This design comes from an exercise in tuning for small area on the open sky130 flow, not from production work. RTL that was checked went through simulation tests only; none was proved equivalent to the original. Not every run is shown, and edits may drop behaviour that the tests do not exercise. The RTL of run 10 was laid out without a check of its function. Power and IR drop assume default switching activity.

[flow/config.mk]
export PLATFORM = sky130hd
export DESIGN_NAME = obj_track
export DESIGN_NICKNAME = obj_track
export VERILOG_FILES = /design/flow/design.v
export SDC_FILE = /design/flow/constraint.sdc
export NUM_CORES = 4
export LEC_CHECK = 0
export CAP_MARGIN = 20
export CORE_MARGIN = 2
export CORE_UTILIZATION = 40
export PLACE_DENSITY = 0.6
export SLEW_MARGIN = 20
[flow/run.sh]
#!/bin/bash
# synth_recipe.tcl (not shown) runs the flow's synth.tcl, then flattens the netlist and writes it again
# the make line also repeats each setting of config.mk as NAME=value (left out here)
make -C /OpenROAD-flow-scripts/flow DESIGN_CONFIG=/design/flow/config.mk WORK_HOME=/design/flow/orfs CLKGATE_MAP_FILE= SYNTH_SCRIPT=/design/flow/synth_recipe.tcl finish
[flow/design.v]
module mul_obj_check (
    input  wire         sys_clk,
    input  wire         sys_rst_n,
    input  wire         pre_hs,
    input  wire         pre_vs,
    input  wire         pre_wr_en,
    input  wire         pre_1bit,
    output wire         mul_hs,
    output wire         mul_vs,
    output wire         mul_wr_en,
    output wire [639:0] box,        
    output reg  [3:0]   box_cnt,
    output reg          box_full
);
    reg [2:0] vs_reg, hs_reg, wr_en_reg;
    reg       vs_fall, vs_rise;
    reg       pre_1bit_r;
    reg [9:0] cnt_x, cnt_y;
    reg [15:0] tar_flag;
    reg [3:0]  tar_cnt;
    reg        full;
    wire vs_r    = vs_reg[0];
    wire wr_en_r = wr_en_reg[0];
    always @(posedge sys_clk or negedge sys_rst_n) begin
        if (!sys_rst_n) begin
            vs_reg <= 3'd0;
            hs_reg <= 3'd0;
            wr_en_reg <= 3'd0;
            pre_1bit_r <= 1'b0;
        end else begin
            vs_reg <= {vs_reg[1:0], pre_vs};
            hs_reg <= {hs_reg[1:0], pre_hs};
            wr_en_reg <= {wr_en_reg[1:0], pre_wr_en};
            pre_1bit_r <= pre_1bit;
        end
    end
    assign mul_hs = hs_reg[2];
    assign mul_vs = vs_reg[2];
    assign mul_wr_en = wr_en_reg[2];
    always @(posedge sys_clk or negedge sys_rst_n) begin
        if (!sys_rst_n) begin
            vs_fall <= 1'b0;
            vs_rise <= 1'b0;
        end else if (!pre_vs && vs_r) begin
            vs_fall <= 1'b1;
        end else if (!vs_r && pre_vs) begin
            vs_rise <= 1'b1;
        end else begin
            vs_fall <= 1'b0;
            vs_rise <= 1'b0;
        end
    end
    always @(posedge sys_clk or negedge sys_rst_n) begin
        if (!sys_rst_n) begin
            cnt_x <= 10'd0;
            cnt_y <= 10'd0;
        end else if (pre_wr_en) begin
            if (cnt_x != 10'd799) begin
                cnt_x <= cnt_x + 10'd1;
            end else begin
                cnt_x <= 10'd0;
                cnt_y <= (cnt_y != 10'd599) ? cnt_y + 10'd1 : 10'd0;
            end
        end
    end
    wire field_valid = (cnt_x > 10'd20) && (cnt_x < 10'd780) && (cnt_y > 10'd15) && (cnt_y < 10'd585);
    wire s1 = pre_wr_en && !pre_1bit && field_valid;
    wire s2 = wr_en_r && !pre_1bit_r && field_valid;
    wire tf_all = &tar_flag;
    wire tf_any = |tar_flag;
    wire proc = s2 && tf_any;               
    wire new_slot = !vs_fall && s2 && tf_all;
    wire widen = !vs_fall && s2 && tf_any && !tf_all;
    wire [9:0] x2 = cnt_x - 10'd1;
    wire [9:0] xp = cnt_x + 10'd100;
    wire [9:0] xm = (cnt_x >= 10'd100) ? cnt_x - 10'd100 : 10'd0;
    wire [9:0] yp = cnt_y + 10'd100;
    wire [9:0] ym = (cnt_y >= 10'd100) ? cnt_y - 10'd100 : 10'd0;
    wire [9:0] op_l = proc ? x2 : xp;
    wire [9:0] op_r = proc ? x2 : xm;
    wire [9:0] op_u = proc ? cnt_y : yp;
    wire [9:0] op_d = proc ? cnt_y : ym;
    reg [9:0] xmin [15:0];
    reg [9:0] xmax [15:0];
    reg [9:0] ymin [15:0];
    reg [9:0] ymax [15:0];
    wire [15:0] valid, outside, lt_l, gt_r, lt_u, gt_d;
    genvar i;
    generate for (i = 0; i < 16; i = i + 1) begin : sl
        assign valid[i] = full || (tar_cnt > i);
        assign lt_l[i] = op_l < xmin[i];
        assign gt_r[i] = op_r > xmax[i];
        assign lt_u[i] = op_u < ymin[i];
        assign gt_d[i] = op_d > ymax[i];
        assign outside[i] = lt_l[i] | gt_r[i] | lt_u[i] | gt_d[i];
        wire here = widen && !tar_flag[i];
        wire nw = new_slot && (tar_cnt == i);
        wire e_l = nw || (here && lt_l[i]);
        wire e_r = nw || (here && !lt_l[i] && gt_r[i]);
        wire e_d = nw || (here && !lt_l[i] && !gt_r[i] && gt_d[i]);
        wire e_u = nw || (here && !lt_l[i] && !gt_r[i] && !gt_d[i] && lt_u[i]);
        always @(posedge sys_clk) begin
            if (e_l) xmin[i] <= x2;
            if (e_r) xmax[i] <= x2;
            if (e_d) ymax[i] <= cnt_y;
            if (e_u) ymin[i] <= cnt_y;
        end
        reg [39:0] out;
        always @(posedge sys_clk) begin
            if (vs_rise) out <= {ymax[i], xmax[i], ymin[i], xmin[i]};
        end
        assign box[40*i +: 40] = out;
    end endgenerate
    always @(posedge sys_clk or negedge sys_rst_n) begin
        if (!sys_rst_n) begin
            tar_flag <= 16'd0;
            tar_cnt <= 4'd0;
            full <= 1'b0;
        end else if (vs_fall) begin
            tar_flag <= 16'd0;
            tar_cnt <= 4'd0;
            full <= 1'b0;
        end else begin
            if (s1 && !proc && !tf_all)
                tar_flag <= ~valid | outside;
            else
                tar_flag <= 16'd0;
            if (new_slot) begin
                tar_cnt <= tar_cnt + 4'd1;
                if (tar_cnt == 4'd15) full <= 1'b1;
            end
        end
    end
    always @(posedge sys_clk or negedge sys_rst_n) begin
        if (!sys_rst_n) begin
            box_cnt <= 4'd0;
            box_full <= 1'b0;
        end else if (vs_rise) begin
            box_cnt <= tar_cnt;
            box_full <= full;
        end
    end
endmodule
module boundary_fusion (
    input  wire         sys_clk,
    input  wire         sys_rst_n,
    input  wire         pre_wr_en,
    input  wire         pre_hs,
    input  wire         pre_vs,
    input  wire [639:0] box,
    input  wire [3:0]   box_cnt,
    input  wire         box_full,
    input  wire [15:0]  cam_data,
    output reg  [15:0]  fusion_rgb565,
    output reg          fusion_hs,
    output reg          fusion_vs,
    output reg          fusion_wr_en,
    output wire [7:0]   obj_num
);
    reg [9:0] cnt_x, cnt_y;
    always @(posedge sys_clk or negedge sys_rst_n) begin
        if (!sys_rst_n) begin
            cnt_x <= 10'd0;
            cnt_y <= 10'd0;
        end else if (pre_wr_en) begin
            if (cnt_x != 10'd799) begin
                cnt_x <= cnt_x + 10'd1;
            end else begin
                cnt_x <= 10'd0;
                cnt_y <= (cnt_y != 10'd599) ? cnt_y + 10'd1 : 10'd0;
            end
        end
    end
    wire field_valid = (cnt_x > 10'd20) && (cnt_x < 10'd780) && (cnt_y > 10'd20) && (cnt_y < 10'd585);
    wire [15:0] hit;
    genvar i;
    generate for (i = 0; i < 16; i = i + 1) begin : sl
        wire [9:0] xl = box[40*i +: 10];
        wire [9:0] yu = box[40*i+10 +: 10];
        wire [9:0] xr = box[40*i+20 +: 10];
        wire [9:0] yd = box[40*i+30 +: 10];
        wire valid = box_full || (box_cnt > i);
        assign hit[i] = valid && (cnt_x >= xl) && (cnt_x <= xr) && (cnt_y >= yu) && (cnt_y <= yd)
                        && ((cnt_x == xl) || (cnt_x == xr) || (cnt_y == yu) || (cnt_y == yd));
    end endgenerate
    reg red;
    always @(posedge sys_clk or negedge sys_rst_n) begin
        if (!sys_rst_n) begin
            red <= 1'b0;
            fusion_rgb565 <= 16'd0;
            fusion_hs <= 1'b0;
            fusion_vs <= 1'b0;
            fusion_wr_en <= 1'b0;
        end else begin
            red <= field_valid && (hit != 16'd0);
            fusion_rgb565 <= red ? 16'hF800 : cam_data;
            fusion_hs <= pre_hs;
            fusion_vs <= pre_vs;
            fusion_wr_en <= pre_wr_en;
        end
    end
    reg [4:0] num_r, num;
    reg [1:0] cnt_wait;
    always @(posedge sys_clk or negedge sys_rst_n) begin
        if (!sys_rst_n) begin
            num_r <= 5'd0;
            num <= 5'd0;
            cnt_wait <= 2'd0;
        end else begin
            num_r <= {box_full, box_full ? 4'd0 : box_cnt};
            if (num_r != 5'd0 || cnt_wait == 2'd2) num <= num_r;
            cnt_wait <= (cnt_wait == 2'd2) ? 2'd0 : cnt_wait + 2'd1;
        end
    end
    assign obj_num = {3'd0, num};
endmodule
module obj_track (
    input  wire        sys_clk,
    input  wire        sys_rst_n,
    input  wire        pre_hs,
    input  wire        pre_vs,
    input  wire        pre_wr_en,
    input  wire        pre_1bit,
    input  wire [15:0] cam_data,
    output wire [15:0] fusion_rgb565,
    output wire        fusion_hs,
    output wire        fusion_vs,
    output wire        fusion_wr_en,
    output wire [7:0]  obj_num
);
    wire         mul_hs, mul_vs, mul_wr_en;
    wire [639:0] box;
    wire [3:0]   box_cnt;
    wire         box_full;
    mul_obj_check u_mul_obj_check (
        .sys_clk   (sys_clk),
        .sys_rst_n (sys_rst_n),
        .pre_hs    (pre_hs),
        .pre_vs    (pre_vs),
        .pre_wr_en (pre_wr_en),
        .pre_1bit  (pre_1bit),
        .mul_hs    (mul_hs),
        .mul_vs    (mul_vs),
        .mul_wr_en (mul_wr_en),
        .box       (box),
        .box_cnt   (box_cnt),
        .box_full  (box_full)
    );
    boundary_fusion u_boundary_fusion (
        .sys_clk       (sys_clk),
        .sys_rst_n     (sys_rst_n),
        .pre_wr_en     (mul_wr_en),
        .pre_hs        (mul_hs),
        .pre_vs        (mul_vs),
        .box           (box),
        .box_cnt       (box_cnt),
        .box_full      (box_full),
        .cam_data      (cam_data),
        .fusion_rgb565 (fusion_rgb565),
        .fusion_hs     (fusion_hs),
        .fusion_vs     (fusion_vs),
        .fusion_wr_en  (fusion_wr_en),
        .obj_num       (obj_num)
    );
endmodule
[flow/constraint.sdc]
create_clock -name core_clock -period 8.0 [get_ports {sys_clk}]
set_input_delay 1.6000 -clock core_clock [delete_from_list [all_inputs] [get_ports {sys_clk}]]
set_output_delay 1.6000 -clock core_clock [all_outputs]
set_load 0.01 [all_outputs]
Fig. 1: run 1, clock wires, drivers and flops
Bar = 100 um.
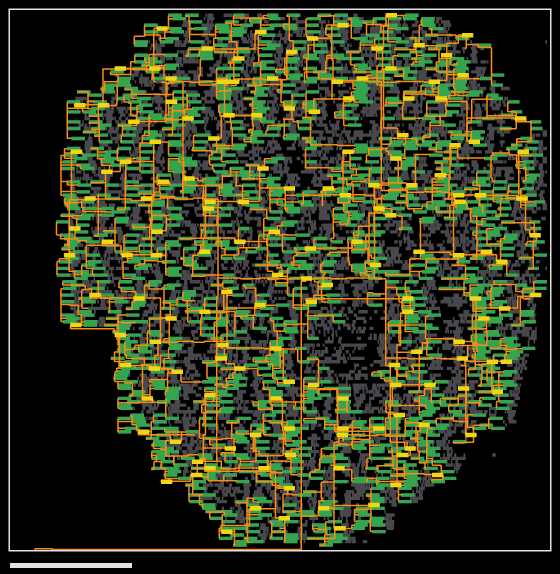
[green] flip-flops | count: 1390
[yellow] cells driving clock nets | count: 155
[orange] clock wires | length: 18200 um
routed clock nets: 156

Fig. 2: run 1, cells colored by class
Bar = 100 um.
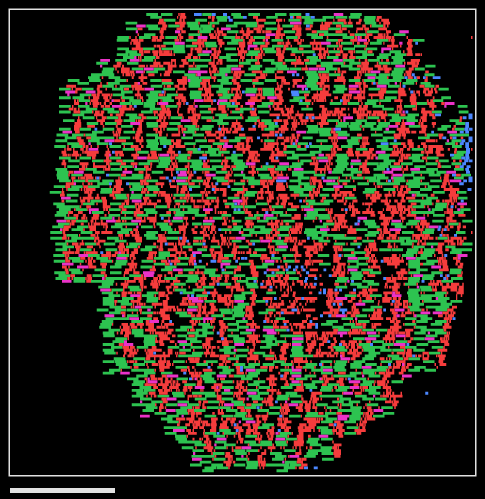
| color | class | cells | share of their area |
|---|---|---|---|
| magenta | clock drivers and dummy loads | 286 | 6.1% |
| green | flip-flops | 1390 | 49% |
| blue | other buffers and delay cells | 244 | 2.4% |
| red | all other logic | 4937 | 42% |

Fig. 3: run 1, wiring by layer
Bar = 100 um. Two of the layers only.
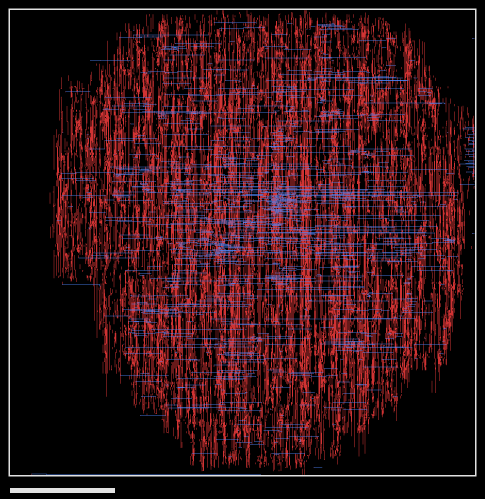
| color | layer | wire length |
|---|---|---|
| red | met2 | 109 mm |
| blue | met3 | 19900 um |

==> results.sh, run 1 <==
export IMPL_die_h_um=441
export IMPL_syn_avg_cell_area_sq_um=12.0
export IMPL_cts_tree="built"
export IMPL_core_sq_um=190000
export IMPL_synthDistinctLibCells=74
export IMPL_synth_simple_area_share_pct=7.80
export IMPL_p_per_area_nw_per_um2=230
export IMPL_p_total_mw=20.0
export IMPL_synth_top_family_by_area="adder cells"
export IMPL_drcViolationCount=0
export IMPL_p_clk_share_pct=36.1
export IMPL_dpl_instance_area_sq_um=81900
export IMPL_grt_pass1_vias=51800
export IMPL_area_growth_pct=14.2
export IMPL_pwr_share_seq_pct=42.8
export IMPL_dr_total_vias=52100
export IMPL_synth_edf_count=1280
export IMPL_largest_reg_flops=640
export IMPL_num_rows=160
export IMPL_synth_warnings=6
export IMPL_grt_use_total_pct=25.0
export IMPL_ios=49
export IMPL_synthFlopType="edfxtp_1"
export IMPL_net_switching_power_mw=6.18
export IMPL_synth_cells=6376
export IMPL_grt_max_degree=152
export IMPL_ctsResizeCount=0
export IMPL_final_max_slew_viol_count=0
export IMPL_reg2reg_depth=19
export IMPL_layout_nets=8019
export IMPL_io_buffers=45
export IMPL_ant_nets=0
export IMPL_die_x_um=441
export IMPL_worstPathRequired_ps=8440
export IMPL_clockBufferDepth=3
export IMPL_mostFrequentLayoutCell="edfxtp_1"
export IMPL_internal_power_mw=13.9
export IMPL_fin_crit_ps=6990
export IMPL_grt_pass1_wl_mm=349
export IMPL_yosys_area_top_type="edfxtp_1"
export IMPL_synth_compound_area_share_pct=10.4
export IMPL_regMostFlops="u_mul_obj_check.sl.out"
export IMPL_postCtsSetupBuffers=0
export IMPL_synth_area_leaders="edfxtp_1 (50%), ha_1 (21%), inv_1 (6.1%)"
export IMPL_yosysTopAreaCellShare_pct=50.4
export IMPL_syn_area_sq_um=76300
export IMPL_vias_per_cell=5.56
export IMPL_outcome="timing/DRC/antenna clean"
export IMPL_gp_congestion=0.963
export IMPL_yosys_area_share_adder_pct=20.8
export IMPL_finalHoldViolations=0
export IMPL_whs_ps=355
export IMPL_yosysSeqAreaShare_pct=54.0
export IMPL_worstPathArrival_ps=7430
export IMPL_endpoint_kind="flop"
==> run 1: layout make-up <==
| type | instances | area [sq um] |
|---|---|---|
| well taps | 2511 | 3140 |
| multi-input cells | 3703 | 30900 |
| fillers | 17000 | 103000 |
| inverters | 1234 | 4630 |
| clock inverters | 100 | 1060 |
| diodes | 7 | 17.5 |
| clock buffers | 186 | 4080 |
| flip-flops and latches | 1390 | 41200 |
| repair buffers | 244 | 2050 |
==> run 1: per-stage QoR <==
stage	utilization [%]	setup WS, ps
after detailed placement	43.2	1250
after CTS	45.9	1210
final	45.9	1010
after global routing	45.9	834
after global placement	43.2	1160
after floorplan	-	619
==> run 1: how the worst min path moves through the flow <==
| stage | startpoint | to | slack, ps | cells after the start |
|---|---|---|---|---|
| final | u_mul_obj_check.hs_reg[0] | u_mul_obj_check.hs_reg[1] | 360 | 0 |
| after global routing | u_mul_obj_check.hs_reg[1] | u_mul_obj_check.hs_reg[2] | 350 | 0 |
| after CTS | u_mul_obj_check.hs_reg[1] | u_mul_obj_check.hs_reg[2] | 350 | 0 |
| after detailed placement | u_mul_obj_check.hs_reg[0] | u_mul_obj_check.hs_reg[1] | 340 | 0 |
| after global placement | u_mul_obj_check.vs_reg[2] | u_boundary_fusion.fusion_vs | 330 | 0 |
| after floorplan | u_mul_obj_check.hs_reg[2] | u_boundary_fusion.fusion_hs | 330 | 0 |
==> run 1: cells by family after synthesis <==
kind of cell,count (synthesis)
DFF,1390
adders and majority gates,1269
buffers and inverters,1285
xor gates and xnor gates,48
and+or+nand+nor,1147
other,1
muxes,8
AOI/OAI and AO/OA,1228
==> run 1: power by group through the flow <==
stage | clock network, mW | logic (mW) | registers (mW)
after global placement | 0 | 4.06 | 8.73
after global routing | 7.61 | 4.64 | 8.60
after floorplan | 0 | 2.20 | 8.72
after CTS | 7.34 | 4.20 | 8.58
after detailed placement | 0 | 4.17 | 8.73
final | 7.23 | 4.23 | 8.58
==> run 1: worst max-delay path: stages, from the launching register on <==
cell and delay [ps]:
dfrtp_2 490, inv_1 100, ha_1 200, nor2b_1 130, o41a_1 320, o21ai_0 780
and3_1 840, buf_4 330, nand2_1 130, nand2_1 510, buf_4 340, ha_1 280
a21o_1 160, a21o_1 160, a21oi_1 160, o21ai_0 90, o21ai_0 160, nand2b_1 90
a221o_1 390, o31ai_2 910
==> run 1: cells in the mapped netlist, types with 93 or more instances <==
master and n:
a21o_1 215, a21oi_1 322, dfrtp_1 110, edfxtp_1 1280
ha_1 1269, inv_1 1234, nand2_1 195, nand3_1 110
nand4_1 205, nor2_1 221, nor2b_1 93, nor3_1 117
o21ai_0 262
==> run 1: metal layers <==
metal  vias up  global-route usage (%)  part of all wire [%]
li1      23900                       -                     -
met1     25700                    32.9                    41
met2      2033                    39.4                    45
met3       482                    4.72                   8.2
met4        12                    12.6                   5.4
met5         -                       0                 0.036
==> run 2, diff against run 1 <==
--- a/flow/design.v
+++ b/flow/design.v
@@ -81,4 +81,14 @@
     wire [9:0] op_u = proc ? cnt_y : yp;
     wire [9:0] op_d = proc ? cnt_y : ym;
+    function automatic lt10(input [9:0] a, input [9:0] b);
+        integer n;
+        reg c;
+        begin
+            c = 1'b0;
+            for (n = 0; n < 10; n = n + 1)
+                c = (~a[n] & b[n]) | (~a[n] & c) | (b[n] & c);
+            lt10 = c;
+        end
+    endfunction
     reg [9:0] xmin [15:0];
     reg [9:0] xmax [15:0];
@@ -89,8 +99,8 @@
     generate for (i = 0; i < 16; i = i + 1) begin : sl
         assign valid[i] = full || (tar_cnt > i);
-        assign lt_l[i] = op_l < xmin[i];
-        assign gt_r[i] = op_r > xmax[i];
-        assign lt_u[i] = op_u < ymin[i];
-        assign gt_d[i] = op_d > ymax[i];
+        assign lt_l[i] = lt10(op_l, xmin[i]);
+        assign gt_r[i] = lt10(xmax[i], op_r);
+        assign lt_u[i] = lt10(op_u, ymin[i]);
+        assign gt_d[i] = lt10(ymax[i], op_d);
         assign outside[i] = lt_l[i] | gt_r[i] | lt_u[i] | gt_d[i];
         wire here = widen && !tar_flag[i];
@@ -173,4 +183,14 @@
     end
     wire field_valid = (cnt_x > 10'd20) && (cnt_x < 10'd780) && (cnt_y > 10'd20) && (cnt_y < 10'd585);
+    function automatic lt10(input [9:0] a, input [9:0] b);
+        integer n;
+        reg c;
+        begin
+            c = 1'b0;
+            for (n = 0; n < 10; n = n + 1)
+                c = (~a[n] & b[n]) | (~a[n] & c) | (b[n] & c);
+            lt10 = c;
+        end
+    endfunction
     wire [15:0] hit;
     genvar i;
@@ -181,6 +201,6 @@
         wire [9:0] yd = box[40*i+30 +: 10];
         wire valid = box_full || (box_cnt > i);
-        assign hit[i] = valid && (cnt_x >= xl) && (cnt_x <= xr) && (cnt_y >= yu) && (cnt_y <= yd)
-                        && ((cnt_x == xl) || (cnt_x == xr) || (cnt_y == yu) || (cnt_y == yd));
+        assign hit[i] = valid && !lt10(cnt_x, xl) && !lt10(xr, cnt_x) && !lt10(cnt_y, yu) && !lt10(yd, cnt_y)
+                        && (!lt10(xl, cnt_x) || !lt10(cnt_x, xr) || !lt10(yu, cnt_y) || !lt10(cnt_y, yd));
     end endgenerate
     reg red;
==> flow/flow/run.sh (new file) <==
#!/bin/bash
# Layout flow: the standard flow (standard.sh), with one change in synthesis:
# the combinational logic is mapped by ABC with an area-oriented script
# (flow/area.abc) instead of ORFS's speed script. Everything else in
# synthesis (register mapping, flatten, renaming) is the standard flow's own script.
set -euo pipefail
W=$(pwd)
# ORFS synth.tcl with only the ABC script path replaced
sed 's#^\(\s*\)log_cmd abc {\*}$abc_args#\1set abc_args [lreplace $abc_args 1 1 '"$W"'/flow/area.abc]\n\1log_cmd abc {*}$abc_args#' \
    "$FLOW_HOME/scripts/synth.tcl" > "$W/synth_area.tcl"
grep -q "flow/area.abc" "$W/synth_area.tcl"
# The standard flow's synthesis script, sourcing the edited synth.tcl
sed "s#source \$::env(SCRIPTS_DIR)/synth.tcl#source $W/synth_area.tcl#" "$W/synth_recipe.tcl" > "$W/synth_flow.tcl"
grep -q "synth_area.tcl" "$W/synth_flow.tcl"
bash "$W/standard.sh" SYNTH_SCRIPT="$W/synth_flow.tcl" finish > "$W/make_finish.log" 2>&1
==> flow/flow/area.abc (new file) <==
strash
&get -n
&fraig -x
&put
dc2
strash
&get -n
&dch -f
&nf -R 1000
&put
strash
dc2
&get -n
&dch -f
&nf -R 1000
&put
==> flow/standard.sh (new file) <==
#!/bin/bash
# synth_recipe.tcl (not shown) runs the flow's synth.tcl, then flattens the netlist and writes it again
# the make line also repeats each setting of config.mk as NAME=value (left out here)
make -C /OpenROAD-flow-scripts/flow DESIGN_CONFIG=/design/flow/config.mk WORK_HOME=/design/flow/orfs CLKGATE_MAP_FILE= SYNTH_SCRIPT=/design/flow/synth_recipe.tcl "${@:-finish}"
--- a/flow/config.mk
+++ b/flow/config.mk
@@ -8,5 +8,6 @@
 export CAP_MARGIN = 20
 export CORE_MARGIN = 2
-export CORE_UTILIZATION = 40
-export PLACE_DENSITY = 0.6
+export CORE_UTILIZATION = 60
+export CTS_BUF_LIST = sky130_fd_sc_hd__clkbuf_4
+export PLACE_DENSITY = 0.7
 export SLEW_MARGIN = 20
removed: flow/run.sh
Fig. 4: run 2, clock nets
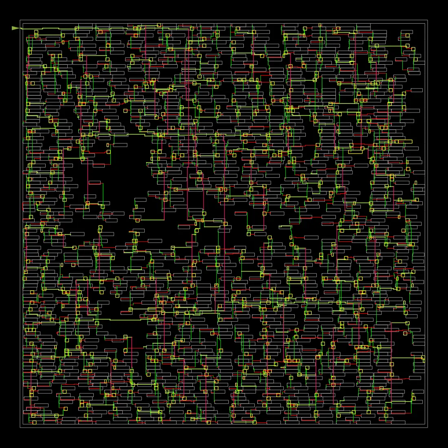
Sink Count: 1390
# clk buffers: 541

Fig. 5: run 2, clock wires, drivers and flops
Bar = 100 um.
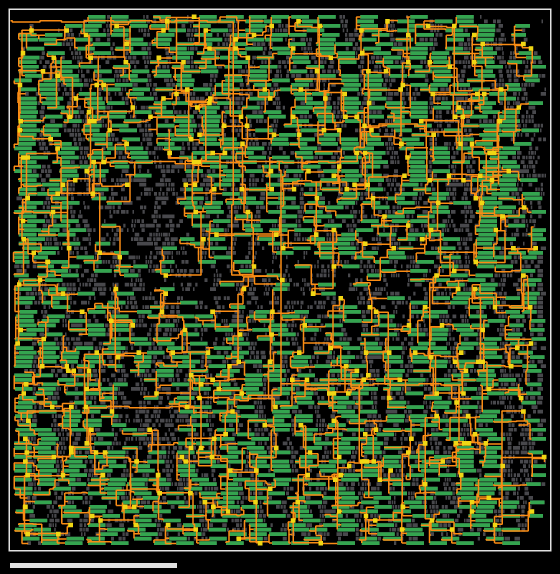
[green] flip-flops | count: 1390
[orange] clock wires | length: 18000 um
[yellow] cells driving clock nets | count: 369
routed clock nets: 370

==> results.sh, run 2 <==
export IMPL_area_growth_pct=13.8
export IMPL_num_rows=117
export IMPL_synth_area_leaders="edfxtp_1 (63%), dfrtp_1 (4.5%), o21ai_0 (3.1%)"
export IMPL_cpLargestDelayFamily="compound AO/OA/AOI/OAI gates"
export IMPL_p_total_mw=18.1
export IMPL_outcome="timing/DRC/antenna clean"
export IMPL_reg2reg_depth=20
export IMPL_yosysTopAreaCellShare_pct=62.7
export IMPL_grt_pass1_vias=47100
export IMPL_grt_pass1_wl_mm=299
export IMPL_regMostFlops="u_mul_obj_check.sl.out"
export IMPL_clockBufferDepth=4
export IMPL_syn_area_sq_um=61300
export IMPL_synth_edf_count=1280
export IMPL_cts_tree="built"
export IMPL_first_iter_violations=7126
export IMPL_synthDistinctLibCells=69
export IMPL_drcViolationCount=0
export IMPL_slowest_stage="o21ai_1"
export IMPL_r2r_slack_ps=1340
export IMPL_antenna_found_initial=5
export IMPL_dr_total_vias=49200
export IMPL_syn_avg_cell_area_sq_um=12.8
export IMPL_core_sq_um=102000
export IMPL_grt_max_degree=185
export IMPL_yosysSeqAreaShare_pct=67.2
export IMPL_endpoint_kind="flop"
export IMPL_worstPathCellList="clkinv_1 > ha_1 > clkinv_1 > o21ai_0 > o21ai_0 > a21boi_0 > nor3_1 > nand3b_1 > a31o_2 > buf_4 > nand2_1 > nor3_1 > a21oi_4 > buf_4 > a22oi_1 > a21oi_1 > a221oi_1 > o21ai_0 > nand2b_1 > o21ai_1"
export IMPL_yosys_area_top_type="edfxtp_1"
export IMPL_yosysMostFrequentCell="edfxtp_1"
export IMPL_fin_crit_ps=6660
export IMPL_ios=49
export IMPL_ctsResizeCount=0
export IMPL_synth_warnings=6
export IMPL_layout_nets=5428
export IMPL_cpPeakStageDelay_ps=800
export IMPL_largest_reg_flops=640
export IMPL_netlist_top_cells_count="edfxtp_1 (1280), o21ai_0 (377), nand2_1 (367), a21oi_1 (351), nor2_1 (331)"
export IMPL_mostFrequentLayoutCell="edfxtp_1"
export IMPL_io_buffers=45
export IMPL_final_max_slew_viol_count=0
export IMPL_ant_nets=0
export IMPL_cp_common_cell="o21ai_0"
export IMPL_crit_buf_inv=4
export IMPL_synth_cells=4789
export IMPL_p_per_area_nw_per_um2=260
export IMPL_postCtsSetupBuffers=0
export IMPL_worstPathArrival_ps=7470
export IMPL_finalHoldViolations=0
export IMPL_vias_per_cell=7.02
export IMPL_worstPathRequired_ps=8810
[run 2: final cells by class]
cell class | instances | area [sq um]
Sequential cell | 1390 | 41200
Fill cell | 7489 | 31800
Multi-Input combinational cell | 3248 | 19800
Clock buffer | 541 | 4060
Timing Repair Buffer | 226 | 1990
Tap cell | 1368 | 1710
Inverter | 150 | 563
Clock inverter | 83 | 442
Antenna cell | 8 | 20.0
[run 2: worst max-delay path by stage]
stage                                   from                          end  slack, ps  cells after the start
floorplan           u_mul_obj_check.cnt_y[1]   u_mul_obj_check.ymin[0][0]        500                     19
global placement    u_mul_obj_check.cnt_x[2]   u_mul_obj_check.ymin[2][0]       1690                     17
detailed placement  u_mul_obj_check.cnt_y[2]   u_mul_obj_check.ymin[2][0]       1640                     20
CTS                 u_mul_obj_check.cnt_y[2]   u_mul_obj_check.ymin[2][7]       1530                     20
global route        u_mul_obj_check.cnt_y[2]  u_mul_obj_check.ymax[15][9]       1020                     20
finish              u_mul_obj_check.cnt_y[2]  u_mul_obj_check.ymax[15][2]       1340                     20
[run 2: per-layer routing]
metal / track usage [%] / part of all wire [%] / up-vias
li1: - / - / 20900
met1: 53.0 / 36 / 23900
met2: 62.0 / 45 / 3708
met3: 9.46 / 13 / 668
met4: 21.1 / 5.6 / 4
met5: 0 / 0.011 / -
[run 2: per-stage QoR]
| stage | hold slack [ps] | setup WS (ps) | utilization [%] | instance area [sq um] | std cells |
|---|---|---|---|---|---|
| 3_5_place_dp | 336 | 1640 | 64.3 | 65300 | 6382 |
| 2_1_floorplan | 331 | 503 | - | 61300 | 4791 |
| 6_report | 325 | 1340 | 68.7 | 69800 | 7014 |
| 4_1_cts | 280 | 1530 | 68.7 | 69800 | 7006 |
| 3_3_place_gp | 344 | 1690 | 64.3 | 65300 | 6382 |
| 5_1_grt | 334 | 1020 | 68.7 | 69800 | 7009 |
[run 2: report_power, final]
part	switching, mW	internal (mW)	total (mW)
Sequential	0.151	8.27	8.42
Clock	2.91	3.20	6.11
Combinational	2.58	1.03	3.60
[run 2: logic make-up (layout without fill, tap and decap cells)]
| family | count (synthesis) | count (layout) | share of synthesized area, % |
|---|---|---|---|
| multiplexers | 8 | 8 | 0.141 |
| AND/OR/NAND/NOR | 1249 | 1249 | 9.72 |
| other | 1 | 11 | 0.00612 |
| buffers and inverters | 153 | 1000 | 0.955 |
| adder cells (fa/ha/maj) | 59 | 59 | 1.05 |
| AO/OA/AOI/OAI | 1886 | 1886 | 20.3 |
| flip-flops | 1390 | 1390 | 67.2 |
| XOR/XNOR | 43 | 43 | 0.614 |
[run 2: worst register-to-register path: stages (launching register included)]
cell and delay (ps):
dfrtp_1 680, clkinv_1 300, ha_1 270, clkinv_1 40
o21ai_0 70, o21ai_0 150, a21boi_0 150, nor3_1 320
nand3b_1 180, a31o_2 400, buf_4 290, nand2_1 180
nor3_1 120, a21oi_4 700, buf_4 380, a22oi_1 90
a21oi_1 230, a221oi_1 90, o21ai_0 600, nand2b_1 230
o21ai_1 800
==> run 3, diff against run 2 <==
--- a/flow/config.mk
+++ b/flow/config.mk
@@ -8,6 +8,5 @@
 export CAP_MARGIN = 20
 export CORE_MARGIN = 2
-export CORE_UTILIZATION = 60
-export CTS_BUF_LIST = sky130_fd_sc_hd__clkbuf_4
-export PLACE_DENSITY = 0.7
+export CORE_UTILIZATION = 40
+export PLACE_DENSITY = 0.6
 export SLEW_MARGIN = 20
Fig. 6: run 3, clock wires, drivers and flops
Bar = 100 um.
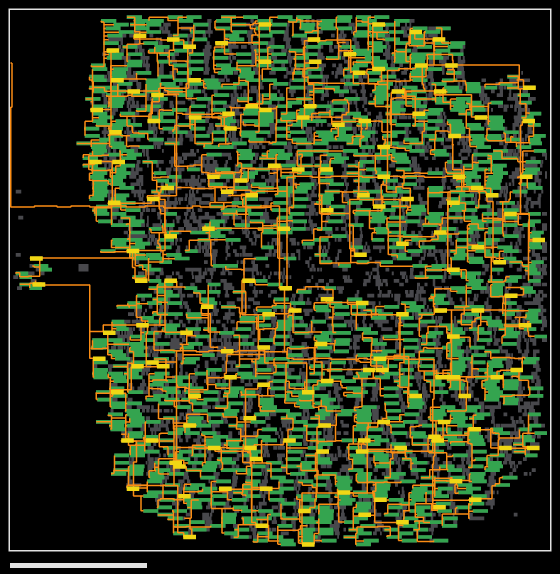
[orange] clock wires | length: 17600 um
[green] flip-flops | count: 1390
[yellow] cells driving clock nets | count: 154
flops lie: widely spread

Fig. 7: run 3, cells colored by class
Bar = 100 um.
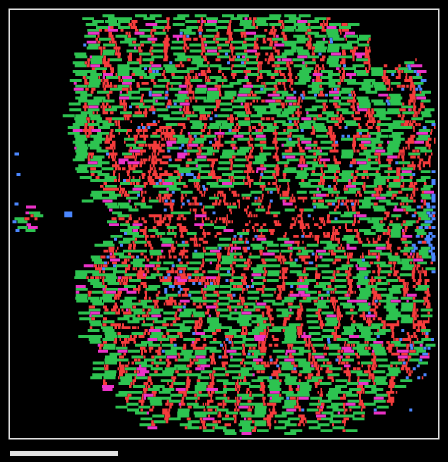
| color | class | cells | share of their area |
|---|---|---|---|
| red | all other logic | 3398 | 30% |
| magenta | clock drivers and dummy loads | 286 | 7.3% |
| blue | other buffers and delay cells | 233 | 2.8% |
| green | flip-flops | 1390 | 60% |

==> results.sh, run 3 <==
export IMPL_grt_pass1_wl_mm=319
export IMPL_top_layer_used="met5"
export IMPL_regMostFlops="u_mul_obj_check.sl.out"
export IMPL_synth_area_leaders="edfxtp_1 (63%), dfrtp_1 (4.5%), o21ai_0 (3.1%)"
export IMPL_synth_edf_count=1280
export IMPL_clockBufferDepth=3
export IMPL_mostFrequentLayoutCell="edfxtp_1"
export IMPL_place_ws_ps=1280
export IMPL_met2_wirelength_mm=100
export IMPL_layout_nets=5220
export IMPL_die_x_um=396
export IMPL_ant_nets=0
export IMPL_synthFlopType="edfxtp_1"
export IMPL_dr_total_vias=47800
export IMPL_worstPathRequired_ps=8400
export IMPL_yosysTopAreaCellShare_pct=62.7
export IMPL_synthDistinctLibCells=69
export IMPL_cts_sinks=1390
export IMPL_ios=49
export IMPL_yosysSeqAreaShare_pct=67.2
export IMPL_worstPathArrival_ps=7540
export IMPL_yosys_area_top_type="edfxtp_1"
export IMPL_dr_wl_met3_mm=25.3
export IMPL_grt_pass1_vias=45500
export IMPL_core_sq_um=152000
export IMPL_finalHoldViolations=0
export IMPL_outcome="timing/DRC/antenna clean"
export IMPL_wirelength_met1_mm=89.5
export IMPL_utilization_pct=46.8
export IMPL_antenna_found_initial=5
export IMPL_endpoint_kind="flop"
export IMPL_grt_max_degree=162
export IMPL_seq_area_sq_um=41200
export IMPL_final_max_slew_viol_count=0
export IMPL_ctsResizeCount=0
export IMPL_yosysMostFrequentCell="edfxtp_1"
export IMPL_grt_use_total_pct=28.4
export IMPL_synth_warnings=6
export IMPL_postCtsSetupBuffers=0
export IMPL_vias_per_cell=6.51
export IMPL_p_per_area_nw_per_um2=269
export IMPL_netlist_top_cells_count="edfxtp_1 (1280), o21ai_0 (377), nand2_1 (367), a21oi_1 (351), nor2_1 (331)"
export IMPL_gp_congestion=1.03
export IMPL_io_buffers=45
export IMPL_syn_avg_cell_area_sq_um=12.8
run 3: kinds of logic (layout without fill, tap and decap cells):
family | count (synthesis) | after routing | synth area share [%]
compound gates | 1886 | 1886 | 20.3
xor+xnor | 43 | 43 | 0.614
fa+ha+maj | 59 | 59 | 1.05
buf+inv | 153 | 669 | 0.955
flops | 1390 | 1390 | 67.2
mux | 8 | 8 | 0.141
other cells | 1 | 5 | 0.00612
simple gates | 1249 | 1249 | 9.72
run 3: worst max-delay path: stages, from the launching register on:
cell      delay (ps)
dfrtp_1          340
buf_4            390
clkinv_1         260
ha_1             260
clkinv_1          50
o21ai_0          100
o21ai_0          170
a21boi_0         170
nor3_1           300
nand3b_1         210
a31o_2           330
nand2_1          160
nor2_1           100
a21oi_4          600
buf_4            340
o22ai_1          110
a21oi_1          130
a221oi_1          70
o21ai_0          280
a222oi_1         150
o21ai_0          450
clkinv_1         120
nor3_1           560
nand2_1          110
o21ai_1          930
run 3: layout make-up:
type,instances,area share (%)
tap,2030,3.57
clock buffer,200,5.75
multi-input combinational,3248,28.0
sequential,1390,57.9
inverter,150,0.792
timing repair buffer,233,2.68
antenna,2,0.00704
clock inverter,86,1.25
run 3: worst paths after layout:
kind                       slack, ps  cells past startpoint                          end                      start
min                              350                      0  u_boundary_fusion.fusion_vs  u_mul_obj_check.vs_reg[2]
min reg2reg                      350                      0  u_boundary_fusion.fusion_vs  u_mul_obj_check.vs_reg[2]
min in group asynchronous        800                      1    u_mul_obj_check.vs_reg[2]                  sys_rst_n
max reg2reg                      860                     24   u_mul_obj_check.ymin[8][1]   u_mul_obj_check.cnt_y[2]
max                              860                     24   u_mul_obj_check.ymin[8][1]   u_mul_obj_check.cnt_y[2]
max in group asynchronous       5860                      2   u_boundary_fusion.cnt_y[5]                  sys_rst_n
run 3: where the power goes:
group | total [mW] | switching [mW] | leakage, nW | internal (mW)
combinational | 3.59 | 2.55 | 7.61 | 1.04
clock | 7.10 | 3.04 | 2.40 | 4.06
sequential | 8.41 | 0.139 | 12.5 | 8.27
total | 19.1 | 5.73 | 22.5 | 13.4
run 3: routing by layer:
metal  up-vias  global-route usage [%]
met5         -                       0
met4         6                    13.7
met3       548                    6.84
met2      2849                    43.1
met1     24100                    38.2
li1      20300                       -
run 3: per-stage QoR:
stage	area (sq um)	power (mW)	cells
floorplan	61300	10.5	4791
global placement	66100	12.0	7050
detailed placement	66100	12.1	7051
CTS	71100	19.1	7337
global route	71100	19.7	7337
finish	71100	19.1	7339
==> run 4, diff against run 3 <==
--- a/flow/design.v
+++ b/flow/design.v
@@ -9,4 +9,6 @@
     output wire         mul_vs,
     output wire         mul_wr_en,
+    output wire [9:0]   mul_x,      
+    output wire [9:0]   mul_y,
     output wire [639:0] box,        
     output reg  [3:0]   box_cnt,
@@ -27,12 +29,11 @@
             hs_reg <= 3'd0;
             wr_en_reg <= 3'd0;
-            pre_1bit_r <= 1'b0;
         end else begin
             vs_reg <= {vs_reg[1:0], pre_vs};
             hs_reg <= {hs_reg[1:0], pre_hs};
             wr_en_reg <= {wr_en_reg[1:0], pre_wr_en};
-            pre_1bit_r <= pre_1bit;
-        end
-    end
+        end
+    end
+    always @(posedge sys_clk) pre_1bit_r <= pre_1bit;
     assign mul_hs = hs_reg[2];
     assign mul_vs = vs_reg[2];
@@ -64,4 +65,8 @@
         end
     end
+    wire [1:0]  lag = wr_en_reg[0] + wr_en_reg[1] + wr_en_reg[2];
+    wire [10:0] bx = {1'b0, cnt_x} - {9'd0, lag};
+    assign mul_x = bx[10] ? bx[9:0] + 10'd800 : bx[9:0];
+    assign mul_y = !bx[10] ? cnt_y : (cnt_y == 10'd0) ? 10'd599 : cnt_y - 10'd1;
     wire field_valid = (cnt_x > 10'd20) && (cnt_x < 10'd780) && (cnt_y > 10'd15) && (cnt_y < 10'd585);
     wire s1 = pre_wr_en && !pre_1bit && field_valid;
@@ -87,5 +92,5 @@
             c = 1'b0;
             for (n = 0; n < 10; n = n + 1)
-                c = (~a[n] & b[n]) | (~a[n] & c) | (b[n] & c);
+                c = (a[n] ^ b[n]) ? b[n] : c;
             lt10 = c;
         end
@@ -156,4 +161,6 @@
     input  wire         sys_rst_n,
     input  wire         pre_wr_en,
+    input  wire [9:0]   cnt_x,      
+    input  wire [9:0]   cnt_y,
     input  wire         pre_hs,
     input  wire         pre_vs,
@@ -168,27 +175,15 @@
     output wire [7:0]   obj_num
 );
-    reg [9:0] cnt_x, cnt_y;
-    always @(posedge sys_clk or negedge sys_rst_n) begin
-        if (!sys_rst_n) begin
-            cnt_x <= 10'd0;
-            cnt_y <= 10'd0;
-        end else if (pre_wr_en) begin
-            if (cnt_x != 10'd799) begin
-                cnt_x <= cnt_x + 10'd1;
-            end else begin
-                cnt_x <= 10'd0;
-                cnt_y <= (cnt_y != 10'd599) ? cnt_y + 10'd1 : 10'd0;
-            end
-        end
-    end
     wire field_valid = (cnt_x > 10'd20) && (cnt_x < 10'd780) && (cnt_y > 10'd20) && (cnt_y < 10'd585);
-    function automatic lt10(input [9:0] a, input [9:0] b);
+    function automatic [1:0] cmp10(input [9:0] a, input [9:0] b);
         integer n;
-        reg c;
+        reg c, e;
+        reg [9:0] d;
         begin
+            d = a ^ b;
             c = 1'b0;
             for (n = 0; n < 10; n = n + 1)
-                c = (~a[n] & b[n]) | (~a[n] & c) | (b[n] & c);
-            lt10 = c;
+                c = d[n] ? b[n] : c;
+            cmp10 = {c, ~|d};
         end
     endfunction
@@ -201,6 +196,9 @@
         wire [9:0] yd = box[40*i+30 +: 10];
         wire valid = box_full || (box_cnt > i);
-        assign hit[i] = valid && !lt10(cnt_x, xl) && !lt10(xr, cnt_x) && !lt10(cnt_y, yu) && !lt10(yd, cnt_y)
-                        && (!lt10(xl, cnt_x) || !lt10(cnt_x, xr) || !lt10(yu, cnt_y) || !lt10(cnt_y, yd));
+        wire [1:0] cl = cmp10(cnt_x, xl);
+        wire [1:0] cr = cmp10(xr, cnt_x);
+        wire [1:0] cu = cmp10(cnt_y, yu);
+        wire [1:0] cd = cmp10(yd, cnt_y);
+        assign hit[i] = valid && !cl[1] && !cr[1] && !cu[1] && !cd[1] && (cl[0] || cr[0] || cu[0] || cd[0]);
     end endgenerate
     reg red;
@@ -250,4 +248,5 @@
 );
     wire         mul_hs, mul_vs, mul_wr_en;
+    wire [9:0]   mul_x, mul_y;
     wire [639:0] box;
     wire [3:0]   box_cnt;
@@ -263,4 +262,6 @@
         .mul_vs    (mul_vs),
         .mul_wr_en (mul_wr_en),
+        .mul_x     (mul_x),
+        .mul_y     (mul_y),
         .box       (box),
         .box_cnt   (box_cnt),
@@ -271,4 +272,6 @@
         .sys_rst_n     (sys_rst_n),
         .pre_wr_en     (mul_wr_en),
+        .cnt_x         (mul_x),
+        .cnt_y         (mul_y),
         .pre_hs        (mul_hs),
         .pre_vs        (mul_vs),
--- a/flow/config.mk
+++ b/flow/config.mk
@@ -8,5 +8,8 @@
 export CAP_MARGIN = 20
 export CORE_MARGIN = 2
-export CORE_UTILIZATION = 40
-export PLACE_DENSITY = 0.6
+export CORE_UTILIZATION = 60
+export CTS_BUF_LIST = sky130_fd_sc_hd__clkbuf_16
+export CTS_CLUSTER_DIAMETER = 50
+export CTS_CLUSTER_SIZE = 18
+export PLACE_DENSITY = 0.7
 export SLEW_MARGIN = 20
Fig. 8: run 4, cells colored by class
Bar = 100 um.
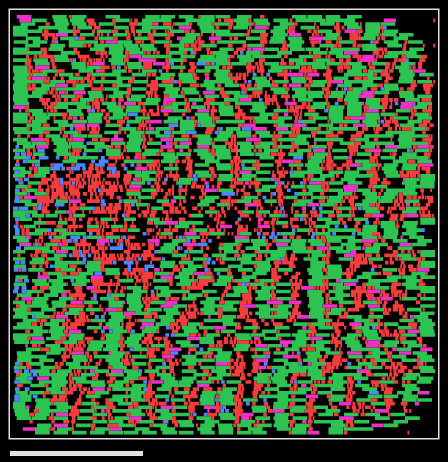
| color | class | cells | share of their area |
|---|---|---|---|
| blue | other buffers and delay cells | 253 | 3.4% |
| magenta | clock drivers and dummy loads | 244 | 6.9% |
| red | all other logic | 3220 | 30% |
| green | flip-flops | 1370 | 60% |

Fig. 9: run 4, floorplan with the power grid
Pins as bars on the die edge.
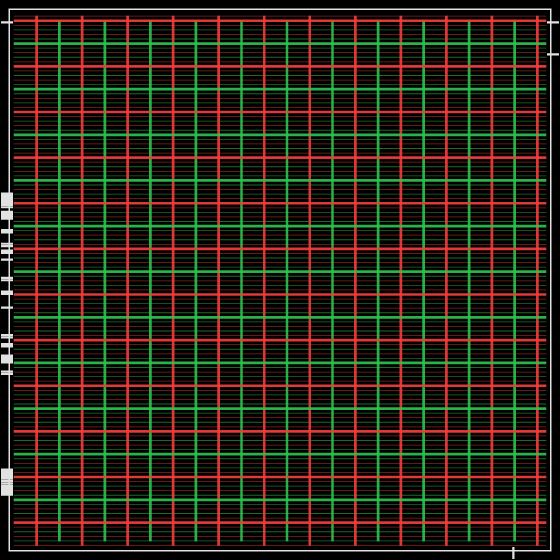
| color | net |
|---|---|
| green | VDD |
| red | VSS |
met4 straps: 23
rows: 116
met1 rails: 117

==> results.sh, run 4 <==
export IMPL_io_buffers=45
export IMPL_drcViolationCount=0
export IMPL_yosysSeqAreaShare_pct=67.1
export IMPL_grt_max_degree=161
export IMPL_postCtsSetupBuffers=0
export IMPL_utilization_pct=69.7
export IMPL_p_total_mw=20.6
export IMPL_cpPeakStageDelay_ps=790
export IMPL_grt_pass1_vias=43900
export IMPL_seq_area_sq_um=40700
export IMPL_netlist_top_cells_count="edfxtp_1 (1280), nand2_1 (370), o21ai_0 (369), nor2_1 (352), o22ai_1 (331)"
export IMPL_core_sq_um=100000
export IMPL_cts_sinks=1370
export IMPL_cpLargestDelayFamily="simple AND/OR/NAND/NOR gates"
export IMPL_ios=49
export IMPL_synth_warnings=6
export IMPL_clockBufferDepth=3
export IMPL_synth_area_leaders="edfxtp_1 (63%), dfrtp_1 (3.7%), o22ai_1 (3.4%)"
export IMPL_ctsResizeCount=0
export IMPL_worstPathRequired_ps=8650
export IMPL_yosysTopAreaCellShare_pct=63.4
export IMPL_synthFlopType="edfxtp_1"
export IMPL_synthDistinctLibCells=70
export IMPL_r2r_start="u_mul_obj_check.wr_en_reg[2]"
export IMPL_worstPathArrival_ps=7800
export IMPL_layout_nets=5090
export IMPL_outcome="timing/DRC/antenna clean"
export IMPL_reg2reg_depth=24
export IMPL_slowest_stage="nor3_1"
export IMPL_antenna_found_initial=6
export IMPL_dr_total_vias=46600
export IMPL_first_iter_violations=7303
export IMPL_hp_start="u_mul_obj_check.vs_reg[1]"
export IMPL_syn_avg_cell_area_sq_um=13.2
export IMPL_min_path_cells=0
export IMPL_die_x_um=322
[run 4: cell types whose count changed after synthesis, sizes merged, moves of 46 or more]
cell	delta
a31oi	-49
clkinv	-85
ha	+63
nor2b	-93
nand2b	-131
a22o	-46
a21oi	-72
[run 4: routing by layer]
layer / vias to the layer above / track usage [%]
met5: - / 0
met2: 3350 / 57.9
li1: 19900 / -
met1: 22800 / 52.1
met3: 530 / 8.03
met4: 2 / 20.1
[run 4: cell families after synthesis]
group / synth area share (%)
compound gates: 19.7
flops: 67.1
simple gates: 8.45
fa+ha+maj: 2.69
xor+xnor: 1.47
buf+inv: 0.439
mux: 0.159
other cells: 0.00618
[run 4: layout make-up]
type                            count  share of cell area, %
Clock inverter                    101                   1.63
Timing Repair Buffer              253                   3.27
Antenna cell                        4                 0.0143
Tap cell                         1298                   2.33
Sequential cell                  1370                   58.3
Multi-Input combinational cell   3155                   28.9
Clock buffer                      143                   5.13
Inverter                           65                  0.350
[run 4: stage by stage]
stage	hold slack [ps]	cells	setup WS (ps)	instance area [sq um]	setup TNS, ps
5_1_grt	364	6385	492	69800	0
2_1_floorplan	331	4593	-126	60700	-126
4_1_cts	359	6384	909	69800	0
3_3_place_gp	338	6139	874	65000	0
3_5_place_dp	338	6140	942	65000	0
6_report	354	6389	848	69800	0
[run 4: worst max path at each step]
stage and end:
3_3_place_gp u_boundary_fusion.red, 4_1_cts u_boundary_fusion.red, 6_report u_boundary_fusion.red, 5_1_grt u_boundary_fusion.red, 3_5_place_dp u_boundary_fusion.red, 2_1_floorplan u_boundary_fusion.red
[run 4: report_power, final]
part           internal, mW  switching, mW  leakage (nW)  total, mW
Combinational          1.67           3.88          7.77       5.54
Sequential             8.18          0.157          12.5       8.33
Clock                  3.84           2.91          2.33       6.75
==> run 5, diff against run 4 <==
--- a/flow/config.mk
+++ b/flow/config.mk
@@ -10,6 +10,6 @@
 export CORE_UTILIZATION = 60
 export CTS_BUF_LIST = sky130_fd_sc_hd__clkbuf_16
-export CTS_CLUSTER_DIAMETER = 50
-export CTS_CLUSTER_SIZE = 18
+export CTS_CLUSTER_DIAMETER = 70
+export CTS_CLUSTER_SIZE = 24
 export PLACE_DENSITY = 0.7
 export SLEW_MARGIN = 20
Fig. 10: run 5, clock nets
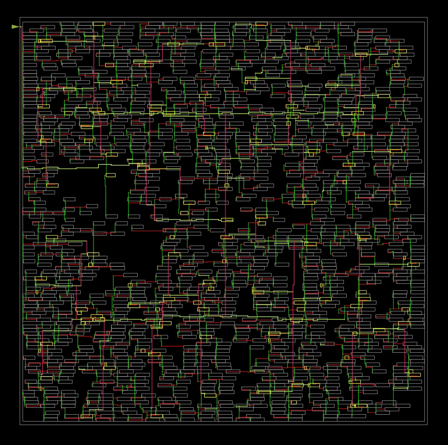
clk latency of the worst-skew pair: 700 ps
sequential cell count: 1370
Worst Clk Skew: 35.8 ps
Clock Power: 4.45 mW

Fig. 11: run 5, clock wires, drivers and flops
Bar = 100 um.
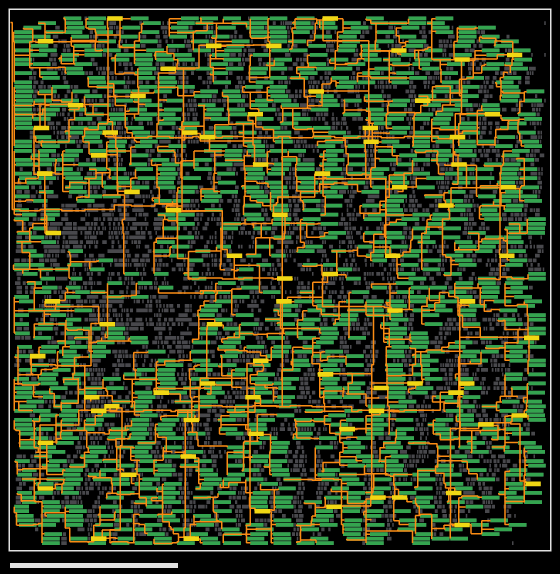
[yellow] cells driving clock nets | count: 78
[orange] clock wires | length: 14100 um
[green] flip-flops | count: 1370
flops lie: widely spread

==> results.sh, run 5 <==
export IMPL_dr_total_vias=46200
export IMPL_synth_warnings=6
export IMPL_netlist_top_cells_count="edfxtp_1 (1280), nand2_1 (370), o21ai_0 (369), nor2_1 (352), o22ai_1 (331)"
export IMPL_endpoint_kind="flop"
export IMPL_synthDistinctLibCells=70
export IMPL_postCtsSetupBuffers=0
export IMPL_drcViolationCount=0
export IMPL_die_x_um=322
export IMPL_yosysSeqAreaShare_pct=67.1
export IMPL_p_per_area_nw_per_um2=271
export IMPL_num_rows=116
export IMPL_finalNonFillerCells=6280
export IMPL_finalHoldViolations=0
export IMPL_largest_reg_flops=640
export IMPL_gp_congestion=0.996
export IMPL_yosys_area_top_type="edfxtp_1"
export IMPL_outcome="timing/DRC/antenna clean"
export IMPL_ctsResizeCount=0
export IMPL_dpl_instance_area_sq_um=65000
export IMPL_syn_area_sq_um=60700
export IMPL_cts_sinks=1370
export IMPL_synth_edf_count=1280
export IMPL_first_iter_violations=7360
export IMPL_layout_nets=5032
export IMPL_area_growth_pct=11.4
export IMPL_vias_per_cell=7.35
export IMPL_fillers=7155
export IMPL_synth_cells=4591
export IMPL_yosysTopAreaCellShare_pct=63.4
export IMPL_regMostFlops="u_mul_obj_check.sl.out"
export IMPL_place_inst=6140
export IMPL_fin_area_sq_um=67600
export IMPL_clockBufferDepth=3
export IMPL_cts_tree="built"
export IMPL_yosysMostFrequentCell="edfxtp_1"
export IMPL_io_buffers=45
export IMPL_syn_avg_cell_area_sq_um=13.2
export IMPL_synth_area_leaders="edfxtp_1 (63%), dfrtp_1 (3.7%), o22ai_1 (3.4%)"
export IMPL_grt_pass1_wl_mm=282
export IMPL_die_h_um=322
export IMPL_grt_pass1_vias=43200
export IMPL_ant_nets=0
export IMPL_r2r_slack_ps=840
==> run 5: cell counts after synthesis <==
No cell type changed its count.
==> run 5: path summary, 6_finish.rpt <==
check	from	end	depth (start not counted)
min	u_mul_obj_check.hs_reg[1]	u_mul_obj_check.hs_reg[2]	0
max in group asynchronous	sys_rst_n	u_mul_obj_check.tar_flag[7]	2
min in group asynchronous	sys_rst_n	u_boundary_fusion.cnt_wait[0]	1
max reg2reg	u_mul_obj_check.wr_en_reg[2]	u_boundary_fusion.red	24
min reg2reg	u_mul_obj_check.hs_reg[1]	u_mul_obj_check.hs_reg[2]	0
max	u_mul_obj_check.wr_en_reg[2]	u_boundary_fusion.red	24
==> run 5: layer usage <==
| metal | global-route usage, % | vias up | wire length, um |
|---|---|---|---|
| met5 | 0 | - | 63 |
| met4 | 18.8 | 6 | 11200 |
| met3 | 7.12 | 485 | 24100 |
| met2 | 57.6 | 3240 | 87500 |
| met1 | 52.1 | 22700 | 73100 |
| li1 | - | 19700 | - |
==> run 5: cell type report <==
| class | instances | area (sq um) | share of cell area [%] |
|---|---|---|---|
| clock buffers | 81 | 2030 | 3.00 |
| diodes | 2 | 5.00 | 0.00741 |
| inverters | 65 | 244 | 0.361 |
| multi-input cells | 3155 | 20200 | 29.9 |
| flip-flops and latches | 1370 | 40700 | 60.2 |
| repair buffers | 253 | 2280 | 3.38 |
| well taps | 1298 | 1620 | 2.40 |
| clock inverters | 56 | 497 | 0.735 |
==> run 5: where the power goes <==
group	leakage [nW]	total (mW)	switching [mW]	internal [mW]
clock network	1.30	4.45	2.46	1.99
logic	7.77	5.54	3.87	1.66
registers	12.5	8.32	0.155	8.17
total	21.6	18.3	6.49	11.8
==> run 5: cells by family (layout without fill, tap and decap cells) <==
family / count (synthesis) / in the layout / share of synthesized area (%)
buf+inv: 68 / 455 / 0.439
flops: 1370 / 1370 / 67.1
fa+ha+maj: 139 / 139 / 2.69
mux: 9 / 9 / 0.159
compound gates: 1791 / 1791 / 19.7
simple gates: 1111 / 1111 / 8.45
other cells: 1 / 5 / 0.00618
xor+xnor: 102 / 102 / 1.47
==> run 5: metrics by stage <==
step	hold WS, ps	utilization, %	worst slack [ps]	setup TNS, ps	total power [mW]
3_5_place_dp	338	64.9	942	0	13.8
3_3_place_gp	338	64.9	874	0	13.7
2_1_floorplan	331	-	-126	-126	11.5
6_report	362	67.5	835	0	18.3
5_1_grt	371	67.5	472	0	18.9
4_1_cts	364	67.5	880	0	18.2
==> run 5: worst max-delay path, cell delays in order, from the launching register on <==
cell and delay [ps]:
dfrtp_1 410, ha_1 330, fa_1 590, fa_1 230, fa_4 290, nand2b_1 140, nand2_1 150, nor3_1 760
nand2_1 210, or2_0 350, nor3_1 540, a21oi_1 220, o21ai_4 370, buf_4 420, nor2_1 100, nor3_1 160
nand4_1 120, nor2_1 100, a31oi_1 110, nand3b_1 170, o2111ai_1 270, a311o_1 470, o2111ai_1 210, nor4_1 120
a211oi_1 190
==> run 6, diff against run 5 <==
--- a/flow/config.mk
+++ b/flow/config.mk
@@ -10,6 +10,6 @@
 export CORE_UTILIZATION = 60
 export CTS_BUF_LIST = sky130_fd_sc_hd__clkbuf_16
-export CTS_CLUSTER_DIAMETER = 70
-export CTS_CLUSTER_SIZE = 24
+export CTS_CLUSTER_DIAMETER = 75
+export CTS_CLUSTER_SIZE = 28
 export PLACE_DENSITY = 0.7
 export SLEW_MARGIN = 20
Fig. 12: run 6, clock wires, drivers and flops
Bar = 100 um.
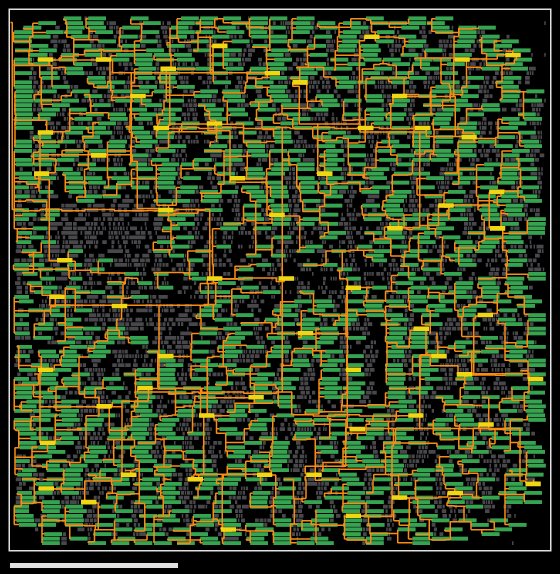
[orange] clock wires | length: 13700 um
[yellow] cells driving clock nets | count: 61
[green] flip-flops | count: 1370
routed clock nets: 62

Fig. 13: run 6, wiring by layer
Bar = 100 um. Two of the layers only.
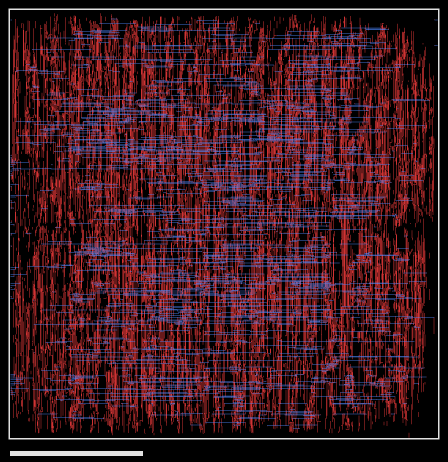
| color | layer | wire length |
|---|---|---|
| blue | met3 | 23.7 mm |
| red | met2 | 87.8 mm |

==> results.sh, run 6 <==
export IMPL_hpwl_mm=132
export IMPL_clk_latency_ps=750
export IMPL_antenna_found_initial=5
export IMPL_cts_tree="built"
export IMPL_dr_total_vias=45800
export IMPL_die_x_um=322
export IMPL_die_h_um=322
export IMPL_ios=49
export IMPL_outcome="timing/DRC/antenna clean"
export IMPL_synthDistinctLibCells=70
export IMPL_multi_input_area_sq_um=20200
export IMPL_endpoint_kind="flop"
export IMPL_mostFrequentLayoutCell="edfxtp_1"
export IMPL_yosysSeqAreaShare_pct=67.1
export IMPL_area_growth_pct=10.5
export IMPL_dpl_instance_area_sq_um=65000
export IMPL_core_sq_um=100000
export IMPL_yosysMostFrequentCell="edfxtp_1"
export IMPL_seq_area_sq_um=40700
export IMPL_switching_share_pct=35.7
export IMPL_reg2reg_depth=24
export IMPL_postCtsSetupBuffers=0
export IMPL_synth_area_leaders="edfxtp_1 (63%), dfrtp_1 (3.7%), o22ai_1 (3.4%)"
export IMPL_syn_avg_cell_area_sq_um=13.2
export IMPL_clockBufferDepth=3
export IMPL_layout_nets=5016
export IMPL_internal_power_mw=11.4
export IMPL_vias_per_cell=7.33
export IMPL_gp_congestion=0.996
export IMPL_grt_pass1_vias=42900
export IMPL_grt_max_degree=161
export IMPL_p_per_area_nw_per_um2=264
export IMPL_setup_slack_ps=878
export IMPL_grt_use_total_pct=37.5
export IMPL_pwr_share_comb_pct=31.3
export IMPL_worstPathRequired_ps=8660
export IMPL_final_max_slew_viol_count=0
export IMPL_yosysTopAreaCellShare_pct=63.4
export IMPL_fin_area_sq_um=67000
export IMPL_largest_reg_flops=640
export IMPL_net_switching_power_mw=6.32
export IMPL_finalNonFillerCells=6249
export IMPL_synth_cells=4591
export IMPL_synth_edf_count=1280
export IMPL_place_ws_ps=942
export IMPL_cts_sinks=1370
export IMPL_netlist_top_cells_count="edfxtp_1 (1280), nand2_1 (370), o21ai_0 (369), nor2_1 (352), o22ai_1 (331)"
export IMPL_ant_nets=0
export IMPL_ctsResizeCount=0
export IMPL_fillers=7223
export IMPL_yosys_area_top_type="edfxtp_1"
export IMPL_skew_ps=41.5
export IMPL_regMostFlops="u_mul_obj_check.sl.out"
-- run 6: cell counts after synthesis --
No cell type changed its count.
-- run 6: logic make-up after synthesis --
| family | share of synthesized area (%) |
|---|---|
| compound gates | 19.7 |
| xor+xnor | 1.47 |
| fa+ha+maj | 2.69 |
| buf+inv | 0.439 |
| flops | 67.1 |
| mux | 0.159 |
| other cells | 0.00618 |
| simple gates | 8.45 |
-- run 6: final timing paths --
kind / end / from / slack [ps]
max in group asynchronous: u_mul_obj_check.tar_flag[10] / sys_rst_n / 6050
min in group asynchronous: u_boundary_fusion.fusion_rgb565[5] / sys_rst_n / 870
max: u_boundary_fusion.red / u_mul_obj_check.wr_en_reg[2] / 880
min reg2reg: u_mul_obj_check.hs_reg[2] / u_mul_obj_check.hs_reg[1] / 360
max reg2reg: u_boundary_fusion.red / u_mul_obj_check.wr_en_reg[2] / 880
min: u_mul_obj_check.hs_reg[2] / u_mul_obj_check.hs_reg[1] / 360
-- run 6: final cells by class --
type | count | share of cell area, %
repair buffers | 254 | 3.44
inverters | 65 | 0.364
multi-input cells | 3155 | 30.1
diodes | 2 | 0.00747
clock inverters | 41 | 0.486
flip-flops and latches | 1370 | 60.7
well taps | 1298 | 2.42
clock buffers | 64 | 2.39
-- run 6: metrics by stage --
step                      power, mW  hold WS [ps]  setup TNS [ps]
final                          17.7           363               0
after global routing           18.3           371               0
after CTS                      17.5           365               0
after detailed placement       13.8           338               0
after global placement         13.7           338               0
after floorplan                11.5           331            -126
-- run 6: worst max-delay path, cell delays in order, from the launching register on --
cell       delay (ps)
dfrtp_1           400
ha_1              330
fa_1              580
fa_1              230
fa_4              290
nand2b_1          140
nand2_1           150
nor3_1            770
nand2_1           200
or2_0             340
nor3_1            540
a21oi_1           220
o21ai_4           380
buf_4             420
nor2_1            100
nor3_1            140
nand4_1           120
nor2_1            110
a31oi_1           120
nand3b_1          170
o2111ai_1         290
a311o_1           470
o2111ai_1         210
nor4_1            120
a211oi_1          180
-- run 6: power by group through the flow --
stage                     clock, mW  sequential, mW  combinational, mW
after detailed placement          0            8.48               5.35
final                          3.84            8.32               5.53
after global routing           4.08            8.34               5.83
after global placement            0            8.48               5.25
after floorplan                   0            8.52               2.99
after CTS                      3.84            8.32               5.38
-- run 6: routing by layer --
metal | GRT usage, % | vias to the layer above | share of wire, %
li1 | - | 19600 | -
met1 | 52.1 | 22600 | 37
met2 | 57.7 | 3157 | 45
met3 | 6.89 | 464 | 12
met4 | 17.9 | 4 | 5.5
met5 | 0 | - | 0.014
==> run 7, diff against run 6 <==
--- a/flow/flow/area.abc
+++ b/flow/flow/area.abc
@@ -15,2 +15,7 @@
 &nf -R 1000
 &put
+strash
+&get -n
+&dch -f
+&nf -R 2000 -E 500
+&put
Fig. 14: run 7, cells colored by class
Bar = 100 um.
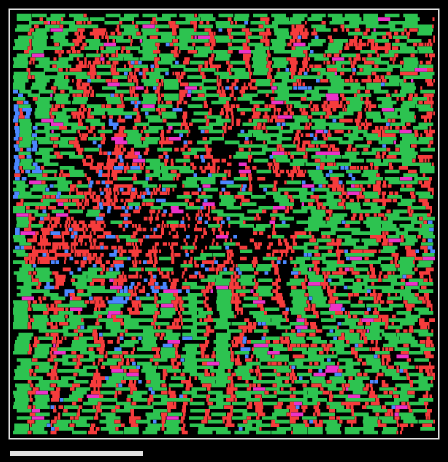
| color | class | cells | share of their area |
|---|---|---|---|
| magenta | clock drivers and dummy loads | 113 | 3.4% |
| red | all other logic | 3119 | 31% |
| green | flip-flops | 1370 | 62% |
| blue | other buffers and delay cells | 304 | 4.0% |

Fig. 15: run 7, wiring by layer
Bar = 100 um. Two of the layers only.
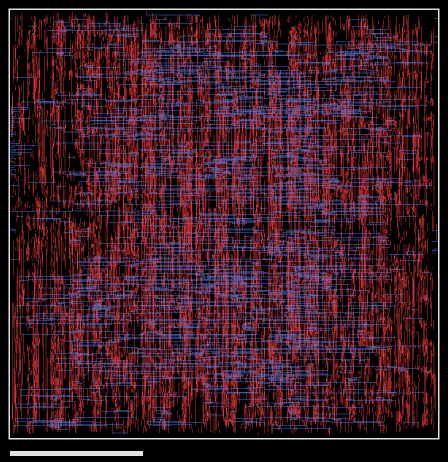
| color | layer | wire length |
|---|---|---|
| blue | met3 | 29.9 mm |
| red | met2 | 86.5 mm |

==> results.sh, run 7 <==
export IMPL_outcome="timing/DRC/antenna clean"
export IMPL_regMostFlops="u_mul_obj_check.sl.out"
export IMPL_finalHoldViolations=0
export IMPL_met2_wirelength_mm=86.5
export IMPL_grt_use_total_pct=39.8
export IMPL_endpoint_kind="flop"
export IMPL_grt_pass1_vias=42500
export IMPL_synth_compound_area_share_pct=21.1
export IMPL_worstPathArrival_ps=8200
export IMPL_fin_crit_ps=7630
export IMPL_synth_cells=4490
export IMPL_clk_latency_ps=700
export IMPL_yosysTopAreaCellShare_pct=63.7
export IMPL_grt_max_degree=159
export IMPL_area_growth_pct=11.8
export IMPL_worstPathRequired_ps=8570
export IMPL_setup_slack_ps=366
export IMPL_hpwl_mm=142
export IMPL_syn_area_sq_um=60300
export IMPL_finalNonFillerCells=6208
export IMPL_synth_warnings=6
export IMPL_first_iter_violations=8538
export IMPL_utilization_pct=67.5
export IMPL_yosys_area_top_type="edfxtp_1"
export IMPL_synth_xor_area_share_pct=1.29
export IMPL_synthFlopType="edfxtp_1"
export IMPL_largest_reg_flops=640
export IMPL_synth_edf_count=1280
==> run 7: logic make-up after synthesis <==
family / Yosys count
compound gates: 1874
other cells: 1
flops: 1370
simple gates: 935
fa+ha+maj: 127
buf+inv: 90
mux: 4
xor+xnor: 89
==> run 7: layout make-up <==
class / instances / area, sq um / share of cell area (%)
Tap cell: 1298 / 1620 / 2.41
Antenna cell: 4 / 10.0 / 0.0149
Clock inverter: 41 / 432 / 0.641
Clock buffer: 72 / 1800 / 2.67
Multi-Input combinational cell: 3032 / 19900 / 29.5
Sequential cell: 1370 / 40700 / 60.4
Timing Repair Buffer: 304 / 2620 / 3.88
Inverter: 87 / 327 / 0.485
==> run 7: final timing paths <==
| kind | depth (start not counted) | to | startpoint |
|---|---|---|---|
| min in group asynchronous | 1 | u_boundary_fusion.fusion_rgb565[15] | sys_rst_n |
| worst min register to register | 0 | u_mul_obj_check.hs_reg[2] | u_mul_obj_check.hs_reg[1] |
| worst max-delay path | 19 | u_boundary_fusion.red | u_mul_obj_check.wr_en_reg[2] |
| worst min-delay path | 0 | u_mul_obj_check.hs_reg[2] | u_mul_obj_check.hs_reg[1] |
| worst max register to register | 19 | u_boundary_fusion.red | u_mul_obj_check.wr_en_reg[2] |
| max in group asynchronous | 2 | u_boundary_fusion.num[0] | sys_rst_n |
==> run 7: power by group <==
part,total [mW],leakage [nW],switching [mW],internal [mW]
clock network,4.20,1.13,2.40,1.81
logic,5.85,7.91,4.12,1.73
registers,8.35,12.2,0.160,8.19
==> run 7: routing by layer <==
| layer | track usage (%) | vias up |
|---|---|---|
| li1 | - | 19600 |
| met1 | 57.5 | 22600 |
| met2 | 56.9 | 3536 |
| met3 | 9.32 | 489 |
| met4 | 20.1 | 14 |
| met5 | 0 | - |
==> run 7: worst max-delay path: stages, from the launching register on <==
cell and delay [ps]:
dfrtp_1 400, ha_1 330, fa_1 570, fa_1 230, fa_4 280, o21ai_0 80
buf_4 160, or3_1 370, nor4_1 510, nand2_1 190, xnor2_2 890, buf_4 430
buf_4 220, a221oi_1 110, a31oi_1 890, o21ai_0 700, a31oi_1 320, o311ai_0 270
nor4_1 430, a21oi_1 120
==> run 7: through the flow <==
step / cell area [sq um] / setup TNS, ps
global route: 67400 / 0
global placement: 65100 / 0
finish: 67400 / 0
CTS: 67400 / 0
detailed placement: 65100 / 0
floorplan: 60300 / -116
==> run 7: timing repair <==
action,in CTS,in global routing
setup buffers,0,0
endpoints found under the setup margin,0,1
gates resized for setup,0,1
==> run 8, diff against run 7 <==
==> flow/flow/area.abc (replaced) <==
strash
&get -n
&fraig -x
&put
dc2
strash
&get -n
&dch -f
&nf -R 1000
&put
strash
dc2
&get -n
&dch -f
&nf -R 1000
&put
--- a/flow/config.mk
+++ b/flow/config.mk
@@ -8,8 +8,8 @@
 export CAP_MARGIN = 20
 export CORE_MARGIN = 2
-export CORE_UTILIZATION = 60
+export CORE_UTILIZATION = 75
 export CTS_BUF_LIST = sky130_fd_sc_hd__clkbuf_16
-export CTS_CLUSTER_DIAMETER = 75
+export CTS_CLUSTER_DIAMETER = 60
 export CTS_CLUSTER_SIZE = 28
-export PLACE_DENSITY = 0.7
+export PLACE_DENSITY = 0.85
 export SLEW_MARGIN = 20
Fig. 16: run 8, cells colored by class
Bar = 100 um.
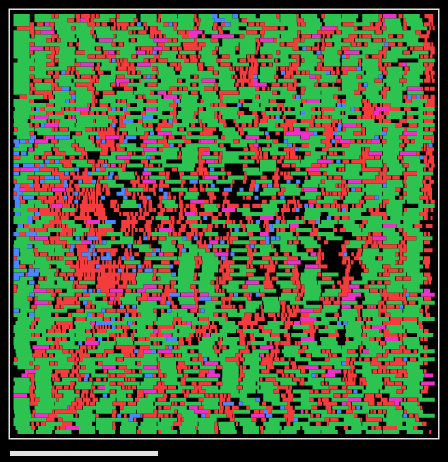
| color | class | cells | share of their area |
|---|---|---|---|
| blue | other buffers and delay cells | 267 | 3.5% |
| green | flip-flops | 1370 | 61% |
| red | all other logic | 3220 | 31% |
| magenta | clock drivers and dummy loads | 159 | 4.7% |

Fig. 17: run 8, clock nets
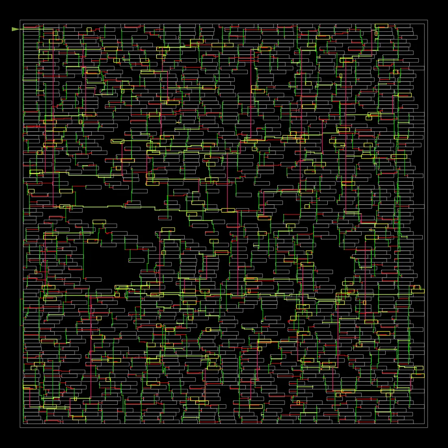
# clk buffers: 86
Clock Power: 5.10 mW
clk latency of the worst-skew pair: 710 ps
Sink Count: 1370

==> results.sh, run 8 <==
export IMPL_grt_pass1_wl_mm=308
export IMPL_die_x_um=288
export IMPL_cp_common_cell="nand3_1"
export IMPL_gp_congestion=1.04
export IMPL_grt_max_degree=162
export IMPL_finalSetupTns_ps=0
export IMPL_dr_total_vias=50500
export IMPL_cpPeakStageDelay_ps=820
export IMPL_grt_pass1_vias=48100
export IMPL_cts_tree="built"
export IMPL_num_rows=104
export IMPL_crit_buf_inv=2
export IMPL_p_per_area_nw_per_um2=284
export IMPL_yosys_area_top_type="edfxtp_1"
export IMPL_fin_crit_ps=7400
export IMPL_yosysSeqAreaShare_pct=67.1
export IMPL_syn_area_sq_um=60700
export IMPL_largest_reg_flops=640
export IMPL_antenna_found_initial=19
export IMPL_utilization_pct=84.5
export IMPL_outcome="timing/DRC/antenna clean"
export IMPL_synth_area_leaders="edfxtp_1 (63%), dfrtp_1 (3.7%), o22ai_1 (3.4%)"
export IMPL_synth_warnings=6
export IMPL_ctsResizeCount=0
export IMPL_worstPathRequired_ps=8590
export IMPL_final_max_slew_viol_count=0
export IMPL_layout_nets=5053
export IMPL_synth_edf_count=1280
export IMPL_die_h_um=288
export IMPL_synthFlopType="edfxtp_1"
export IMPL_clockBufferDepth=3
export IMPL_ios=49
export IMPL_slowest_stage="o21ai_4"
export IMPL_synthDistinctLibCells=70
export IMPL_drcViolationCount=0
export IMPL_synth_cells=4591
export IMPL_grt_overflow=0
export IMPL_first_iter_violations=11400
export IMPL_vias_per_cell=8.30
export IMPL_worstPathArrival_ps=7990
export IMPL_endpoint_kind="flop"
export IMPL_postCtsSetupBuffers=0
export IMPL_skew_ps=47.2
export IMPL_cpLargestDelayFamily="adder cells"
export IMPL_hpwl_mm=139
export IMPL_io_buffers=45
export IMPL_yosysTopAreaCellShare_pct=63.4
export IMPL_p_total_mw=19.3
export IMPL_fillers=3850
export IMPL_syn_avg_cell_area_sq_um=13.2
export IMPL_area_growth_pct=11.8
export IMPL_grt_use_total_pct=51.5
export IMPL_yosysMostFrequentCell="edfxtp_1"
export IMPL_finalHoldViolations=0
[run 8: layer usage]
metal | GRT usage (%) | part of all wire, %
met1 | 64.6 | 30
met2 | 74.7 | 42
met3 | 19.8 | 19
met4 | 35.2 | 9.0
met5 | 0 | 0.057
[run 8: final timing paths]
kind	start	endpoint	slack (ps)	depth (start not counted)
worst min register to register	u_mul_obj_check.vs_reg[1]	u_mul_obj_check.vs_reg[2]	370	0
max in group asynchronous	sys_rst_n	u_mul_obj_check.vs_rise	5890	2
worst min-delay path	u_mul_obj_check.vs_reg[1]	u_mul_obj_check.vs_reg[2]	370	0
min in group asynchronous	sys_rst_n	u_boundary_fusion.fusion_rgb565[9]	790	1
worst max register to register	u_mul_obj_check.wr_en_reg[2]	u_boundary_fusion.red	600	23
worst max-delay path	u_mul_obj_check.wr_en_reg[2]	u_boundary_fusion.red	600	23
[run 8: kinds of logic after synthesis]
logic type / after synthesis / share of synthesized area, %
other: 1 / 0.00618
AND/OR/NAND/NOR: 1111 / 8.45
XOR/XNOR: 102 / 1.47
multiplexers: 9 / 0.159
adder cells (fa/ha/maj): 139 / 2.69
buffers and inverters: 68 / 0.439
flip-flops: 1370 / 67.1
AO/OA/AOI/OAI: 1791 / 19.7
[run 8: layout make-up]
class	count	area (sq um)	share of cell area, %
Antenna cell	6	15.0	0.0221
Inverter	65	244	0.360
Multi-Input combinational cell	3155	20200	29.7
Clock buffer	86	2150	3.17
Tap cell	1060	1330	1.96
Timing Repair Buffer	267	2300	3.39
Sequential cell	1370	40700	60.0
Clock inverter	73	948	1.40
[run 8: power breakdown]
part           switching [mW]  internal (mW)
combinational            4.23           1.63
clock                    2.84           2.26
sequential              0.165           8.17
total                    7.23           12.1
[run 8: stage by stage]
stage	hold WS, ps	cell area (sq um)	cells	setup WS (ps)
5_1_grt	377	67800	6076	319
6_report	369	67800	6082	602
2_1_floorplan	331	60700	4593	-126
3_3_place_gp	334	64700	5915	1200
4_1_cts	367	67800	6074	943
3_5_place_dp	335	64700	5915	1000
==> run 9, diff against run 8 <==
--- a/flow/flow/area.abc
+++ b/flow/flow/area.abc
@@ -15,2 +15,7 @@
 &nf -R 1000
 &put
+strash
+&get -n
+&dch -f
+&nf -R 2000 -E 500
+&put
--- a/flow/config.mk
+++ b/flow/config.mk
@@ -8,8 +8,8 @@
 export CAP_MARGIN = 20
 export CORE_MARGIN = 2
-export CORE_UTILIZATION = 75
-export CTS_BUF_LIST = sky130_fd_sc_hd__clkbuf_16
+export CORE_UTILIZATION = 60
+export CTS_BUF_LIST = sky130_fd_sc_hd__clkbuf_8
 export CTS_CLUSTER_DIAMETER = 60
-export CTS_CLUSTER_SIZE = 28
-export PLACE_DENSITY = 0.85
+export CTS_CLUSTER_SIZE = 16
+export PLACE_DENSITY = 0.7
 export SLEW_MARGIN = 20
Fig. 18: run 9, wiring by layer
Bar = 100 um. Two of the layers only.
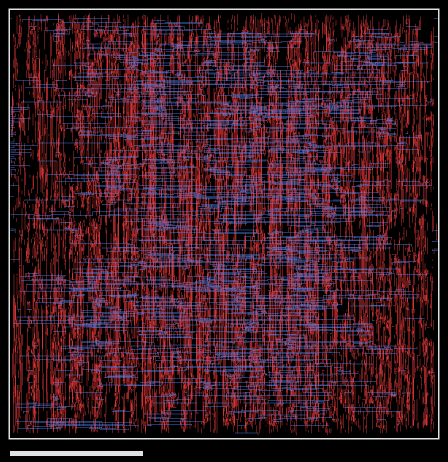
| color | layer | wire length |
|---|---|---|
| red | met2 | 86.6 mm |
| blue | met3 | 29.7 mm |

Fig. 19: run 9, cells colored by class
Bar = 100 um.
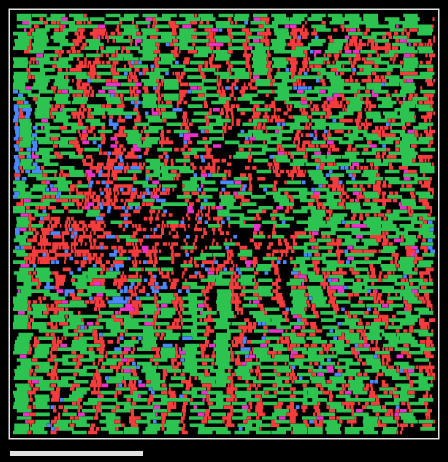
| color | class | cells | share of their area |
|---|---|---|---|
| blue | other buffers and delay cells | 304 | 4.0% |
| magenta | clock drivers and dummy loads | 198 | 3.5% |
| green | flip-flops | 1370 | 62% |
| red | all other logic | 3119 | 31% |

==> results.sh, run 9 <==
export IMPL_grt_pass1_wl_mm=294
export IMPL_worstPathCellList="ha_1 > fa_1 > fa_1 > fa_4 > o21ai_0 > buf_4 > or3_1 > or4_1 > buf_4 > nor4_1 > nor3b_1 > nand2_1 > a2111oi_4 > buf_12 > o21ai_0 > a31oi_2 > o221ai_1 > nor4_1 > a21oi_1 > o311ai_0 > nor4_1 > a21oi_1"
export IMPL_crit_buf_inv=3
export IMPL_whs_endpoint="u_boundary_fusion.fusion_hs"
export IMPL_synthFlopType="edfxtp_1"
export IMPL_die_h_um=321
export IMPL_ant_nets=0
export IMPL_mostFrequentLayoutCell="edfxtp_1"
export IMPL_syn_avg_cell_area_sq_um=13.4
export IMPL_yosysMostFrequentCell="edfxtp_1"
export IMPL_rr_endpoint="u_boundary_fusion.red"
export IMPL_num_rows=116
export IMPL_place_ws_ps=395
export IMPL_worstPathRequired_ps=8740
export IMPL_syn_area_sq_um=60300
export IMPL_cts_sinks=1370
export IMPL_slowest_stage="a2111oi_4"
export IMPL_antenna_found_initial=11
export IMPL_yosysTopAreaCellShare_pct=63.7
export IMPL_endpoint_kind="flop"
export IMPL_outcome="timing/DRC/antenna clean"
export IMPL_yosys_area_top_type="edfxtp_1"
export IMPL_synth_area_leaders="edfxtp_1 (64%), dfrtp_1 (3.7%), o22ai_1 (3.6%)"
export IMPL_finalHoldViolations=0
export IMPL_synth_warnings=6
export IMPL_dpl_instance_area_sq_um=65100
export IMPL_regMostFlops="u_mul_obj_check.sl.out"
export IMPL_yosysSeqAreaShare_pct=67.5
export IMPL_worstPathArrival_ps=8430
export IMPL_area_growth_pct=11.8
export IMPL_cpPeakStageDelay_ps=750
export IMPL_r2r_slack_ps=310
export IMPL_vias_per_cell=7.39
export IMPL_reg2reg_depth=22
export IMPL_fin_crit_ps=7690
export IMPL_synth_cells=4490
export IMPL_final_max_slew_viol_count=0
export IMPL_clk_latency_ps=840
export IMPL_layout_nets=5016
export IMPL_grt_use_total_pct=39.8
export IMPL_cpLargestDelayFamily="compound AO/OA/AOI/OAI gates"
export IMPL_die_x_um=321
export IMPL_ios=49
export IMPL_synth_edf_count=1280
export IMPL_netlist_top_cells_count="edfxtp_1 (1280), o21ai_0 (354), o22ai_1 (343), nand2_1 (327), nor2_1 (300)"
[run 9: cell types whose count changed in the layout (fill, tap and decap cells not counted), sizes merged, moves of 26 or more]
cell,before,now
clkinv,86,112
clkbuf,86,123
nor2,352,300
a2111oi,14,42
nand2,370,327
o221ai,105,77
buf,223,260
[run 9: worst max-delay path by stage]
stage / slack, ps / endpoint / startpoint
final: 310 / u_boundary_fusion.red / u_mul_obj_check.wr_en_reg[2]
after floorplan: -120 / u_boundary_fusion.red / u_mul_obj_check.wr_en_reg[2]
after detailed placement: 400 / u_boundary_fusion.red / u_mul_obj_check.wr_en_reg[2]
after global routing: 110 / u_boundary_fusion.red / u_mul_obj_check.wr_en_reg[1]
after CTS: 310 / u_boundary_fusion.red / u_mul_obj_check.wr_en_reg[2]
after global placement: 440 / u_boundary_fusion.red / u_mul_obj_check.wr_en_reg[2]
[run 9: per-layer routing]
layer | global-route usage [%] | wire (um) | up-vias
met2 | 56.5 | 86600 | 3504
met5 | 0 | 36 | -
met3 | 9.29 | 29700 | 493
met1 | 57.9 | 79000 | 22800
li1 | - | - | 19700
met4 | 20.2 | 11900 | 6
[run 9: logic make-up after synthesis]
family                   synth area share [%]
flip-flops                               67.5
XOR/XNOR                                 1.29
multiplexers                           0.0706
other                                 0.00622
AND/OR/NAND/NOR                          7.02
buffers and inverters                   0.579
adder cells (fa/ha/maj)                  2.51
AO/OA/AOI/OAI                            21.1
[run 9: report_power, final]
group          internal (mW)  switching [mW]
sequential              8.19           0.160
combinational           1.73            4.12
clock                   1.63            2.46
[run 9: final cells by class]
type / count / area (sq um) / area share, %
diodes: 5 / 12.5 / 0.0186
multi-input cells: 3032 / 19900 / 29.5
inverters: 87 / 327 / 0.484
clock inverters: 75 / 593 / 0.880
well taps: 1298 / 1620 / 2.41
clock buffers: 123 / 1690 / 2.51
repair buffers: 304 / 2620 / 3.88
flip-flops and latches: 1370 / 40700 / 60.4
[run 9: stage by stage]
| step | hold WS [ps] | TNS, ps | utilization, % | std cells |
|---|---|---|---|---|
| after CTS | 347 | 0 | 67.5 | 6289 |
| after global routing | 350 | 0 | 67.5 | 6291 |
| after floorplan | 331 | -116 | - | 4492 |
| after global placement | 336 | 0 | 65.2 | 6091 |
| final | 341 | 0 | 67.5 | 6294 |
| after detailed placement | 338 | 0 | 65.2 | 6091 |
[run 9: repair_timing]
| item | CTS | global route |
|---|---|---|
| resized for setup | 0 | 1 |
| endpoints found under the hold margin | 0 | 0 |
| buffers inserted | 0 | 0 |
| setup endpoints to repair | 0 | 1 |
==> run 10: a larger rewrite; changed files in full <==
removed: flow/flow/run.sh
removed: flow/flow/area.abc
removed: flow/standard.sh
==> flow/design.v <==
module mul_obj_check #(
    parameter H_PIXEL  = 11'd800,
    parameter V_PIXEL  = 10'd600,
    parameter MIN_DISC = 10'd50
) 
(
    input  wire                         sys_clk                    ,
    input  wire                         sys_rst_n                  ,
    input  wire                         pre_hs                     ,
    input  wire                         pre_vs                     ,
    input  wire                         pre_wr_en                  ,
    input  wire                         pre_1bit                   ,
    output wire                         mul_hs                     ,
    output wire                         mul_vs                     ,
    output wire                         mul_wr_en                  ,
    output wire  [687:0]                pos_data_flat    
);
  reg [42:0] pos_data [15:0];
  reg [42:0] pos_data_out [15:0];
  reg vs_r;
  reg vs_fall,vs_rise;
  reg [10:0] cnt_x,cnt_x_r;
  reg [ 9:0] cnt_y,cnt_y_r;
  wire field_valid;
always_ff @(posedge sys_clk or negedge sys_rst_n) begin 
    if(sys_rst_n == 1'b0) begin
        vs_r <= 1'b0;
    end
    else begin
        vs_r <= pre_vs;
    end
end
always_ff @(posedge sys_clk or negedge sys_rst_n) begin : fall
    if(sys_rst_n == 1'b0) begin
    	vs_fall <= 1'b0;
        vs_rise <= 1'b0;
    end
    else if (!pre_vs && vs_r) begin
        vs_fall <= 1'b1;
    end
    else if (!vs_r && pre_vs) begin
        vs_rise <= 1'b1;
    end
    else begin
        vs_fall <= 1'b0;
        vs_rise <= 1'b0;
    end
end
reg wr_en_r,pre_1bit_r;
always @(posedge sys_clk or negedge sys_rst_n) begin
    if(!sys_rst_n) begin
    	wr_en_r <= 1'b0;
        pre_1bit_r <= 1'b0;
    end
    else begin
        wr_en_r <= pre_wr_en;
        pre_1bit_r <= pre_1bit;
    end
end
assign field_valid = ((cnt_x > 20 && cnt_x < (H_PIXEL - 20))&& (cnt_y > 15 && cnt_y < (V_PIXEL - 15))) ? 1'b1 : 1'b0;
always @(posedge sys_clk or negedge sys_rst_n) begin
    if(sys_rst_n == 1'b0) begin
    	cnt_x <= 11'd0;
    end
    else if(pre_wr_en)begin
        if(cnt_x < (H_PIXEL - 1)) begin
            cnt_x <= cnt_x + 1'b1;
        end
        else begin
            cnt_x <= 11'd0;
        end
    end
end
always @(posedge sys_clk or negedge sys_rst_n) begin
    if(sys_rst_n == 1'b0) begin
    	cnt_y <= 10'd0;
    end
    else if ((cnt_x == H_PIXEL - 1) && pre_wr_en) begin
        if (cnt_y < V_PIXEL - 1) begin
            cnt_y <= cnt_y + 1'b1;
        end
        else begin
            cnt_y <= 10'd0;
        end
    end
end
always @(posedge sys_clk or negedge sys_rst_n) begin
    if(!sys_rst_n) begin
    	cnt_x_r <= 11'd0;
        cnt_y_r <= 10'd0;
    end
    else begin
        cnt_x_r <= cnt_x;
        cnt_y_r <= cnt_y;
    end
end
  wire        target_flag [15:0];
  wire [10:0] target_right[15:0];
  wire [10:0] target_left [15:0];
  wire [ 9:0] target_up   [15:0];
  wire [ 9:0] target_down [15:0];
  wire [10:0] pixel_right[15:0];
  wire [10:0] pixel_left [15:0];
  wire [ 9:0] pixel_up   [15:0];
  wire [ 9:0] pixel_down [15:0];
  genvar i;
generate for ( i=0; i<16; i = i + 1) begin :sd
    assign pos_data_flat[43*i +: 43] = pos_data_out[i];
    assign target_flag[i]  = pos_data[i][42];
    assign target_down[i]  = pixel_down[i]  < (V_PIXEL - MIN_DISC)  ? (pixel_down[i] + MIN_DISC)    : (V_PIXEL);
    assign target_right[i] = pixel_right[i] < (H_PIXEL - MIN_DISC)  ? (pixel_right[i] + MIN_DISC)   : H_PIXEL;
    assign target_up[i]    = pixel_up[i]    > (MIN_DISC)            ? (pixel_up[i] - MIN_DISC)      : 10'd0;
    assign target_left[i]  = pixel_left[i]  > (MIN_DISC)            ? (pixel_left[i] - MIN_DISC)    : 11'd0;
    assign pixel_down[i] = pos_data[i][41:32];
    assign pixel_right[i]= pos_data[i][31:21];
    assign pixel_up[i]   = pos_data[i][20:11];
    assign pixel_left[i] = pos_data[i][10:0];
end 
endgenerate
reg [ 3:0]  tar_cnt;
reg [15:0] tar_flag; 
integer j,k;
always @(posedge sys_clk or negedge sys_rst_n) begin
    if(!sys_rst_n) begin
    	for (j =0; j<16; ++j) begin
           pos_data[j] <= 43'd0;
        end
        tar_flag <= 16'd0;
        tar_cnt  <= 4'd0;
    end
    else if(vs_fall) begin
        for (j =0; j<16; ++j) begin  
            pos_data[j] <= 43'd0;
        end
        tar_flag <= 16'd0;
        tar_cnt  <= 4'd0;
    end
    else begin
        if(pre_wr_en && (!pre_1bit) && field_valid)begin
        for (j = 0;j < 16;++j) begin
            if((!target_flag[j]) && (tar_flag != 16'hffff)) begin
                tar_flag[j] <= 1'b1;
            end
            else begin
            if(((cnt_x < target_left[j]) || (cnt_x > target_right[j]) || (cnt_y < target_up[j]) || (cnt_y > target_down[j]))
            && (tar_flag != 16'hffff)) begin
                tar_flag[j] <= 1'b1; 
            end
            else begin
                tar_flag[j] <= 1'b0; 
            end 
            end
        end
    end
        else begin
            tar_flag <= 16'd0; 
        end
        if (wr_en_r && (!pre_1bit_r)&& field_valid) begin
            if (tar_flag == 16'hffff) begin  
            tar_cnt <= tar_cnt + 1'b1;
            pos_data[tar_cnt] <= {1'b1,cnt_y_r,cnt_x_r,cnt_y_r,cnt_x_r};
            tar_flag <= 16'd0;
        end
            else if(tar_flag > 16'd0) begin
            for (k = 0;k < 16;++k ) begin
                if(tar_flag[k] == 1'b0) begin  
                    pos_data[k][42] <= 1'b1;
                    if(cnt_x_r < pos_data[k][10:0]) begin
                        pos_data[k][10:0] <= cnt_x_r; 
                    end
                    else if(cnt_x_r > pos_data[k][31:21]) begin
                        pos_data[k][31:21] <= cnt_x_r; 
                    end
                    else if (cnt_y_r > pos_data[k][41:32]) begin
                        pos_data[k][41:32] <= cnt_y_r; 
                    end
                    else if (cnt_y_r < pos_data[k][20:11]) begin
                        pos_data[k][20:11] <= cnt_y_r; 
                    end
                end
            end
            tar_flag <= 16'd0;
        end
        end
    end
end
integer l;
always @(posedge sys_clk or negedge sys_rst_n) begin
    if(!sys_rst_n) begin
        for (l = 0;l<16 ;++l ) begin
            pos_data_out[l] <= 43'd0;
        end	
    end
    else if(vs_rise) begin
        for (l = 0;l<16 ;++l ) begin
            pos_data_out[l] <= pos_data[l];
        end
    end
    else begin
        for (l = 0;l<16 ;++l ) begin
            pos_data_out[l] <= pos_data_out[l];
        end
    end
end
reg [2:0] vs_reg;
reg [2:0] hs_reg;
reg [2:0] wr_en_reg;
always @(posedge sys_clk or negedge sys_rst_n) begin
    if(!sys_rst_n) begin
    	vs_reg <= 3'd0;
        hs_reg <= 3'd0;
        wr_en_reg <= 3'd0;
    end
    else begin
        vs_reg <= {vs_reg[1],vs_reg[0],pre_vs};
        hs_reg <= {hs_reg[1],hs_reg[0],pre_hs};
        wr_en_reg <= {wr_en_reg[1],wr_en_reg[0],pre_wr_en};
    end
end
assign mul_hs = hs_reg[2];
assign mul_vs = vs_reg[2];
assign mul_wr_en = wr_en_reg[2];
endmodule
module boundary_fusion #(
    parameter H_PIXEL = 'D1024,
    parameter V_PIXEL = 'D768
) 
(
    input wire sys_clk,
    input wire sys_rst_n,
    input wire pre_wr_en,
    input wire pre_hs,
    input wire pre_vs,
    input wire [687:0] pos_data_flat,
    input wire [15:0] cam_data,
    output wire [15:0] fusion_rgb565,
    output reg  fusion_hs,
    output reg  fusion_vs,
    output reg  fusion_wr_en,
    output reg [7:0] fusion_r,
    output reg [7:0] fusion_g,
    output reg [7:0] fusion_b,
    output wire [23:0] fusion_rgb888,
    output reg  [7:0] obj_num
);
  wire [7:0] cam_r = {cam_data[15:11], cam_data[15:13]};
  wire [7:0] cam_g = {cam_data[10:5] , cam_data[10:9] };
  wire [7:0] cam_b = {cam_data[4:0]  , cam_data[4:2]  };
(*keep = 1*)  reg [10:0] cnt_x;
(*keep = 1*)  reg [10:0] cnt_y;
(*keep = 1*)  wire [10:0] boundary_left [15:0];
(*keep = 1*)  wire [10:0] boundary_right [15:0];
(*keep = 1*)  wire [9:0] boundary_up [15:0];
(*keep = 1*)  wire [9:0] boundary_down [15:0];
(*keep = 1*)  wire boundary_flag[15:0];
genvar j;
generate 
    for (j = 0;j<16 ;++j ) begin : shift
        assign boundary_down[j]  = pos_data_flat[43*j+32 +: 10];
        assign boundary_right[j] = pos_data_flat[43*j+21 +: 11];
        assign boundary_up[j]    = pos_data_flat[43*j+11 +: 10];
        assign boundary_left[j]  = pos_data_flat[43*j +: 11];
        assign boundary_flag[j]  = pos_data_flat[43*j+42];
    end
endgenerate
always @(posedge sys_clk or negedge sys_rst_n) begin
    if(!sys_rst_n) begin
    	cnt_x <= 11'd0;
        cnt_y <= 11'd0;
    end
    else if(pre_wr_en) begin
        if (cnt_x < H_PIXEL - 1) begin
            cnt_x <= cnt_x + 1'b1;
            cnt_y <= cnt_y;
        end
        else if (cnt_x == H_PIXEL - 1)begin
            cnt_x <= 11'd0;
            if (cnt_y < V_PIXEL - 1) begin
                cnt_y <= cnt_y + 1'b1;
            end
            else begin
                cnt_y <= 11'd0;
            end
        end
    end
end
wire filed_valid;
assign filed_valid = (((H_PIXEL - 20)>cnt_x && cnt_x>20) && ((V_PIXEL-15)>cnt_y && cnt_y>20)) ? 1'b1 : 1'b0;
wire [15:0] add_flag1_r,add_flag2_r;
reg [15:0] add_flag1,add_flag2;
genvar i;
generate for ( i=0 ;i<16 ;++i ) begin 
    assign add_flag1_r[i] = (boundary_flag[i] && filed_valid && 
     (((cnt_x == boundary_right[i]) || (cnt_x == boundary_left[i]))
        && ((cnt_y <= boundary_down[i]) && (cnt_y >= boundary_up[i])))) ? 1'b1 : 1'b0;
    assign add_flag2_r[i] = (boundary_flag[i] && filed_valid && 
    (((cnt_x <= boundary_right[i]) && (cnt_x >= boundary_left[i]))
        && ((cnt_y == boundary_down[i]) || (cnt_y == boundary_up[i])))) ? 1'b1 : 1'b0;
end
endgenerate
always @(posedge sys_clk or negedge sys_rst_n) begin
    if(!sys_rst_n) begin
    	add_flag1 <= 16'd0;
        add_flag2 <= 16'd0;
    end
    else begin
        add_flag1 <= add_flag1_r;
        add_flag2 <= add_flag2_r;
    end
end
always @(posedge sys_clk or negedge sys_rst_n) begin
    if(!sys_rst_n) begin
    	fusion_r <= 8'd0;
        fusion_g <= 8'd0;
        fusion_b <= 8'd0;
    end
    else begin
            if ((add_flag1!=16'h0000) || (add_flag2!=16'h0000)) begin
                    fusion_r <= 8'd255;
                    fusion_g <= 8'd0;
                    fusion_b <= 8'd0;
            end
            else begin
                fusion_r <= cam_r;
                fusion_g <= cam_g;
                fusion_b <= cam_b;
            end
    end
end
always @(posedge sys_clk or negedge sys_rst_n) begin
    if(!sys_rst_n) begin
    	fusion_hs <= 1'b0;
        fusion_vs <= 1'b0;
        fusion_wr_en <= 1'b0;
    end
    else begin
        fusion_hs <= pre_hs;
        fusion_vs <= pre_vs;
        fusion_wr_en <= pre_wr_en;
    end
end
assign fusion_rgb565 = {fusion_r[7:3],fusion_g[7:2],fusion_b[7:3]};
assign fusion_rgb888 = {fusion_r,fusion_g,fusion_b};
reg [3:0] obj_num_reg1,obj_num_reg2,obj_num_reg3,obj_num_reg4;
reg [3:0] cnt_wait;
always @(posedge sys_clk or negedge sys_rst_n) begin
    if(!sys_rst_n) begin
    	obj_num_reg1 <= 4'd0;
        obj_num_reg2 <= 4'd0;
        obj_num_reg3 <= 4'd0;
        obj_num_reg4  <= 4'd0;
    end
    else begin
        obj_num_reg1 <= boundary_flag[0]+boundary_flag[1]+boundary_flag[2]+boundary_flag[3];
        obj_num_reg2 <= boundary_flag[4]+boundary_flag[5]+boundary_flag[6]+boundary_flag[7];
        obj_num_reg3 <= boundary_flag[8]+boundary_flag[9]+boundary_flag[10]+boundary_flag[11];
        obj_num_reg4 <= boundary_flag[12]+boundary_flag[13]+boundary_flag[14]+boundary_flag[15];
    end
end
always @(posedge sys_clk or negedge sys_rst_n) begin
    if(!sys_rst_n) begin
    	obj_num <= 8'd0;
    end
    else if (( obj_num_reg1 + obj_num_reg2 + obj_num_reg3 + obj_num_reg4) == 0 && cnt_wait!= 4'd2) begin
        obj_num <= obj_num;
    end
    else begin
        obj_num <= obj_num_reg1 + obj_num_reg2 + obj_num_reg3 + obj_num_reg4;
    end
end
always @(posedge sys_clk or negedge sys_rst_n) begin
    if(!sys_rst_n) begin
    	cnt_wait <= 4'd0;
    end
    else if (cnt_wait == 4'd2) begin
        cnt_wait <= 4'd0;
    end
    else begin
        cnt_wait <= cnt_wait + 1'b1;
    end
end
endmodule
module obj_track (
    input  wire        sys_clk,
    input  wire        sys_rst_n,
    input  wire        pre_hs,
    input  wire        pre_vs,
    input  wire        pre_wr_en,
    input  wire        pre_1bit,
    input  wire [15:0] cam_data,
    output wire [15:0] fusion_rgb565,
    output wire        fusion_hs,
    output wire        fusion_vs,
    output wire        fusion_wr_en,
    output wire [7:0]  obj_num
);
    localparam H_PIXEL  = 11'd800;
    localparam V_PIXEL  = 10'd600;
    localparam MIN_DISC = 'd100;
    wire         mul_hs, mul_vs, mul_wr_en;
    wire [687:0] pos_data;
    mul_obj_check #(
        .H_PIXEL  (H_PIXEL),
        .V_PIXEL  (V_PIXEL),
        .MIN_DISC (MIN_DISC)
    ) u_mul_obj_check (
        .sys_clk       (sys_clk),
        .sys_rst_n     (sys_rst_n),
        .pre_hs        (pre_hs),
        .pre_vs        (pre_vs),
        .pre_wr_en     (pre_wr_en),
        .pre_1bit      (pre_1bit),
        .mul_hs        (mul_hs),
        .mul_vs        (mul_vs),
        .mul_wr_en     (mul_wr_en),
        .pos_data_flat (pos_data)
    );
    boundary_fusion #(
        .H_PIXEL (H_PIXEL),
        .V_PIXEL (V_PIXEL)
    ) u_boundary_fusion (
        .sys_clk       (sys_clk),
        .sys_rst_n     (sys_rst_n),
        .pre_wr_en     (mul_wr_en),
        .pre_hs        (mul_hs),
        .pre_vs        (mul_vs),
        .pos_data_flat (pos_data),
        .cam_data      (cam_data),
        .fusion_rgb565 (fusion_rgb565),
        .fusion_hs     (fusion_hs),
        .fusion_vs     (fusion_vs),
        .fusion_wr_en  (fusion_wr_en),
        .fusion_r      (),
        .fusion_g      (),
        .fusion_b      (),
        .fusion_rgb888 (),
        .obj_num       (obj_num)
    );
endmodule
==> flow/run.sh <==
#!/bin/bash
# synth_recipe.tcl (not shown) runs the flow's synth.tcl, then flattens the netlist and writes it again
# the make line also repeats each setting of config.mk as NAME=value (left out here)
make -C /OpenROAD-flow-scripts/flow DESIGN_CONFIG=/design/flow/config.mk WORK_HOME=/design/flow/orfs CLKGATE_MAP_FILE= SYNTH_SCRIPT=/design/flow/synth_recipe.tcl finish
==> flow/config.mk <==
export PLATFORM = sky130hd
export DESIGN_NAME = obj_track
export DESIGN_NICKNAME = obj_track
export VERILOG_FILES = /design/flow/design.v
export SDC_FILE = /design/flow/constraint.sdc
export NUM_CORES = 4
export LEC_CHECK = 0
export CAP_MARGIN = 20
export CORE_MARGIN = 2
export CORE_UTILIZATION = 40
export PLACE_DENSITY = 0.6
export SLEW_MARGIN = 20
Fig. 20: run 10, wiring by layer
Bar = 200 um. Two of the layers only.
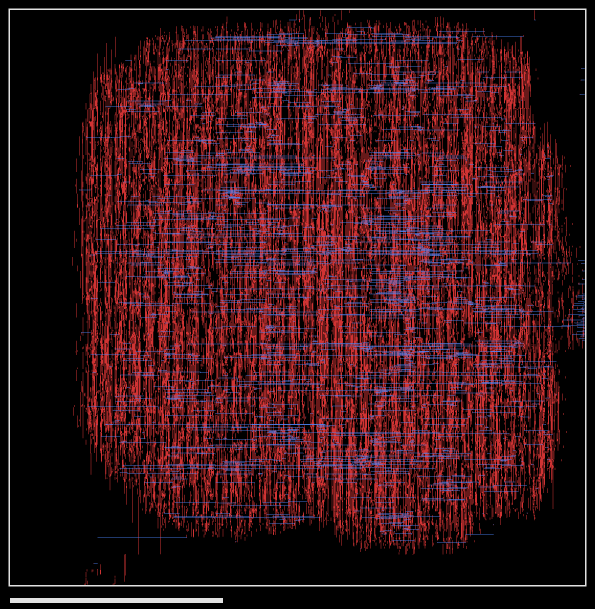
| color | layer | wire length |
|---|---|---|
| red | met2 | 180 mm |
| blue | met3 | 30.7 mm |

Fig. 21: run 10, clock wires, drivers and flops
Bar = 200 um.
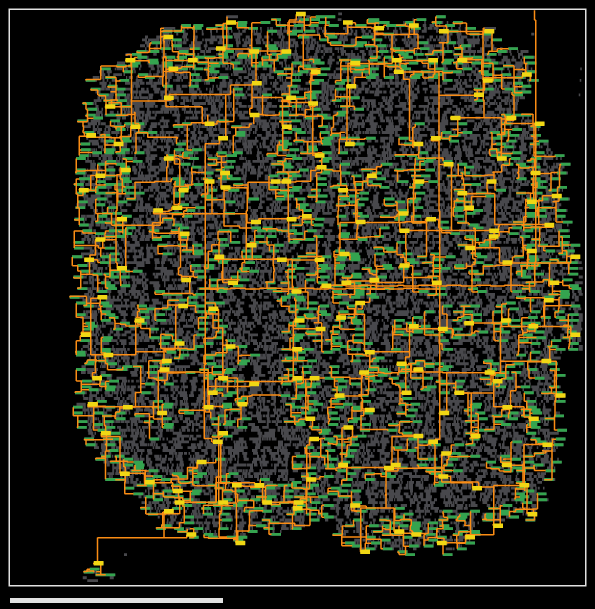
[orange] clock wires | length: 23.9 mm
[yellow] cells driving clock nets | count: 190
[green] flip-flops | count: 1544
routed clock nets: 191

==> results.sh, run 10 <==
export IMPL_outcome="timing/DRC/antenna clean"
export IMPL_synth_simple_area_share_pct=14.7
export IMPL_reg2reg_depth=7
export IMPL_yosys_area_top_type="dfrtp_1"
export IMPL_finalSetupTns_ps=0
export IMPL_synth_top_family_by_area="adder cells"
export IMPL_net_switching_power_mw=11.0
export IMPL_crit_cells=7
export IMPL_ctsResizeCount=0
export IMPL_synth_xor_area_share_pct=2.30
export IMPL_worstPathArrival_ps=5450
export IMPL_finalHoldViolations=0
export IMPL_synth_mux_area_fraction_pct=4.57
export IMPL_postCtsSetupBuffers=0
export IMPL_worstPathRequired_ps=8770
export IMPL_synthFlopType="dfrtp_1"
export IMPL_synth_compound_area_share_pct=16.4
export IMPL_first_iter_violations=9027
export IMPL_endpoint_kind="flop"
export IMPL_internal_power_mw=17.3
export IMPL_yosysMostFrequentCell="ha_1"
export IMPL_mostFrequentLayoutCell="ha_1"
export IMPL_yosys_area_share_adder_pct=22.8
export IMPL_vias_per_cell=5.81
export IMPL_rr_endpoint="u_mul_obj_check.pos_data[0][0]"
export IMPL_ios=49
export IMPL_grt_overflow=0
export IMPL_grt_use_met2_pct=43.2
export IMPL_grtUsageMet3_pct=4.44
export IMPL_area_growth_pct=10.4
export IMPL_netlist_top_cells_count="ha_1 (2088), dfrtp_1 (1544), nand2_1 (1497), inv_1 (1293), o21ai_0 (1118)"
export IMPL_met1_usage_pct=37.2
export IMPL_num_rows=197
export IMPL_syn_avg_cell_area_sq_um=9.05
export IMPL_drcViolationCount=0
export IMPL_synthDistinctLibCells=89
export IMPL_synth_cells=12700
export IMPL_setup_slack_ps=3320
export IMPL_yosysTopAreaCellShare_pct=33.5
export IMPL_crit_path_start="u_mul_obj_check.cnt_y[5]"
export IMPL_grt_pass1_vias=92100
export IMPL_synth_warnings=4
export IMPL_syn_area_sq_um=115000
export IMPL_io_buffers=45
export IMPL_synth_area_leaders="dfrtp_1 (34%), ha_1 (23%), nand2_1 (4.9%)"
export IMPL_place_ws_ps=3250
export IMPL_grt_max_degree=188
export IMPL_grt_use_total_pct=27.3
export IMPL_pwr_share_seq_pct=33.0
run 10: changes by cell type in the layout (fill, tap and decap cells not counted), sizes merged, moves of 404 or more:
cell / before / now
o21ai: 354 / 1136
nand2: 327 / 1498
ha: 84 / 2088
mux2i: 2 / 406
edfxtp: 1280 / 0
dfrtp: 89 / 1544
inv: 40 / 1301
run 10: how the worst min path moves through the flow:
| stage | slack [ps] | start | cells past startpoint | end |
|---|---|---|---|---|
| final | 340 | u_mul_obj_check.hs_reg[2] | 0 | u_boundary_fusion.fusion_hs |
| after global routing | 370 | u_mul_obj_check.hs_reg[0] | 0 | u_mul_obj_check.hs_reg[1] |
| after CTS | 350 | u_mul_obj_check.hs_reg[2] | 0 | u_boundary_fusion.fusion_hs |
| after detailed placement | 330 | u_mul_obj_check.hs_reg[2] | 0 | u_boundary_fusion.fusion_hs |
| after global placement | 330 | u_mul_obj_check.hs_reg[1] | 0 | u_mul_obj_check.hs_reg[2] |
| after floorplan | 330 | u_mul_obj_check.hs_reg[2] | 0 | u_boundary_fusion.fusion_hs |
run 10: layer usage:
metal | up-vias | share of wire (%)
met5 | - | 0.0096
met4 | 6 | 4.4
met3 | 782 | 7.5
met2 | 3348 | 44
met1 | 47400 | 44
li1 | 45600 | -
run 10: cells by family after synthesis:
logic type / after synthesis
adder cells (fa/ha/maj): 2097
flip-flops: 1544
AO/OA/AOI/OAI: 3041
other: 2
XOR/XNOR: 303
AND/OR/NAND/NOR: 3533
multiplexers: 513
buffers and inverters: 1707
run 10: area by class of cell:
cell class                 instances  share of cell area (%)
antenna                            9                  0.0177
tap                             3781                    3.72
multi-input combinational       9506                    55.4
sequential                      1544                    30.5
inverter                        1295                    3.82
clock buffer                     257                    4.27
clock inverter                    78                   0.680
timing repair buffer             239                    1.64
run 10: stage by stage:
stage / total power, mW / hold WS [ps] / instances / area [sq um] / utilization [%]
floorplan: 15.1 / 331 / 12800 / 115000 / -
global placement: 19.0 / 334 / 16400 / 121000 / 42.1
detailed placement: 19.1 / 335 / 16400 / 121000 / 42.1
CTS: 28.1 / 346 / 16700 / 127000 / 44.3
global route: 29.7 / 365 / 16700 / 127000 / 44.3
finish: 28.2 / 345 / 16700 / 127000 / 44.3
run 10: worst reg2reg max path: stages (launching register included):
cell     delay (ps)
dfrtp_2         730
or4_1           690
a21oi_1         280
o21ai_1         330
nor3_2          930
o21ai_0         570
a21o_1          610
mux2_2          420
run 10: power groups by stage:
stage	logic [mW]	registers, mW	clock network [mW]
finish	10.0	9.33	8.92
global route	11.0	9.37	9.35
floorplan	6.05	9.05	0
global placement	9.60	9.43	0
detailed placement	9.69	9.44	0
CTS	9.75	9.30	9.06

-- port drivers added, routing unchanged --
Ports are ideal in the flow. The routed layouts listed here were re-timed in OpenROAD.
Step 1 (the two cells are an assumption about what drives the block):
set clk [get_ports {sys_clk}]
set_driving_cell -lib_cell sky130_fd_sc_hd__clkbuf_16 $clk
set_driving_cell -lib_cell sky130_fd_sc_hd__buf_2 [delete_from_list [all_inputs] $clk]
Step 2 also shifts input and output timing later by t, the mid clock arrival at the registers, as if the neighbouring blocks saw the same clock.
Three values: ideal ports, drivers, drivers and shift; two values: the first two.
run | shift t [ns] | slack for setup (ns) | worst data-port slew with drivers (ns)
run 1 | 0.896 | 1.008 / 1.008 / 1.008 | 0.06
run 2 | 1.280 | 1.338 / 1.338 / 1.338 | 0.04
run 3 | 0.876 | 0.865 / 0.865 / 0.865 | 0.04
run 4 | 0.818 | 0.848 / 0.848 / 0.848 | 0.04
run 5 | 0.757 | 0.835 / 0.835 / 0.835 | 0.04
run 6 | 0.805 | 0.878 / 0.878 / 0.878 | 0.04
run 7 | 0.750 | 0.366 / 0.366 / 0.366 | 0.05
run 8 | 0.766 | 0.602 / 0.602 / 0.602 | 0.04
run 9 | 0.883 | 0.311 / 0.311 / 0.311 | 0.05
run 10 | 0.960 | 3.315 / 3.315 / 3.315 | 0.13
After both steps every run listed still meets setup and hold.
